Source: an optimization exercise on an open RTL-to-GDS flow (aim: a short achievable clock period and few clock cycles). Production flows keep margins and buffers that such runs may drop. At most, simulation tests tie the RTL to the original design; equivalence was not proved. The series may have gaps, and a smaller design here may also do less where the tests do not look. Function not checked in run 5: the RTL went through the layout flow alone. Treat power and IR drop as tool artefacts here; the default activity estimate runs too high for this design.

## design/flow/design.v

```verilog
`timescale 1ns/1ns
module tissue #(
  parameter K = 3                  
) (
  input clk,
  input rst,
  input init,
  input cell_init_status_in,
  input [32:0] number_of_steps,
  input [7:0] flip_chance_in,
  input [7:0] cell_logic_inputs_in,
  input [7:0] cell_lfsr_seed_in,
  output reg done,
  output [89:0] cells
);
  localparam W  = 30;
  localparam NC = 90;
  function [7:0] adv1(input [7:0] x);
    adv1 = {x[6:0], x[7] ^ x[5] ^ x[4] ^ x[3]};
  endfunction
  function [7:0] utab(input [7:0] lg, input fa, input fb);
    utab = {fa ? lg[6] : lg[7], fb ? lg[7] : lg[6],
            fa ? lg[4] : lg[5], fb ? lg[5] : lg[4],
            fa ? lg[2] : lg[3], fb ? lg[3] : lg[2],
            fa ? lg[0] : lg[1], fb ? lg[1] : lg[0]};
  endfunction
  reg [NC-1:0]   is_r;
  reg [8*NC-1:0] ch_r;
  reg [8*NC-1:0] lg_r;
  reg [8*NC-1:0] sd_r;
  always @(posedge clk) begin
    if (init) begin
      is_r <= {is_r[NC-2:0], cell_init_status_in};
      ch_r <= {ch_r[8*NC-9:0], flip_chance_in};
      lg_r <= {lg_r[8*NC-9:0], cell_logic_inputs_in};
      sd_r <= {sd_r[8*NC-9:0], cell_lfsr_seed_in};
    end
  end
  reg        running;
  reg [32:0] rem;
  reg        last;         
  wire       busy = running & ~done;
  always @(posedge clk) begin
    if (rst) begin
      running <= 1'b1;
      done    <= 1'b0;
      rem     <= number_of_steps;
      last    <= (number_of_steps < K);
    end else if (init) begin
      running <= 1'b0;
      done    <= 1'b0;
    end else if (busy) begin
      rem     <= rem - K;
      last    <= (rem < 2*K);
      if (last) done <= 1'b1;
    end
  end
  wire [K-1:1] sel;
  genvar i;
  generate
    for (i = 1; i < K; i = i + 1) begin : g_sel
      assign sel[i] = (rem[3:0] == i-1);
    end
  endgenerate
  reg [7:0]   lf   [0:NC-1];
  reg [7:0]   u0_r [0:NC-1];     
  reg [K-1:1] fa_r [0:NC-1];     
  reg [K-1:1] fb_r [0:NC-1];     
  genvar k, g;
  generate
    for (k = 0; k < NC; k = k + 1) begin : g_lf
      wire [7:0] seed_ld;
      if (k == 0) assign seed_ld = cell_lfsr_seed_in;
      else        assign seed_ld = sd_r[8*k-1 -: 8];
      wire [7:0] ch = ch_r[8*k+7 -: 8];
      wire [7:0] lg = lg_r[8*k+7 -: 8];
      wire [7:0] A [0:2*K];      
      wire [7:0] B [0:K];        
      assign A[0] = lf[k];
      assign B[0] = seed_ld;
      for (g = 0; g < 2*K; g = g + 1) begin : g_a
        assign A[g+1] = adv1(A[g]);
      end
      for (g = 0; g < K; g = g + 1) begin : g_b
        assign B[g+1] = adv1(B[g]);
      end
      wire [K-1:0] fa_n, fb_n;
      for (g = 0; g < K; g = g + 1) begin : g_f
        wire [7:0] x = rst ? B[g] : A[K+g];
        wire [3:0] a = {x[2:0], |x[7:3]};
        wire [3:0] b = {x[7:5], |x[4:0]};
        assign fa_n[g] = (a <= ch[3:0]);
        assign fb_n[g] = (b <= ch[7:4]);
      end
      always @(posedge clk) begin
        if (rst | busy) begin
          lf[k]   <= rst ? seed_ld : A[K];
          u0_r[k] <= utab(lg, fa_n[0], fb_n[0]);
          fa_r[k] <= fa_n[K-1:1];
          fb_r[k] <= fb_n[K-1:1];
        end
      end
    end
  endgenerate
  reg  [NC-1:0] c_r;
  wire [NC-1:0] gen [0:K];
  assign gen[0] = c_r;
  generate
    for (g = 0; g < K; g = g + 1) begin : g_gen
      for (k = 0; k < NC; k = k + 1) begin : g_cell
        wire [7:0] u;
        if (g == 0) assign u = u0_r[k];
        else        assign u = utab(lg_r[8*k+7 -: 8], fa_r[k][g], fb_r[k][g]);
        wire cc = gen[g][k];
        wire l, r;
        if (k % W == 0)     assign l = 1'b0;
        else                assign l = gen[g][k-1];
        if (k % W == W - 1) assign r = 1'b0;
        else                assign r = gen[g][k+1];
        assign gen[g+1][k] = u[{cc, l, r}];
      end
    end
  endgenerate
  reg [NC-1:0] part;
  integer j;
  always @* begin
    part = gen[1];
    for (j = 2; j < K; j = j + 1)
      if (sel[j]) part = gen[j];
  end
  wire take_k = ~rst & busy & (~last | (rem[3:0] == K-1));
  wire [NC-1:0] alt = rst ? is_r : (busy ? part : c_r);
  always @(posedge clk) c_r <= take_k ? gen[K] : alt;
  assign cells = c_r;
endmodule
```

## design/flow/run.sh

```bash
#!/bin/bash
# synth_recipe.tcl (not shown) runs the flow's synth.tcl, then flattens the netlist and writes it again
# the make line also repeats each setting of config.mk as NAME=value (left out here)
make -C /OpenROAD-flow-scripts/flow DESIGN_CONFIG=/design/flow/config.mk WORK_HOME=/design/flow/orfs CLKGATE_MAP_FILE= SYNTH_SCRIPT=/design/flow/synth_recipe.tcl finish
```

## design/flow/config.mk

```make
export PLATFORM = sky130hd
export DESIGN_NAME = tissue
export DESIGN_NICKNAME = tissue
export VERILOG_FILES = /design/flow/design.v
export SDC_FILE = /design/flow/constraint.sdc
export NUM_CORES = 4
export LEC_CHECK = 0
export CAP_MARGIN = 20
export CORE_MARGIN = 2
export CORE_UTILIZATION = 45
export PLACE_DENSITY = 0.6
export SETUP_SLACK_MARGIN = 3.0
export SLEW_MARGIN = 20
```

## design/flow/constraint.sdc

```tcl
create_clock -name core_clock -period 6.0 [get_ports {clk}]
set_input_delay 1.2000 -clock core_clock [delete_from_list [all_inputs] [get_ports {clk}]]
set_output_delay 1.2000 -clock core_clock [all_outputs]
set_load 0.01 [all_outputs]
```

### Wires at chosen ports, followed through buffers, run 1

Drawn at 1 px/µm.
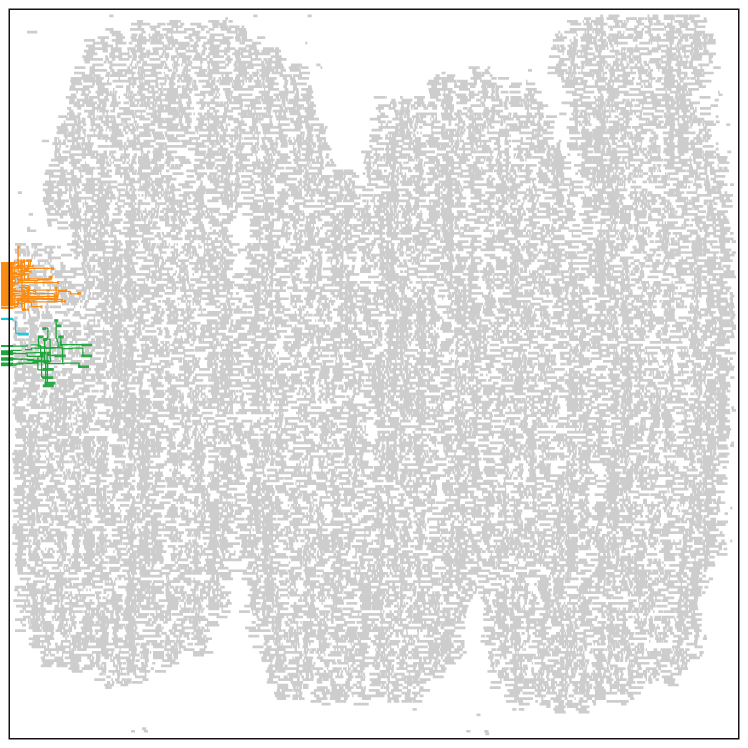
green -> cell_lfsr_seed_in  # bits 8, direction input, edge west, end cells 20, buffers 8, wire 683 µm
orange -> number_of_steps  # bits 33, direction input, edge west, end cells 42, buffers 33, wire 1170 µm
cyan -> cell_init_status_in  # bits 1, direction input, edge west, end cells 1, buffers 1, wire 21.0 µm

### Wire density map, run 1

Drawn at 0.5 px/µm. 36 x 36 tiles, from white (low) to dark blue (high), scaled to the fullest tile. Values are wire area over tile area, all layers added.
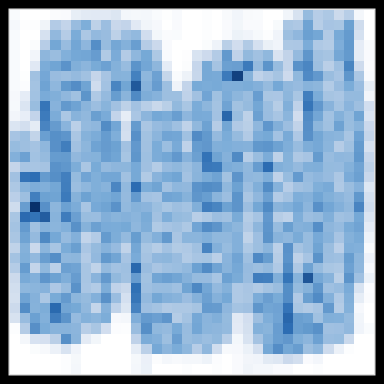
fullest tile = 0.49
tiles over half the peak = 24%
mean over tiles = 0.18
nearly empty tiles = 8.3%

==> results.json, run 1 <==
{
  "via_density_per_instance": 5.60,
  "routed-via-count": 151000,
  "grt.overflow.total": 0,
  "initial_core_utilization_pct": 45.2,
  "synth_largest_area_cell": "sky130_fd_sc_hd__edfxtp_1",
  "synthMostInstantiatedCell": "sky130_fd_sc_hd__edfxtp_1",
  "grt_max_degree": 159,
  "finalMaxSlewViolations": 0,
  "skew_ns": 0.0826,
  "pre_cts_ws_ns": 0.781,
  "stdcell_area_mm2": 0.290,
  "die_w_um": 728,
  "arrival_ns": 4.51,
  "syn-instance-count": 17800,
  "filler_cell_count": 42200,
  "achievable-frequency_mhz": 267,
  "first_global_vias": 150000,
  "run_status": "timing/DRC/antenna clean",
  "leading_cell_types_in_the_layout_fill_and_taps_excluded": "sky130_fd_sc_hd__edfxtp_1, sky130_fd_sc_hd__ha_1, sky130_fd_sc_hd__xnor2_1, sky130_fd_sc_hd__buf_4, sky130_fd_sc_hd__mux2_4",
  "first_iter_violations": 10500,
  "critPathRequiredTime_ns": 6.76,
  "port_buffers": 151,
  "synth_to_layout_area_growth_pct": 22.8,
  "highest_fanout_seen_on_the_critical_path": 4,
  "met2_usage_pct": 37.9,
  "setup.worst_path.end": "c_r[81]",
  "cp-end-kind": "register",
  "path_delay_family": "multiplexers",
  "cts_made_buffers": 461,
  "crit_cells": 10,
  "met1_length_um": 272000,
  "worstReg2RegStart": "c_r[82]",
  "finalNonFillerCells": 26900,
  "drcViolationCount": 0,
  "setup_repair_after_global_routing_missed_its_margin": "yes",
  "timing.critical_path.slowest_stage_cell": "sky130_fd_sc_hd__mux4_2",
  "cts_repair_resize_count": 2483,
  "cts_post_setup_buffers_inserted": 977,
  "synth_area_per_cell_um2": 13.2,
  "finalCritPeriodShare_pct": 62.5,
  "yosysSeqAreaShare_pct": 52.6,
  "synth-edff-count": 4132,
  "drt_wl_total_um": 613000,
  "startpoint_to_endpoint_class_of_the_critical_path": "reg2reg",
  "clock_sinks": 4134,
  "detailedRoute.firstPassIterationCount": 6,
  "postSynthRegisterBits": 4134,
  "timing.reg2reg.setup_slack_ns": 2.25,
  "worst_slew_margin_rel_pct": 28.2,
  "finalSetupViolations": 0,
  "cts-hold-fix-buffers": 0,
  "core-area_mm2": 0.522,
  "clk_pin_slew_worst_paths_ns": 0.06,
  "chipHeight_um": 728,
  "post_synth_instance_area_mm2": 0.236,
  "gr-usage-met3_pct": 2.29,
  "fp.dieArea_mm2": 0.530,
  "max_cap_violations": 0,
  "worst-r2r-cell-count": 10,
  "layout.cells.most_common": "sky130_fd_sc_hd__edfxtp_1",
  "crit_path_start_kind": "register",
  "synth_top_cells_by_area": "sky130_fd_sc_hd__edfxtp_1, sky130_fd_sc_hd__ha_1, sky130_fd_sc_hd__mux2_2",
  "top_layer_used": "met4",
  "worstHoldStart": "ch_r[232]",
  "worst_hold_path_type": "reg2reg",
  "dr_wl_met3_um": 24300,
  "synth.distinct_cells": 73,
  "worst_r2r_endpoint": "c_r[81]",
  "critical_path.cell_chain": "mux4_2, mux2i_1, buf_4, mux2i_4, mux4_2, mux2i_4, mux2i_4, mux4_2, mux2i_1, o21ai_1",
  "slew_of_the_pin_with_the_lowest_slew_margin_ns": 1.08,
  "fraction_of_layout_instances_using_a_drive_strength_above_1_pct": 28.2,
  "fin_crit_ns": 3.75,
  "crit_path_max_incr_delay_ns": 0.55,
  "max-clock-path-buffers": 4,
  "globalRoute.busiestLayer": "met2"
}
Testbench counts for the RTL of run 1, summed over its fixed seeds: cycles 13,412.
### IR drop over the die, run 1

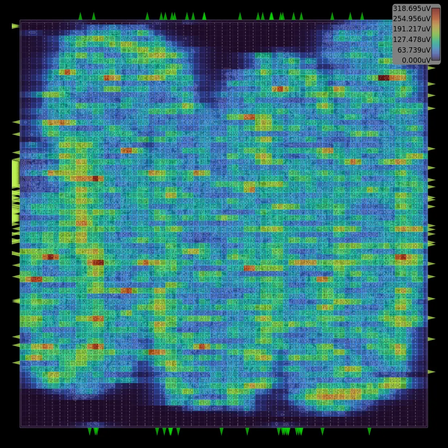

## run 1: final cells by class
cell class / instances / area [µm²] / area share [%]
repair inverters: 4 / 77.6 / 0.0268
repair buffers: 1830 / 20000 / 6.91
inverters: 824 / 3120 / 1.08
multi-input cells: 12300 / 118000 / 40.8
clock buffers: 528 / 11900 / 4.09
diodes: 3 / 7.51 / 0.00259
clock inverters: 330 / 3640 / 1.26
flip-flops and latches: 4134 / 124000 / 42.9
well taps: 6942 / 8690 / 3.00
## run 1: logic make-up after synthesis
| kind of cell | Yosys count | share of synthesized area, % |
|---|---|---|
| buffers and inverters | 1361 | 2.52 |
| adder cells (fa/ha/maj) | 2127 | 11.3 |
| AO/OA/AOI/OAI | 2690 | 7.61 |
| XOR/XNOR | 1560 | 5.79 |
| AND/OR/NAND/NOR | 3509 | 8.04 |
| multiplexers | 2425 | 12.1 |
| flip-flops | 4134 | 52.6 |
## run 1: metrics by stage
stage                     hold slack [ns]  util [%]  TNS [ns]
final                               0.398      55.5         0
after global routing                0.400      55.5         0
after CTS                           0.395      53.5         0
after detailed placement            0.406      47.0         0
after global placement              0.403      47.0         0
after floorplan                     0.400         -  -7048.92
### Met1 routing, run 1

Drawn at 1 px/µm. Supply wires on this layer in grey.
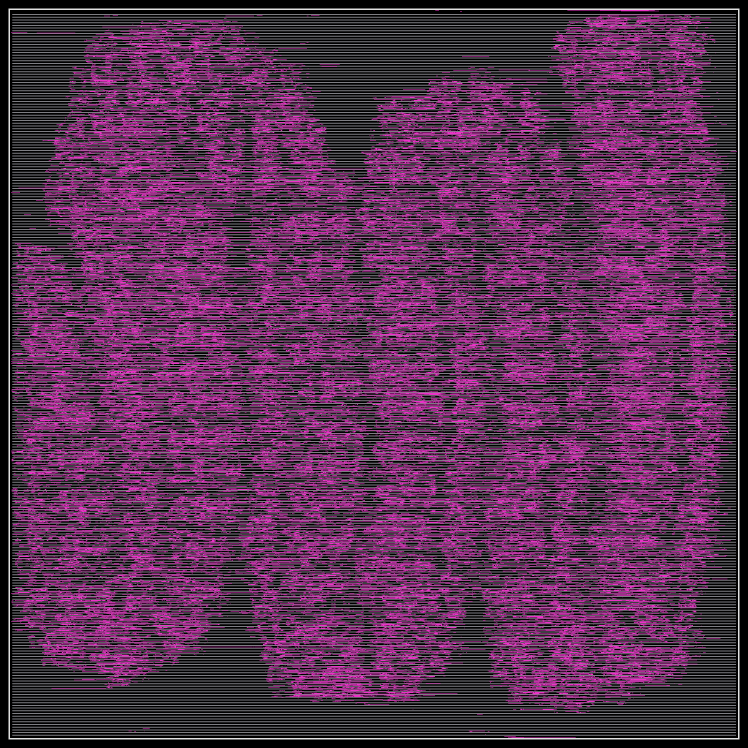

==> run 2: changes to the inputs <==
--- a/design/flow/design.v
+++ b/design/flow/design.v
@@ -1,5 +1,5 @@
 `timescale 1ns/1ns
 module tissue #(
-  parameter K = 3                  
+  parameter K = 4                  
 ) (
   input clk,
--- a/design/flow/config.mk
+++ b/design/flow/config.mk
@@ -10,4 +10,4 @@
 export CORE_UTILIZATION = 45
 export PLACE_DENSITY = 0.6
-export SETUP_SLACK_MARGIN = 3.0
+export SETUP_SLACK_MARGIN = 2.5
 export SLEW_MARGIN = 20
### Met1 routing, run 2

Drawn at 1 px/µm. Supply wires on this layer in grey.
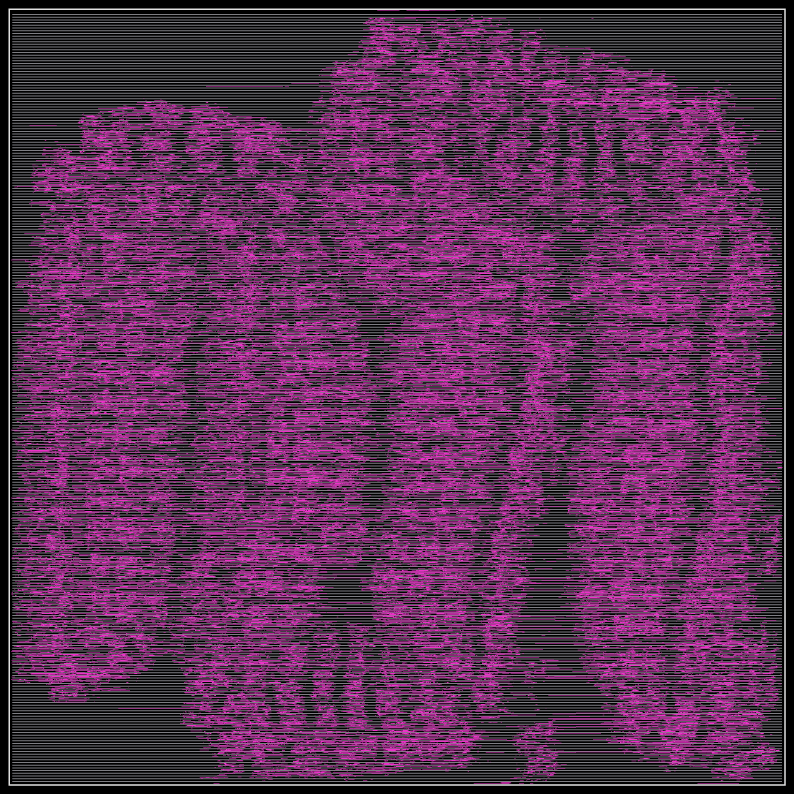
main direction = horizontal
nets with wire on the layer = 24415
detailed-route via count: 175k
post-detailed-routing wire length: 691000 µm
met1 usage in global routing: 32.2%

### Placed cells, one colour a class, run 2

Drawn at 1 px/µm. Fill, decap, tap and diode cells in grey.
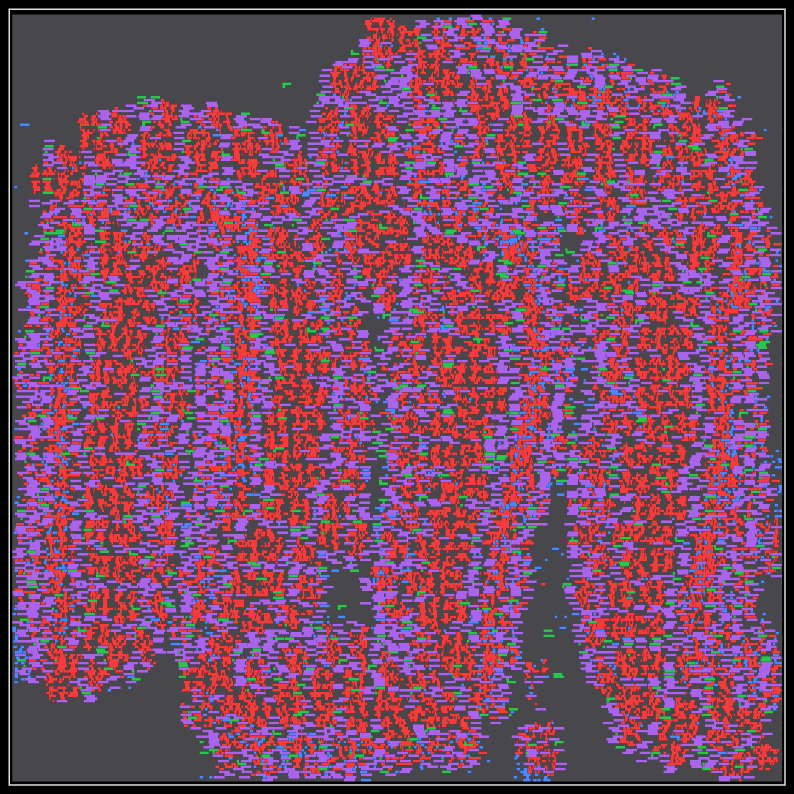
green -> clock drivers and dummy loads  # cells 902, share of their area 5.4%
purple -> flip-flops  # cells 4311, share of their area 43%
blue -> other buffers and delay cells  # cells 1428, share of their area 4.6%
red -> all other logic  # cells 16136, share of their area 47%

==> run 2 against run 1 <==
- critical path depth up 4
- sequential share of layout area down 1.4 points
- die area up 13%
- global-route usage down 0.19 points
- non-clock buffer count down 402
- first-iteration DRC count up 26%
- critical endpoint is now c_r[73]
- final area up 7.9%
==> results.json, run 2 <==
{
  "run_status": "timing/DRC/antenna clean",
  "via_density_per_instance": 5.71,
  "crit_cells": 14,
  "max_cap_violations": 0,
  "fraction_of_layout_instances_using_a_drive_strength_above_1_pct": 21.1,
  "layout.cells.most_common": "sky130_fd_sc_hd__edfxtp_1",
  "first_global_vias": 173000,
  "critical_path.cell_chain": "buf_12, mux4_2, mux2i_4, mux2i_4, mux4_2, mux2i_4, mux2i_4, mux4_2, nand2_2, o31a_1, mux2i_2, mux4_2, mux2i_1, o21ai_1",
  "worst_hold_path_type": "reg2reg",
  "path_delay_family": "multiplexers",
  "crit_path_max_incr_delay_ns": 0.55,
  "slew_of_the_pin_with_the_lowest_slew_margin_ns": 1.16,
  "worst_slew_margin_rel_pct": 22.5,
  "fin_worst_hold_slack_ns": 0.398,
  "finalCritPeriodShare_pct": 76.7,
  "place.detailed.hpwl_um": 479000,
  "synthesized_area_fraction_occupied_by_xor_and_xnor_cells_pct": 7.11,
  "synth_area_per_cell_um2": 12.8,
  "grtUsageTotal_pct": 22.0,
  "synth-compound-area-share_pct": 8.32,
  "finalSetupViolations": 0,
  "synth_largest_area_cell": "sky130_fd_sc_hd__edfxtp_1",
  "finalNonFillerCells": 30600,
  "adder_cell_fraction_of_synth_area_pct": 13.3,
  "fin_crit_ns": 4.60,
  "die_w_um": 774,
  "synth_simple_gate_area_share_pct": 7.79,
  "synth_to_layout_area_growth_pct": 17.0,
  "initial_antenna_violation_count": 16,
  "postSynthRegisterBits": 4311,
  "cts_post_setup_buffers_inserted": 641,
  "fp.dieArea_mm2": 0.599,
  "worst_r2r_endpoint": "c_r[73]",
  "final_util_pct": 52.9,
  "first_iter_violations": 13300,
  "initial_core_utilization_pct": 45.2,
  "ctsHtreeMaxLevel": 5,
  "achievable-frequency_mhz": 217,
  "cts_made_buffers": 482,
  "stdcell_area_mm2": 0.312,
  "startpoint_to_endpoint_class_of_the_critical_path": "reg2reg",
  "synth.distinct_cells": 98,
  "synth_top_cells_by_area": "sky130_fd_sc_hd__edfxtp_1, sky130_fd_sc_hd__ha_1, sky130_fd_sc_hd__xnor2_1",
  "worst-r2r-cell-count": 14,
  "worstHoldStart": "is_r[39]",
  "async_flop_share_pct": 0,
  "crit_start": "c_r[75]",
  "synthMostInstantiatedCell": "sky130_fd_sc_hd__edfxtp_1",
  "finalWeightedCongestion": 0.846,
  "hold_path_sink": "is_r[40]",
  "critPathRequiredTime_ns": 6.77,
  "grt_max_degree": 154,
  "yosysSeqAreaShare_pct": 48.5,
  "cts_repair_resize_count": 1199,
  "grt.overflow.total": 0,
  "chipHeight_um": 774,
  "clock_sinks": 4311,
  "synth-edff-count": 4309,
  "setup_repair_after_global_routing_missed_its_margin": "yes",
  "timing.critical_path.slowest_stage_cell": "sky130_fd_sc_hd__mux4_2",
  "synth.area.mux_share_pct": 12.8,
  "post_synth_instance_area_mm2": 0.267,
  "skew_ns": 0.0939,
  "crit_path_start_kind": "register",
  "syn-instance-count": 20900,
  "timing.reg2reg.setup_slack_ns": 1.40,
  "core-area_mm2": 0.590,
  "clock_latency_ns": 1.08,
  "filler_cell_count": 49300,
  "setup.worst_path.end": "c_r[73]",
  "pre_cts_ws_ns": 0.359,
  "tns_ns": 0,
  "detailedRoute.firstPassIterationCount": 6,
  "detail-route-antenna-nets": 0,
  "clk_pin_slew_worst_paths_ns": 0.06,
  "max-clock-path-buffers": 4,
  "worstReg2RegStart": "c_r[75]",
  "cp-end-kind": "register",
  "main_combinational_cell_family_by_area_after_synthesis": "adder cells",
  "leading_cell_types_in_the_layout_fill_and_taps_excluded": "sky130_fd_sc_hd__edfxtp_1, sky130_fd_sc_hd__ha_1, sky130_fd_sc_hd__xnor2_1, sky130_fd_sc_hd__mux2_2, sky130_fd_sc_hd__o21ai_0",
  "holdPathStages": 0,
  "cts-hold-fix-buffers": 0,
  "arrival_ns": 5.38,
  "drcViolationCount": 0,
  "finalMaxSlewViolations": 0,
  "highest_fanout_seen_on_the_critical_path": 3
}
Testbench counts for the RTL of run 2, summed over its fixed seeds: cycles 10,992.
### Wires at chosen ports, followed through buffers, run 2

Drawn at 1 px/µm.
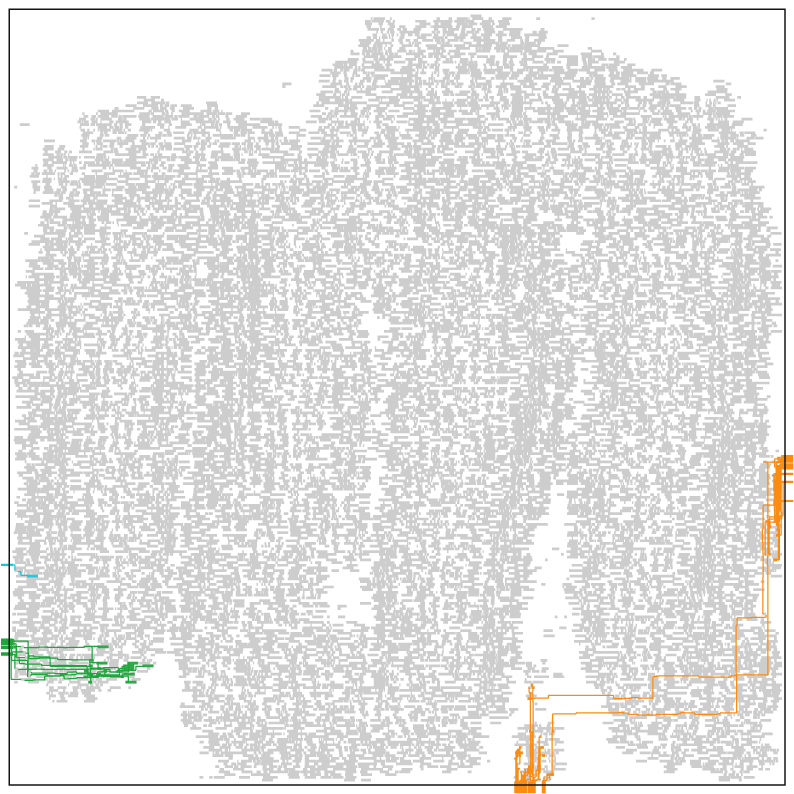
cyan -> cell_init_status_in  # bits 1, direction input, edge west, end cells 1, buffers 1, wire 24.9 µm
orange -> number_of_steps  # bits 33, direction input, edge 21 south, 12 east, end cells 41, buffers 33, wire 2730 µm
green -> cell_lfsr_seed_in  # bits 8, direction input, edge west, end cells 21, buffers 8, wire 1180 µm
count of input and output buffers: 151
number of I/O pins: 152

==> run 2: cell types whose count changed after synthesis, moves of 180 or more <==
| cell | delta |
|---|---|
| sky130_fd_sc_hd__inv_1 | +190 |
| sky130_fd_sc_hd__nor2b_1 | +208 |
| sky130_fd_sc_hd__o21ai_0 | +180 |
| sky130_fd_sc_hd__a21oi_1 | +372 |
| sky130_fd_sc_hd__nor2_1 | +195 |
| sky130_fd_sc_hd__mux2i_1 | +508 |
| sky130_fd_sc_hd__xnor2_1 | +550 |
| sky130_fd_sc_hd__ha_1 | +706 |
| sky130_fd_sc_hd__mux2_2 | -259 |
==> run 2: per-layer routing <==
metal / part of all wire, % / track usage, % / up-vias
met5: 0 / 0 / -
met4: 2.6 / 5.27 / 0
li1: - / - / 82600
met3: 5.1 / 2.60 / 1056
met2: 46 / 34.9 / 4487
met1: 47 / 32.2 / 86600
==> run 2: cell type report <==
cell class,count,area [µm²],share of cell area (%)
repair buffers,1428,14100,4.50
clock inverters,349,3840,1.23
well taps,7810,9770,3.13
flip-flops and latches,4311,129000,41.4
diodes,9,22.5,0.00721
repair inverters,4,68.8,0.0220
multi-input cells,15100,139000,44.5
inverters,1014,3840,1.23
clock buffers,553,12400,3.96
==> run 3: a larger rewrite; changed files in full <==
removed: design/flow/run.sh
==> design/flow/design.v <==
`timescale 1ns/1ns
module cell_logic (
  input        c,
  input        l,
  input        r,
  input  [7:0] u,
  output       y
);
  assign y = u[{c, l, r}];
endmodule
`timescale 1ns/1ns
module tissue #(
  parameter K = 4                  
) (
  input clk,
  input rst,
  input init,
  input cell_init_status_in,
  input [32:0] number_of_steps,
  input [7:0] flip_chance_in,
  input [7:0] cell_logic_inputs_in,
  input [7:0] cell_lfsr_seed_in,
  output reg done,
  output [89:0] cells
);
  localparam W  = 30;
  localparam NC = 90;
  function [7:0] adv1(input [7:0] x);
    adv1 = {x[6:0], x[7] ^ x[5] ^ x[4] ^ x[3]};
  endfunction
  function le4(input [3:0] a, input [3:0] b);
    reg gt;
    begin
      gt = (a[3] & ~b[3]) |
           (~(a[3] ^ b[3]) & ((a[2] & ~b[2]) |
           (~(a[2] ^ b[2]) & ((a[1] & ~b[1]) |
           (~(a[1] ^ b[1]) & (a[0] & ~b[0]))))));
      le4 = ~gt;
    end
  endfunction
  function [7:0] utab(input [7:0] lg, input fa, input fb);
    utab = {fa ? lg[6] : lg[7], fb ? lg[7] : lg[6],
            fa ? lg[4] : lg[5], fb ? lg[5] : lg[4],
            fa ? lg[2] : lg[3], fb ? lg[3] : lg[2],
            fa ? lg[0] : lg[1], fb ? lg[1] : lg[0]};
  endfunction
  reg [NC-1:0]   is_r;
  reg [8*NC-1:0] ch_r;
  reg [8*NC-1:0] lg_r;
  reg [8*NC-1:0] sd_r;
  always @(posedge clk) begin
    if (init) begin
      is_r <= {is_r[NC-2:0], cell_init_status_in};
      ch_r <= {ch_r[8*NC-9:0], flip_chance_in};
      lg_r <= {lg_r[8*NC-9:0], cell_logic_inputs_in};
      sd_r <= {sd_r[8*NC-9:0], cell_lfsr_seed_in};
    end
  end
  reg        running;
  reg [32:0] rem;
  reg        big, eq, last;
  reg [K-1:1] sel;           
  wire       busy = running & ~done;
  function [K-1:1] onehot(input [32:0] x);
    integer q;
    begin
      for (q = 1; q < K; q = q + 1)
        onehot[q] = (q == K - 1) ? (x == K - 2 || x == K - 1) : (x == q - 1);
    end
  endfunction
  always @(posedge clk) begin
    if (rst) begin
      running <= 1'b1;
      done    <= 1'b0;
      rem     <= number_of_steps;
      big     <= (number_of_steps >= K);
      eq      <= (number_of_steps == K - 1);
      last    <= (number_of_steps <= K - 2);
      sel     <= onehot(number_of_steps);
    end else if (init) begin
      running <= 1'b0;
      done    <= 1'b0;
    end else if (busy) begin
      if (big) begin
        rem  <= rem - K;
        big  <= (rem >= 2*K);
        eq   <= (rem == 2*K - 1);
        last <= (rem <= 2*K - 2);
        sel  <= onehot(rem - K);
      end else if (eq) begin
        rem  <= 0;
        big  <= 1'b0;
        eq   <= 1'b0;
        last <= 1'b1;
        sel  <= onehot(0);
      end
      if (last) done <= 1'b1;
    end
  end
  reg [7:0]   lf   [0:NC-1];
  reg [7:0]   u0_r [0:NC-1];     
  reg [K-1:1] fa_r [0:NC-1];     
  reg [K-1:1] fb_r [0:NC-1];     
  genvar k, g;
  generate
    for (k = 0; k < NC; k = k + 1) begin : g_lf
      wire [7:0] seed_ld;
      if (k == 0) assign seed_ld = cell_lfsr_seed_in;
      else        assign seed_ld = sd_r[8*k-1 -: 8];
      wire [7:0] ch = ch_r[8*k+7 -: 8];
      wire [7:0] lg = lg_r[8*k+7 -: 8];
      wire [7:0] A [0:2*K];      
      wire [7:0] B [0:K];        
      assign A[0] = lf[k];
      assign B[0] = seed_ld;
      for (g = 0; g < 2*K; g = g + 1) begin : g_a
        assign A[g+1] = adv1(A[g]);
      end
      for (g = 0; g < K; g = g + 1) begin : g_b
        assign B[g+1] = adv1(B[g]);
      end
      wire [K-1:0] fa_k, fb_k, fa_e, fb_e, fa_s, fb_s;
      for (g = 0; g < K; g = g + 1) begin : g_f
        assign fa_k[g] = le4({A[K+g][2:0],   |A[K+g][7:3]},   ch[3:0]);
        assign fb_k[g] = le4({A[K+g][7:5],   |A[K+g][4:0]},   ch[7:4]);
        assign fa_e[g] = le4({A[K-1+g][2:0], |A[K-1+g][7:3]}, ch[3:0]);
        assign fb_e[g] = le4({A[K-1+g][7:5], |A[K-1+g][4:0]}, ch[7:4]);
        assign fa_s[g] = le4({B[g][2:0],     |B[g][7:3]},     ch[3:0]);
        assign fb_s[g] = le4({B[g][7:5],     |B[g][4:0]},     ch[7:4]);
      end
      wire [K-1:0] fa_r_n = eq ? fa_e : fa_k;
      wire [K-1:0] fb_r_n = eq ? fb_e : fb_k;
      wire [7:0]   u0_k = utab(lg, fa_k[0], fb_k[0]);
      wire [7:0]   u0_e = utab(lg, fa_e[0], fb_e[0]);
      wire [7:0]   u0_s = utab(lg, fa_s[0], fb_s[0]);
      always @(posedge clk) begin
        lf[k]   <= rst ? seed_ld : (eq ? A[K-1] : A[K]);
        u0_r[k] <= rst ? u0_s : (eq ? u0_e : u0_k);
        fa_r[k] <= rst ? fa_s[K-1:1] : fa_r_n[K-1:1];
        fb_r[k] <= rst ? fb_s[K-1:1] : fb_r_n[K-1:1];
      end
    end
  endgenerate
  reg  [NC-1:0] c_r;
  wire [NC-1:0] gen [0:K];
  assign gen[0] = c_r;
  generate
    for (g = 0; g < K; g = g + 1) begin : g_gen
      for (k = 0; k < NC; k = k + 1) begin : g_cell
        wire [7:0] u;
        if (g == 0) assign u = u0_r[k];
        else        assign u = utab(lg_r[8*k+7 -: 8], fa_r[k][g], fb_r[k][g]);
        wire cc = gen[g][k];
        wire l, r;
        if (k % W == 0)     assign l = 1'b0;
        else                assign l = gen[g][k-1];
        if (k % W == W - 1) assign r = 1'b0;
        else                assign r = gen[g][k+1];
        cell_logic lut (.c(cc), .l(l), .r(r), .u(u), .y(gen[g+1][k]));
      end
    end
  endgenerate
  reg [NC-1:0] part;
  integer j;
  always @* begin
    part = gen[1];
    for (j = 2; j < K; j = j + 1)
      if (sel[j]) part = gen[j];
  end
  wire take_k = ~rst & big;
  always @(posedge clk) c_r <= take_k ? gen[K] : (rst ? is_r : part);
  reg [NC-1:0] out_r;
  always @(posedge clk) if (busy & last) out_r <= part;
  assign cells = out_r;
endmodule
==> design/flow/flow/run.sh <==
#!/bin/bash
set -euo pipefail
echo 'export DONT_USE_CELLS += sky130_fd_sc_hd__mux4_1 sky130_fd_sc_hd__mux4_2 sky130_fd_sc_hd__mux4_4' >> config.mk
bash standard.sh > standard.log 2>&1
==> design/flow/standard.sh <==
#!/bin/bash
# synth_recipe.tcl (not shown) runs the flow's synth.tcl, then flattens the netlist and writes it again
# the make line also repeats each setting of config.mk as NAME=value (left out here)
make -C /OpenROAD-flow-scripts/flow DESIGN_CONFIG=/design/flow/config.mk WORK_HOME=/design/flow/orfs CLKGATE_MAP_FILE= SYNTH_SCRIPT=/design/flow/synth_recipe.tcl "${@:-finish}"
==> design/flow/config.mk <==
export PLATFORM = sky130hd
export DESIGN_NAME = tissue
export DESIGN_NICKNAME = tissue
export VERILOG_FILES = /design/flow/design.v
export SDC_FILE = /design/flow/constraint.sdc
export NUM_CORES = 4
export LEC_CHECK = 0
export CAP_MARGIN = 20
export CORE_MARGIN = 2
export CORE_UTILIZATION = 45
export PLACE_DENSITY = 0.6
export SETUP_SLACK_MARGIN = 2.8
export SLEW_MARGIN = 20
export SYNTH_HIERARCHICAL = 1
export SYNTH_MINIMUM_KEEP_SIZE = 0
export DONT_USE_CELLS += sky130_fd_sc_hd__mux4_1 sky130_fd_sc_hd__mux4_2 sky130_fd_sc_hd__mux4_4
### Met1 routing, run 3

Supply wires on this layer in grey.
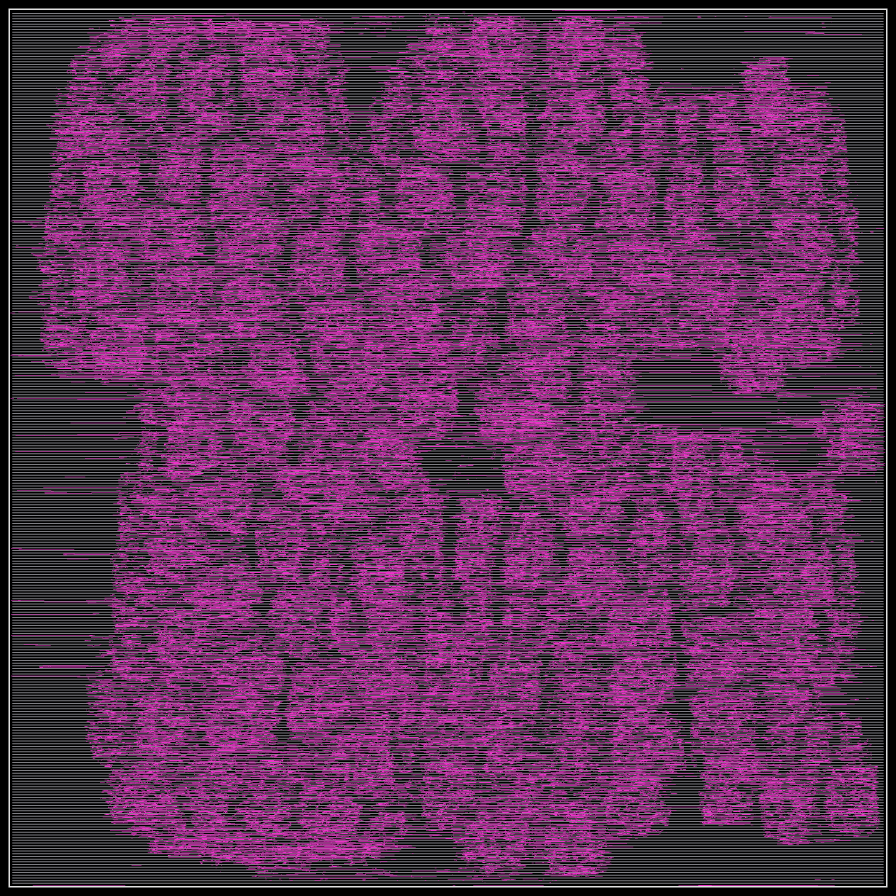
nets with wire on the layer = 37054
share of all routed wire = 46%
longest straight run = 167 µm
main direction = horizontal
wire length on this layer = 465 mm
detailed-route via count: 267k
post-detailed-routing wire length: 1020000 µm
met1 usage in global routing: 34.0%

### Wire density map, run 3

22 x 22 tiles, from white (low) to dark blue (high), scaled to the fullest tile. Values are wire area over tile area, all layers added.
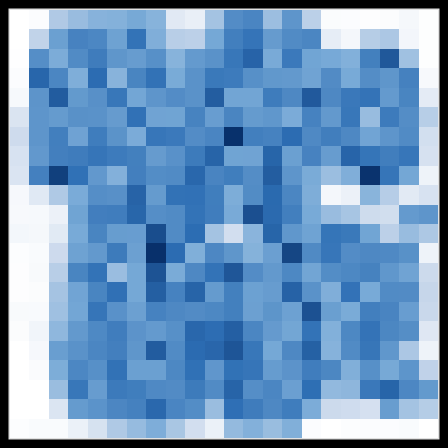
emptiest ninth of the die = south-west
nearly empty tiles = 5.8%
mean over tiles = 0.21
tiles over half the peak = 66%

### Wires at chosen ports, followed through buffers, run 3

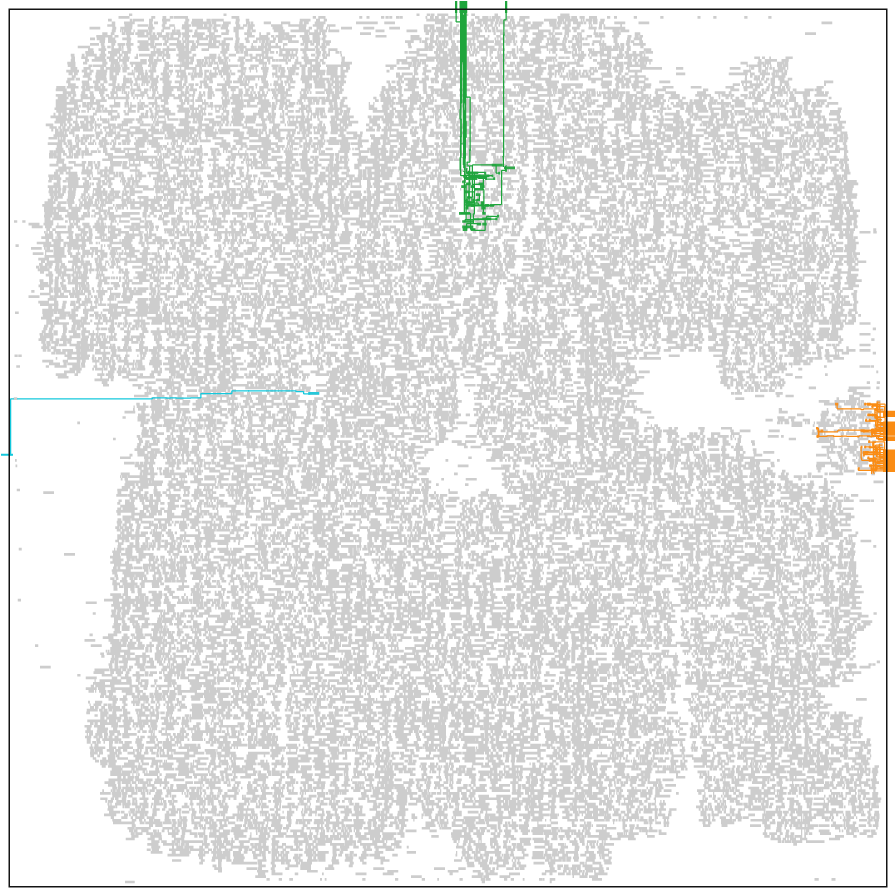
green -> cell_lfsr_seed_in  # bits 8, direction input, edge north, end cells 47, buffers 8, wire 2150 µm
cyan -> cell_init_status_in  # bits 1, direction input, edge west, end cells 1, buffers 1, wire 371 µm
orange -> number_of_steps  # bits 33, direction input, edge east, end cells 43, buffers 33, wire 1220 µm

==> run 3 against run 2 <==
- core utilization down 2.5 points
- wire length grew 48%
- flip-flop and latch count is 131 higher
- worst hold slack better by 0.037 ns
- critical path type is now reg2out
==> results.json, run 3 <==
{
  "timing.critical_path.slowest_stage_cell": "sky130_fd_sc_hd__edfxtp_1",
  "crit_cells": 1,
  "run_status": "timing/DRC/antenna clean",
  "synth.distinct_cells": 104,
  "finalNonFillerCells": 44700,
  "gr-usage-met3_pct": 2.53,
  "first_iter_violations": 18400,
  "fin_crit_ns": 3.45,
  "crit_path_max_incr_delay_ns": 0.85,
  "setup_repair_after_global_routing_missed_its_margin": "yes",
  "detail-route-antenna-nets": 0,
  "synthMostInstantiatedCell": "sky130_fd_sc_hd__ha_1",
  "skew_ns": 0.0449,
  "fin_worst_hold_slack_ns": 0.435,
  "synth-edff-count": 2370,
  "worst_r2r_endpoint": "c_r[22]",
  "pin_count": 152,
  "max_cap_violations": 0,
  "initial_core_utilization_pct": 45.1,
  "final_util_pct": 50.4,
  "finalSetupViolations": 0,
  "postSynthRegisterBits": 4442,
  "cts-hold-fix-buffers": 0,
  "port_buffers": 151,
  "top_layer_used": "met5",
  "grt.overflow.total": 0,
  "die_w_um": 887,
  "chipHeight_um": 887,
  "place.detailed.hpwl_um": 717000,
  "ctsHtreeMaxLevel": 6,
  "timing.reg2reg.setup_slack_ns": 2.65,
  "synth_area_per_cell_um2": 10.4,
  "fraction_of_layout_instances_using_a_drive_strength_above_1_pct": 18.6,
  "met2_usage_pct": 41.0,
  "clk_pin_slew_worst_paths_ns": 0.06,
  "syn-instance-count": 33900,
  "synth_top_cells_by_area": "sky130_fd_sc_hd__edfxtp_1, sky130_fd_sc_hd__ha_1, sky130_fd_sc_hd__dfxtp_1",
  "async_flop_share_pct": 0,
  "finalWeightedCongestion": 0.887,
  "worst_hold_path_type": "reg2reg",
  "leading_cell_types_in_the_layout_fill_and_taps_excluded": "sky130_fd_sc_hd__ha_1, sky130_fd_sc_hd__mux2_2, sky130_fd_sc_hd__mux2i_1, sky130_fd_sc_hd__edfxtp_1, sky130_fd_sc_hd__o21ai_0",
  "worst-r2r-cell-count": 16,
  "achievable-frequency_mhz": 290,
  "via_density_per_instance": 5.98,
  "globalRoute.busiestLayer": "met2",
  "finalCritPeriodShare_pct": 57.5,
  "path_delay_family": "flip-flops",
  "fp.dieArea_mm2": 0.788,
  "cts_made_buffers": 546,
  "hold_path_sink": "ch_r[287]",
  "synth_largest_area_cell": "sky130_fd_sc_hd__edfxtp_1",
  "worstReg2RegStart": "c_r[25]",
  "detailedRoute.firstPassIterationCount": 6,
  "met1_length_um": 465000,
  "crit_path_start_kind": "register",
  "arrival_ns": 2.25,
  "worstHoldStart": "ch_r[279]",
  "crit_start": "out_r[2]",
  "first_global_vias": 265000,
  "critical_path.cell_chain": "buf_2",
  "initial_antenna_violation_count": 35,
  "stdcell_area_mm2": 0.392,
  "max-clock-path-buffers": 4,
  "critPathRequiredTime_ns": 4.80,
  "startpoint_to_endpoint_class_of_the_critical_path": "reg2out",
  "finalMaxSlewViolations": 0,
  "dr_wl_met3_um": 48400,
  "drcViolationCount": 0,
  "highest_fanout_seen_on_the_critical_path": 1,
  "setup.worst_path.end": "cells[2]",
  "grt_max_degree": 174,
  "slew_of_the_pin_with_the_lowest_slew_margin_ns": 1.14,
  "layout.cells.most_common": "sky130_fd_sc_hd__ha_1",
  "wl_met2_um": 474000,
  "clock_latency_ns": 1.12
}
Testbench counts for the RTL of run 3, summed over its fixed seeds: cycles 11,010.
run 3: cell types whose count changed in the layout (fill, tap and decap cells not counted), sizes merged, moves of 315 or more:
cell	delta
edfxtp	-1939
ha	+2119
inv	+456
buf	-424
mux2i	+1748
o21a	+494
mux4	-315
dfxtp	+2070
nor2b	-534
o21ai	+1122
nand2	+1295
a41o	-708
mux2	+2000
run 3: repair_timing:
action | in CTS | in global routing
gates cloned | 0 | 1
gates resized for setup | 824 | 728
setup buffers | 409 | 180
endpoints found under the setup margin | 1215 | 781
pin swaps | 13 | 48
run 3: cells by family (layout without fill, tap and decap cells):
family	after synthesis	in the layout	synth area share (%)
AO/OA/AOI/OAI	6757	6757	12.7
XOR/XNOR	2437	2437	6.38
adder cells (fa/ha/maj)	4952	4952	17.6
buffers and inverters	3016	3442	3.42
flip-flops	4442	4442	32.1
multiplexers	6249	6249	19.0
other	1	67	0.00107
AND/OR/NAND/NOR	6064	6065	8.86
run 3: final cells by class:
type	instances	area, µm²
antenna	43	108
clock buffer	724	15300
clock inverter	290	3170
fill	69100	386000
inverter	1464	5540
multi-input combinational	26500	232000
sequential	4442	114000
tap	10300	12800
timing repair buffer	964	9330
==> run 4: changes to the inputs <==
--- a/design/flow/design.v
+++ b/design/flow/design.v
@@ -11,5 +11,5 @@
 `timescale 1ns/1ns
 module tissue #(
-  parameter K = 4                  
+  parameter K = 3                  
 ) (
   input clk,
@@ -170,6 +170,9 @@
   wire take_k = ~rst & big;
   always @(posedge clk) c_r <= take_k ? gen[K] : (rst ? is_r : part);
+  wire         ld = busy & last;
+  reg [NC-1:0] hold_r;
   reg [NC-1:0] out_r;
-  always @(posedge clk) if (busy & last) out_r <= part;
+  always @(posedge clk) if (ld) hold_r <= part;
+  always @(posedge clk) out_r <= (part & {NC{ld}}) | (hold_r & {NC{~ld}});
   assign cells = out_r;
 endmodule
--- a/design/flow/config.mk
+++ b/design/flow/config.mk
@@ -10,5 +10,5 @@
 export CORE_UTILIZATION = 45
 export PLACE_DENSITY = 0.6
-export SETUP_SLACK_MARGIN = 2.8
+export SETUP_SLACK_MARGIN = 3.3
 export SLEW_MARGIN = 20
 export SYNTH_HIERARCHICAL = 1
### Placed cells, one colour a class, run 4

Drawn at 1 px/µm. Fill, decap, tap and diode cells in grey.
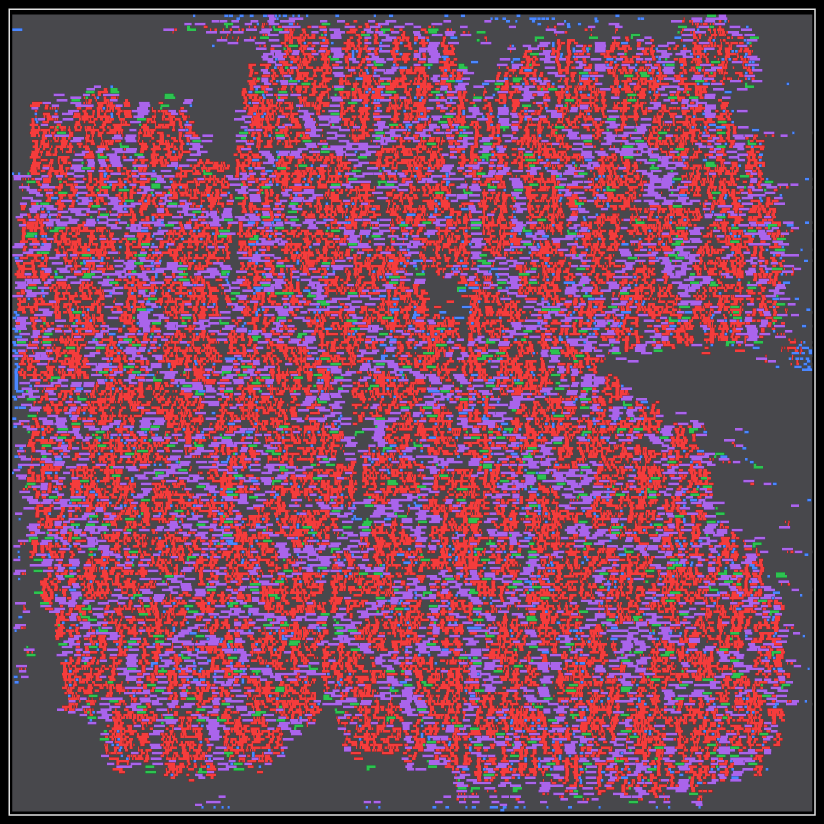
purple -> flip-flops  # cells 4351, share of their area 34%
blue -> other buffers and delay cells  # cells 1466, share of their area 4.0%
red -> all other logic  # cells 20938, share of their area 56%
green -> clock drivers and dummy loads  # cells 972, share of their area 5.5%
Finished Cell Area: 0.337 mm²
core region area: 0.638 mm²
cell row count: 293

### IR drop over the die, run 4

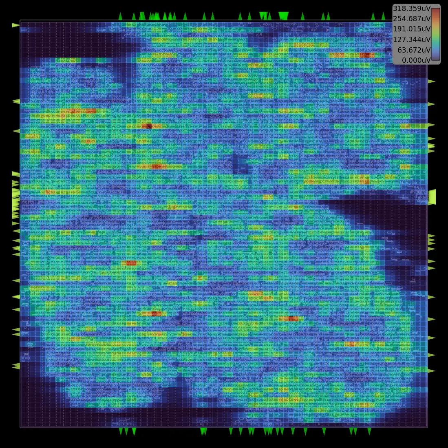

==> run 4 against run 3 <==
- still clean
- die area down 18%
- core utilization up 2.4 points
- worst setup slack better by 0.63 ns
- wire length down 19%
- maximum frequency up 22%
- global-route usage down 0.47 points
- clock skew down 0.013 ns
- register-to-register slack better by 0.57 ns
- critical path type unchanged
- critical endpoint is now cells[89]
==> results.json, run 4 <==
{
  "synth_area_per_cell_um2": 10.9,
  "crit_cells": 1,
  "path_delay_family": "flip-flops",
  "grt.overflow.total": 0,
  "synth.area.mux_share_pct": 17.9,
  "dr_wl_met3_um": 37000,
  "crit_start": "out_r[89]",
  "fin_worst_hold_slack_ns": 0.427,
  "detailedRoute.firstPassIterationCount": 8,
  "worst-r2r-cell-count": 9,
  "finalMaxSlewViolations": 0,
  "first_iter_violations": 15100,
  "drt_wl_total_um": 825000,
  "async_flop_share_pct": 0,
  "setup_repair_after_global_routing_missed_its_margin": "yes",
  "finalSetupViolations": 0,
  "postSynthRegisterBits": 4351,
  "met1_length_um": 379000,
  "first_global_vias": 210000,
  "hold_path_sink": "out_r[46]",
  "use_met1_pct": 33.9,
  "syn-instance-count": 26300,
  "highest_fanout_seen_on_the_critical_path": 1,
  "achievable-frequency_mhz": 354,
  "synth_top_cells_by_area": "sky130_fd_sc_hd__edfxtp_1, sky130_fd_sc_hd__ha_1, sky130_fd_sc_hd__dfxtp_1",
  "top_layer_used": "met5",
  "wl_met2_um": 384000,
  "critPathRequiredTime_ns": 4.80,
  "grt_max_degree": 166,
  "fraction_of_layout_instances_using_a_drive_strength_above_1_pct": 23.7,
  "run_status": "timing/DRC/antenna clean",
  "tns_ns": 0,
  "cp-end-kind": "primary output",
  "synth-compound-area-share_pct": 12.0,
  "layout.cells.most_common": "sky130_fd_sc_hd__ha_1",
  "multi_input_comb_area_mm2": 0.179,
  "adder_cell_fraction_of_synth_area_pct": 16.8,
  "cts_made_buffers": 527,
  "clock_latency_ns": 1.10,
  "crit_path_start_kind": "register"
}
Testbench counts for the RTL of run 4, summed over its fixed seeds: cycles 13,440.
### Met1 routing, run 4

Drawn at 1 px/µm. Supply wires on this layer in grey.
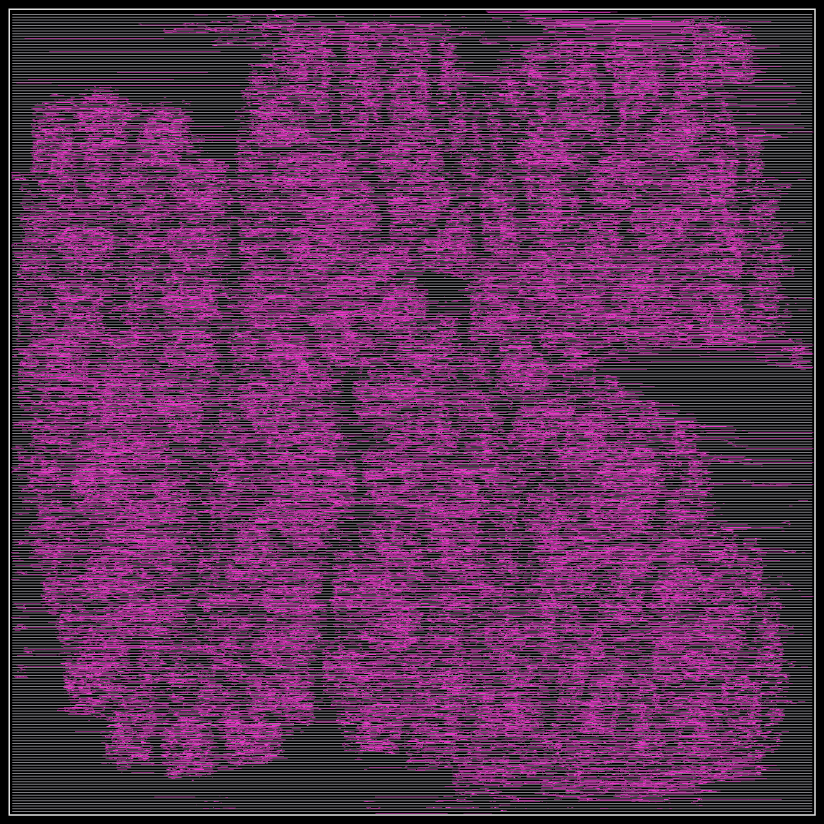
main direction = horizontal
nets with wire on the layer = 29720
wire length on this layer = 379 mm

==> run 4: modules after synthesis, one instance, submodules excluded <==
module | cells | flops+latches | copies in the design | area (µm²)
cell_logic | 8 | 0 | 270 | 76.3
tissue | 24200 | 4351 | 1 | 268000
==> run 4: what timing repair did <==
item,in CTS,in global routing
pin swaps,299,576
resized for setup,1727,1138
cloned,5,2
setup buffers,416,716
hold buffers,0,0
endpoints found under the setup margin,1446,947
==> run 4: metrics by stage <==
stage | utilization [%] | cell area, µm²
detailed placement | 46.9 | 299000
floorplan | - | 290000
global placement | 46.9 | 299000
global route | 52.9 | 337000
finish | 52.9 | 337000
CTS | 51.0 | 325000
==> run 4: cell type report <==
class,count,share of cell area (%)
Timing Repair Buffer,1466,3.84
Antenna cell,22,0.0163
Clock inverter,277,0.940
Inverter,1072,1.21
Clock buffer,695,4.39
Tap cell,8407,3.12
Sequential cell,4351,33.3
Multi-Input combinational cell,19900,53.2
### Wire density map, run 4

Drawn at 0.5 px/µm. 20 x 20 tiles, from white (low) to dark blue (high), scaled to the fullest tile. Values are wire area over tile area, all layers added.
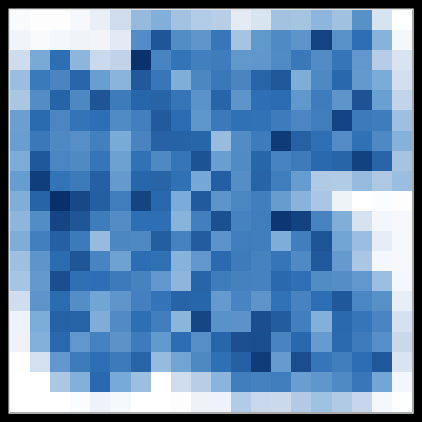

## Run 5: files that changed since run 4, shown whole
removed: design/flow/flow/run.sh
removed: design/flow/standard.sh
==> design/flow/design.v <==
`timescale 1ns/1ns
module lfsr_8 (
  input clk,
  input rst,
  input init,
  input en,                      
  input [7:0] seed,
  output [7:0] out
);
  reg [7:0] lfsr_reg;
  wire load_seed = rst | init;
  always @(posedge clk) begin
    if (load_seed == 1'b1) lfsr_reg <= seed;
    else if (en) lfsr_reg <= {lfsr_reg[6:0], lfsr_reg[7] ^ lfsr_reg[5] ^ lfsr_reg[4] ^ lfsr_reg[3]};
  end
  assign out = lfsr_reg;
endmodule 
`timescale 1ns/1ns
module randomizer (
  input clk,                     
  input rst,                     
  input init,                    
  input en,                      
  input in_bit,                  
  input [7:0] in_chance,         
  input [7:0] in_lfsr_seed,      
  output out_bit,                
  output [7:0] out_chance,       
  output [7:0] out_lfsr_seed    
);
  reg [3:0] one_zero_chance;
  reg [3:0] zero_one_chance;
  reg [7:0] lfsr_seed;
  wire [7:0] rand8;
  wire [3:0] rand4A = {rand8[2:0], |rand8[7:3]};
  wire [3:0] rand4B = {rand8[7:5], |rand8[4:0]};
  lfsr_8 lfsr (
    .clk(clk),
    .rst(rst),
    .init(init),
    .en(en),
    .seed(in_lfsr_seed),
    .out(rand8)
  );
  always @(posedge clk) begin
    if (init == 1'b1) begin
      {zero_one_chance, one_zero_chance} <= in_chance;
      lfsr_seed <= in_lfsr_seed;
    end
  end
  assign out_chance = {zero_one_chance, one_zero_chance};
  assign out_bit = (in_bit == 1'b1 & rand4A <= one_zero_chance) ? 1'b0 : 
                   (in_bit == 1'b0 & rand4B <= zero_one_chance) ? 1'b1 : in_bit;
  assign out_lfsr_seed = lfsr_seed;
endmodule 
`timescale 1ns/1ns
module cell_logic #(parameter NUM_INPUTS = 9) (
  input clk,                            
  input init,                           
  input [NUM_INPUTS-1:0] logic_in,                       
  input [2**NUM_INPUTS-1:0] logic_inputs,  
  output logic_out,
  output [2**NUM_INPUTS-1:0] logic_outputs  
);
  reg [2**NUM_INPUTS-1:0] logic_regs;
  assign logic_outputs = logic_regs;
  always @(posedge clk) begin
    if (init == 1'b1) begin  
      logic_regs <= logic_inputs; 
    end
  end
  assign logic_out = logic_regs[logic_in];
endmodule 
`timescale 1ns/1ns
module single_cell #(
  parameter NUM_STATUS = 8,       
  parameter RANDOMIZED_LEN = 2    
) (
  input clk,                                     
  input rst,                                     
  input init,                                    
  input en,                                      
  input init_status_in,                          
  input [NUM_STATUS-1:0] others_status,          
  input [RANDOMIZED_LEN*8-1:0] in_chance,        
  input [2**(NUM_STATUS+1)-1:0] clg_inputs,      
  input [RANDOMIZED_LEN*8-1:0] in_lfsr_seed,     
  output now_status,                             
  output next_status,                            
  output init_status_out,                        
  output [RANDOMIZED_LEN*8-1:0] out_chance,      
  output [2**(NUM_STATUS+1)-1:0] clg_outputs,    
  output [RANDOMIZED_LEN*8-1:0] out_lfsr_seed    
);
  reg init_status;  
  reg cell_status;  
  wire [RANDOMIZED_LEN-1:0] randomized_bits;
  cell_logic #(NUM_STATUS+1) lg (
    .clk(clk),
    .init(init),
    .logic_in({cell_status, others_status[NUM_STATUS-1:RANDOMIZED_LEN], randomized_bits}),
    .logic_inputs(clg_inputs),
    .logic_out(next_status),
    .logic_outputs(clg_outputs)
  );
  genvar i;
  generate
    for (i=0;i<RANDOMIZED_LEN;i=i+1) begin
      randomizer rb (
        .clk(clk),
        .rst(rst),
        .init(init),
        .en(en),
        .in_chance(in_chance[i*8+7:i*8]),
        .in_lfsr_seed(in_lfsr_seed[i*8+7:i*8]),
        .in_bit(others_status[i]),
        .out_bit(randomized_bits[i]),
        .out_chance(out_chance[i*8+7:i*8]),
        .out_lfsr_seed(out_lfsr_seed[i*8+7:i*8])
      );
    end
  endgenerate
  always @(posedge clk) begin
    if (rst == 1'b1) cell_status <= init_status;
    else if (en == 1'b1) cell_status <= next_status;
  end
  always @(posedge clk) begin
    if (init == 1'b1) init_status <= init_status_in;
  end
  assign now_status = cell_status;  
  assign init_status_out = init_status;  
endmodule
`timescale 1ns/1ns
module tissue #(
  parameter TISSUE_WIDTH = 30,                   
  parameter TISSUE_HEIGHT = 3,                   
  parameter NUM_STATUS = 2,                      
  parameter RANDOMIZED_LEN = 1                   
) (
  input clk,                                            
  input rst,                                            
  input init,                                           
  input cell_init_status_in,                            
  input [32:0] number_of_steps,                         
  input [RANDOMIZED_LEN*8-1:0] flip_chance_in,          
  input [2**(NUM_STATUS+1)-1:0] cell_logic_inputs_in,   
  input [RANDOMIZED_LEN*8-1:0] cell_lfsr_seed_in,       
  output reg done,                                      
  output [TISSUE_WIDTH*TISSUE_HEIGHT-1:0] cells         
);
  wire in_cell_init_status [0:TISSUE_WIDTH*TISSUE_HEIGHT-1];
  wire [RANDOMIZED_LEN*8-1:0] in_flip_chance [0:TISSUE_WIDTH*TISSUE_HEIGHT-1];
  wire [2**(NUM_STATUS+1)-1:0] in_cell_logic_inputs [0:TISSUE_WIDTH*TISSUE_HEIGHT-1];
  wire [RANDOMIZED_LEN*8-1:0] in_cell_lfsr_seed [0:TISSUE_WIDTH*TISSUE_HEIGHT-1];
  wire out_cell_init_status [0:TISSUE_WIDTH*TISSUE_HEIGHT-1];
  wire [RANDOMIZED_LEN*8-1:0] out_flip_chance [0:TISSUE_WIDTH*TISSUE_HEIGHT-1];
  wire [2**(NUM_STATUS+1)-1:0] out_cell_logic_inputs [0:TISSUE_WIDTH*TISSUE_HEIGHT-1];
  wire [RANDOMIZED_LEN*8-1:0] out_cell_lfsr_seed [0:TISSUE_WIDTH*TISSUE_HEIGHT-1];
  wire [NUM_STATUS-1:0] status_bits [0:TISSUE_WIDTH*TISSUE_HEIGHT-1];
  wire cell_status [0:TISSUE_WIDTH*TISSUE_HEIGHT-1];
  wire next_status [0:TISSUE_WIDTH*TISSUE_HEIGHT-1];
  reg [32:0] step;
  assign in_cell_init_status[0] = cell_init_status_in;
  assign in_flip_chance[0] = flip_chance_in;
  assign in_cell_logic_inputs[0] = cell_logic_inputs_in;
  assign in_cell_lfsr_seed[0] = cell_lfsr_seed_in;
  genvar a;
  generate
    for (a=0;a<(TISSUE_WIDTH*TISSUE_HEIGHT);a=a+1) begin
      if (a<(TISSUE_WIDTH*TISSUE_HEIGHT-1)) begin
        assign in_cell_init_status[a+1] = out_cell_init_status[a];
        assign in_flip_chance[a+1] = out_flip_chance[a];
        assign in_cell_logic_inputs[a+1] = out_cell_logic_inputs[a];
        assign in_cell_lfsr_seed[a+1] = out_cell_lfsr_seed[a];
      end
      single_cell #(NUM_STATUS, RANDOMIZED_LEN) s_cell (
        .clk(clk),
        .rst(rst),
        .init(init),
        .en(~done),  
        .init_status_in(in_cell_init_status[a]),
        .in_chance(in_flip_chance[a]),
        .clg_inputs(in_cell_logic_inputs[a]),
        .in_lfsr_seed(in_cell_lfsr_seed[a]),
        .init_status_out(out_cell_init_status[a]),
        .out_chance(out_flip_chance[a]),
        .clg_outputs(out_cell_logic_inputs[a]),
        .out_lfsr_seed(out_cell_lfsr_seed[a]),
        .others_status(status_bits[a]),  
        .now_status(cell_status[a]),  
        .next_status(next_status[a])  
      );
    end
  endgenerate
  genvar b, c;
  generate
    for (b=0;b<TISSUE_HEIGHT;b=b+1) begin
      for (c=0;c<TISSUE_WIDTH;c=c+1) begin
        if (c == 0) begin
          assign status_bits[b*TISSUE_WIDTH+c] = {1'b0, cell_status[b*TISSUE_WIDTH+c+1]};
        end else if (c == TISSUE_WIDTH-1) begin
          assign status_bits[b*TISSUE_WIDTH+c] = {cell_status[b*TISSUE_WIDTH+c-1], 1'b0};
        end else begin
          assign status_bits[b*TISSUE_WIDTH+c] = {cell_status[b*TISSUE_WIDTH+c-1], cell_status[b*TISSUE_WIDTH+c+1]};
        end
      end
    end
  endgenerate
  always @(posedge clk) begin
    if (rst | init) begin
      step <= 0;
      done <= 1'b0;
    end
    else if (!done) begin
      if (step == number_of_steps) done <= 1'b1;
      else step <= step + 1;
    end
  end
  genvar d;
  generate
    for (d=0;d<TISSUE_WIDTH*TISSUE_HEIGHT;d=d+1) begin
      assign cells[d] = cell_status[d];
    end
  endgenerate
endmodule 
==> design/flow/run.sh <==
#!/bin/bash
# synth_recipe.tcl (not shown) runs the flow's synth.tcl, then flattens the netlist and writes it again
# the make line also repeats each setting of config.mk as NAME=value (left out here)
make -C /OpenROAD-flow-scripts/flow DESIGN_CONFIG=/design/flow/config.mk WORK_HOME=/design/flow/orfs CLKGATE_MAP_FILE= SYNTH_SCRIPT=/design/flow/synth_recipe.tcl finish
==> design/flow/config.mk <==
export PLATFORM = sky130hd
export DESIGN_NAME = tissue
export DESIGN_NICKNAME = tissue
export VERILOG_FILES = /design/flow/design.v
export SDC_FILE = /design/flow/constraint.sdc
export NUM_CORES = 4
export LEC_CHECK = 0
export CAP_MARGIN = 20
export CORE_MARGIN = 2
export CORE_UTILIZATION = 45
export PLACE_DENSITY = 0.6
export SLEW_MARGIN = 20
### Wire density map, run 5

27 x 27 tiles, from white (low) to dark blue (high), scaled to the fullest tile. Values are wire area over tile area, all layers added.
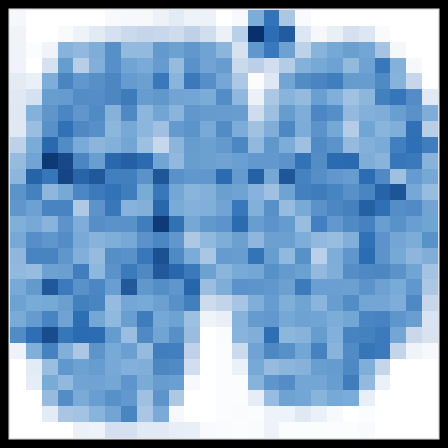
tiles over half the peak = 52%
fullest tile = 0.33
nearly empty tiles = 8.4%
mean over tiles = 0.15
Wirelength per Cell: 19.6 µm
overall global routing resource usage: 18.2%
detailed-route via count: 75.3k

### Met1 routing, run 5

Drawn at 1 px/µm. Supply wires on this layer in grey.
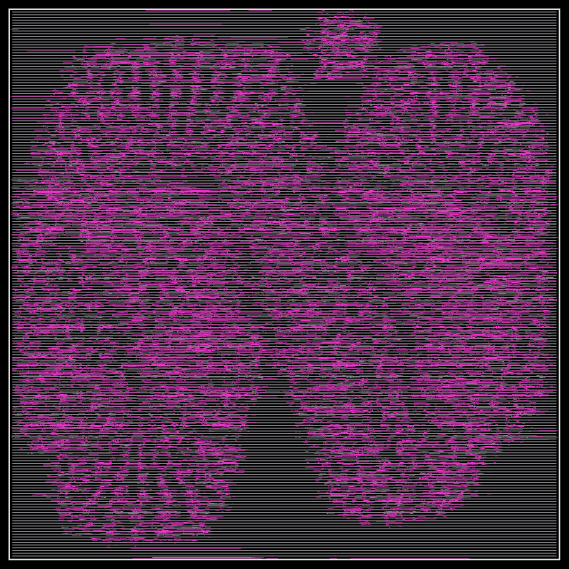
main direction = horizontal
wire length on this layer = 123 mm
share of all routed wire = 44%
nets with wire on the layer = 10352
post-detailed-routing wire length: 278000 µm
met1 usage in global routing: 24.8%

==> run 5 against run 4 <==
- first-iteration DRC count down 58%
- register-to-register slack worse by 0.36 ns
- highest routed layer is now met4
- sequential share of layout area up 28 points
- flip-flop and latch count down 1269
- die area down 53%
- still clean
- non-clock buffer count down 1255
- final area down 56%
- clock skew up 0.010 ns
==> results.json, run 5 <==
{
  "run_status": "timing/DRC/antenna clean",
  "initial_antenna_violation_count": 1,
  "worstReg2RegStart": "genblk1[26].s_cell.genblk1[0].rb.lfsr.lfsr_reg[4]",
  "timing.critical_path.slowest_stage_cell": "sky130_fd_sc_hd__clkdlybuf4s50_1",
  "area.sequential_mm2": 0.0922,
  "cts_post_setup_buffers_inserted": 0,
  "crit_path_start_kind": "register",
  "setup.worst_path.end": "cells[86]",
  "port_buffers": 151,
  "detail-route-antenna-nets": 0,
  "worst_hold_path_type": "reg2reg",
  "fraction_of_layout_instances_using_a_drive_strength_above_1_pct": 7.42,
  "detailedRoute.firstPassIterationCount": 6,
  "startpoint_to_endpoint_class_of_the_critical_path": "reg2out",
  "clk_pin_slew_worst_paths_ns": 0.06,
  "grt.overflow.total": 0,
  "fin_worst_hold_slack_ns": 0.418,
  "initial_core_utilization_pct": 45.1,
  "crit_path_max_incr_delay_ns": 1.00,
  "filler_cell_count": 24800,
  "clock_sinks": 3082,
  "post_synth_instance_area_mm2": 0.134,
  "postPlaceCellArea_mm2": 0.139,
  "finalCritPeriodShare_pct": 62.2,
  "tns_ns": 0,
  "cts_repair_resize_count": 0,
  "synth_top_cells_by_area": "sky130_fd_sc_hd__edfxtp_1, sky130_fd_sc_hd__ha_1, sky130_fd_sc_hd__nand2_1",
  "place.detailed.hpwl_um": 187000,
  "worst-r2r-cell-count": 9,
  "critPathRequiredTime_ns": 4.80,
  "via_density_per_instance": 5.31,
  "stdcell_area_mm2": 0.149,
  "slew_of_the_pin_with_the_lowest_slew_margin_ns": 1.17,
  "synth_largest_area_cell": "sky130_fd_sc_hd__edfxtp_1",
  "layout.cells.most_common": "sky130_fd_sc_hd__edfxtp_1",
  "worst_r2r_endpoint": "genblk1[26].s_cell.cell_status",
  "cts_made_buffers": 325,
  "dr_wl_met3_um": 13400,
  "grt_max_degree": 206,
  "ctsHtreeMaxLevel": 5,
  "first_global_vias": 76200,
  "synthMostInstantiatedCell": "sky130_fd_sc_hd__edfxtp_1",
  "synth-edff-count": 3048,
  "first_iter_violations": 6356,
  "crit_start": "genblk1[86].s_cell.cell_status",
  "worstHoldStart": "genblk1[26].s_cell.lg.logic_regs[2]",
  "path_delay_family": "buffers and inverters",
  "fin_crit_ns": 3.73,
  "worst_slew_margin_rel_pct": 21.8
}
### Placed cells, one colour a class, run 5

Drawn at 1 px/µm. Fill, decap, tap and diode cells in grey.
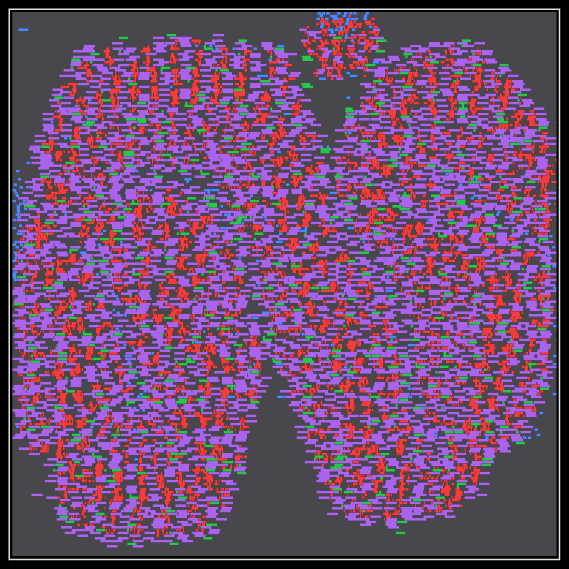
green -> clock drivers and dummy loads  # cells 586, share of their area 7.2%
blue -> other buffers and delay cells  # cells 211, share of their area 1.6%
red -> all other logic  # cells 6362, share of their area 27%
purple -> flip-flops  # cells 3082, share of their area 64%
flip-flop and latch share of the layout cell area: 61.7%
cell row count: 200
core region area: 0.296 mm²
utilization after layout: 50.5%

run 5: changes by cell type after synthesis, sizes merged, moves of 475 or more:
cell    before   now
xor2       478     3
mux2i     2330    12
clkbuf     972   256
a21oi     1124   244
dfxtp     1982    34
o21ai     1636   174
xnor2     1090   302
mux2      2520     3
ha        3873   709
nor2       738   203
edfxtp    2369  3048
run 5: final cells by class:
class	instances	area share, %
inverter	658	1.65
sequential	3082	61.7
timing repair buffer	211	1.55
antenna	1	0.00168
clock inverter	194	1.28
tap	3939	3.30
clock buffer	392	5.68
multi-input combinational	5704	24.8
run 5: layer usage:
metal,up-vias,GRT usage [%]
met2,1683,30.7
met4,0,4.69
met1,37300,24.8
li1,35900,-
met5,-,0
met3,418,2.63
run 5: kinds of logic (layout without fill, tap and decap cells):
| kind of cell | Yosys count | in the layout | share of synthesized area, % |
|---|---|---|---|
| and+or+nand+nor | 3594 | 3594 | 12.4 |
| DFF | 3082 | 3082 | 69.1 |
| buffers and inverters | 1038 | 1455 | 3.21 |
| AOI/OAI and AO/OA | 994 | 994 | 5.11 |
| adders and majority gates | 709 | 709 | 6.64 |
| xor gates and xnor gates | 305 | 305 | 2.00 |
| muxes | 102 | 102 | 1.58 |
| other | 0 | 1 | 0 |

-- what the ideal ports hide --
In the flow no input, the clock included, has a driving cell. The finished layouts below were timed again as built, in two steps. Step 1 (the two cells are an assumption about what drives the block):
set clk [get_ports {clk}]
set_driving_cell -lib_cell sky130_fd_sc_hd__clkbuf_16 $clk
set_driving_cell -lib_cell sky130_fd_sc_hd__buf_2 [delete_from_list [all_inputs] $clk]
Step 2 also shifts input and output timing later by t, the mid clock arrival at the registers, as if the neighbouring blocks saw the same clock. a / b / c = ideal ports / drivers / drivers and shift; a / b = the first two.
run | t (ns) | setup slack, ns | hold slack, ns | latest minus earliest clock arrival (ns) | pins driven straight from the clock port
run 1 | 1.142 | 2.251 / 2.186 / 1.044 | 0.398 / 0.380 / 0.398 | 0.092 / 0.092 | 1
run 2 | 1.158 | 1.397 / 1.397 / 1.121 | 0.398 / 0.398 / 0.398 | 0.095 / 0.095 | 1
run 3 | 1.241 | 2.547 / 2.406 / 1.643 | 0.435 / 0.435 / 0.435 | 0.051 / 0.052 | 1
run 4 | 1.212 | 3.179 / 3.051 / 1.997 | 0.427 / 0.427 / 0.427 | 0.043 / 0.043 | 1
run 5 | 1.000 | 2.267 / 2.167 / 1.721 | 0.418 / 0.418 / 0.418 | 0.076 / 0.077 | 1
After both steps setup and hold are still met in every run listed. For run 1, which loses most, drivers alone change the setup slack by -0.065 ns; drivers and shift together by -1.207 ns.
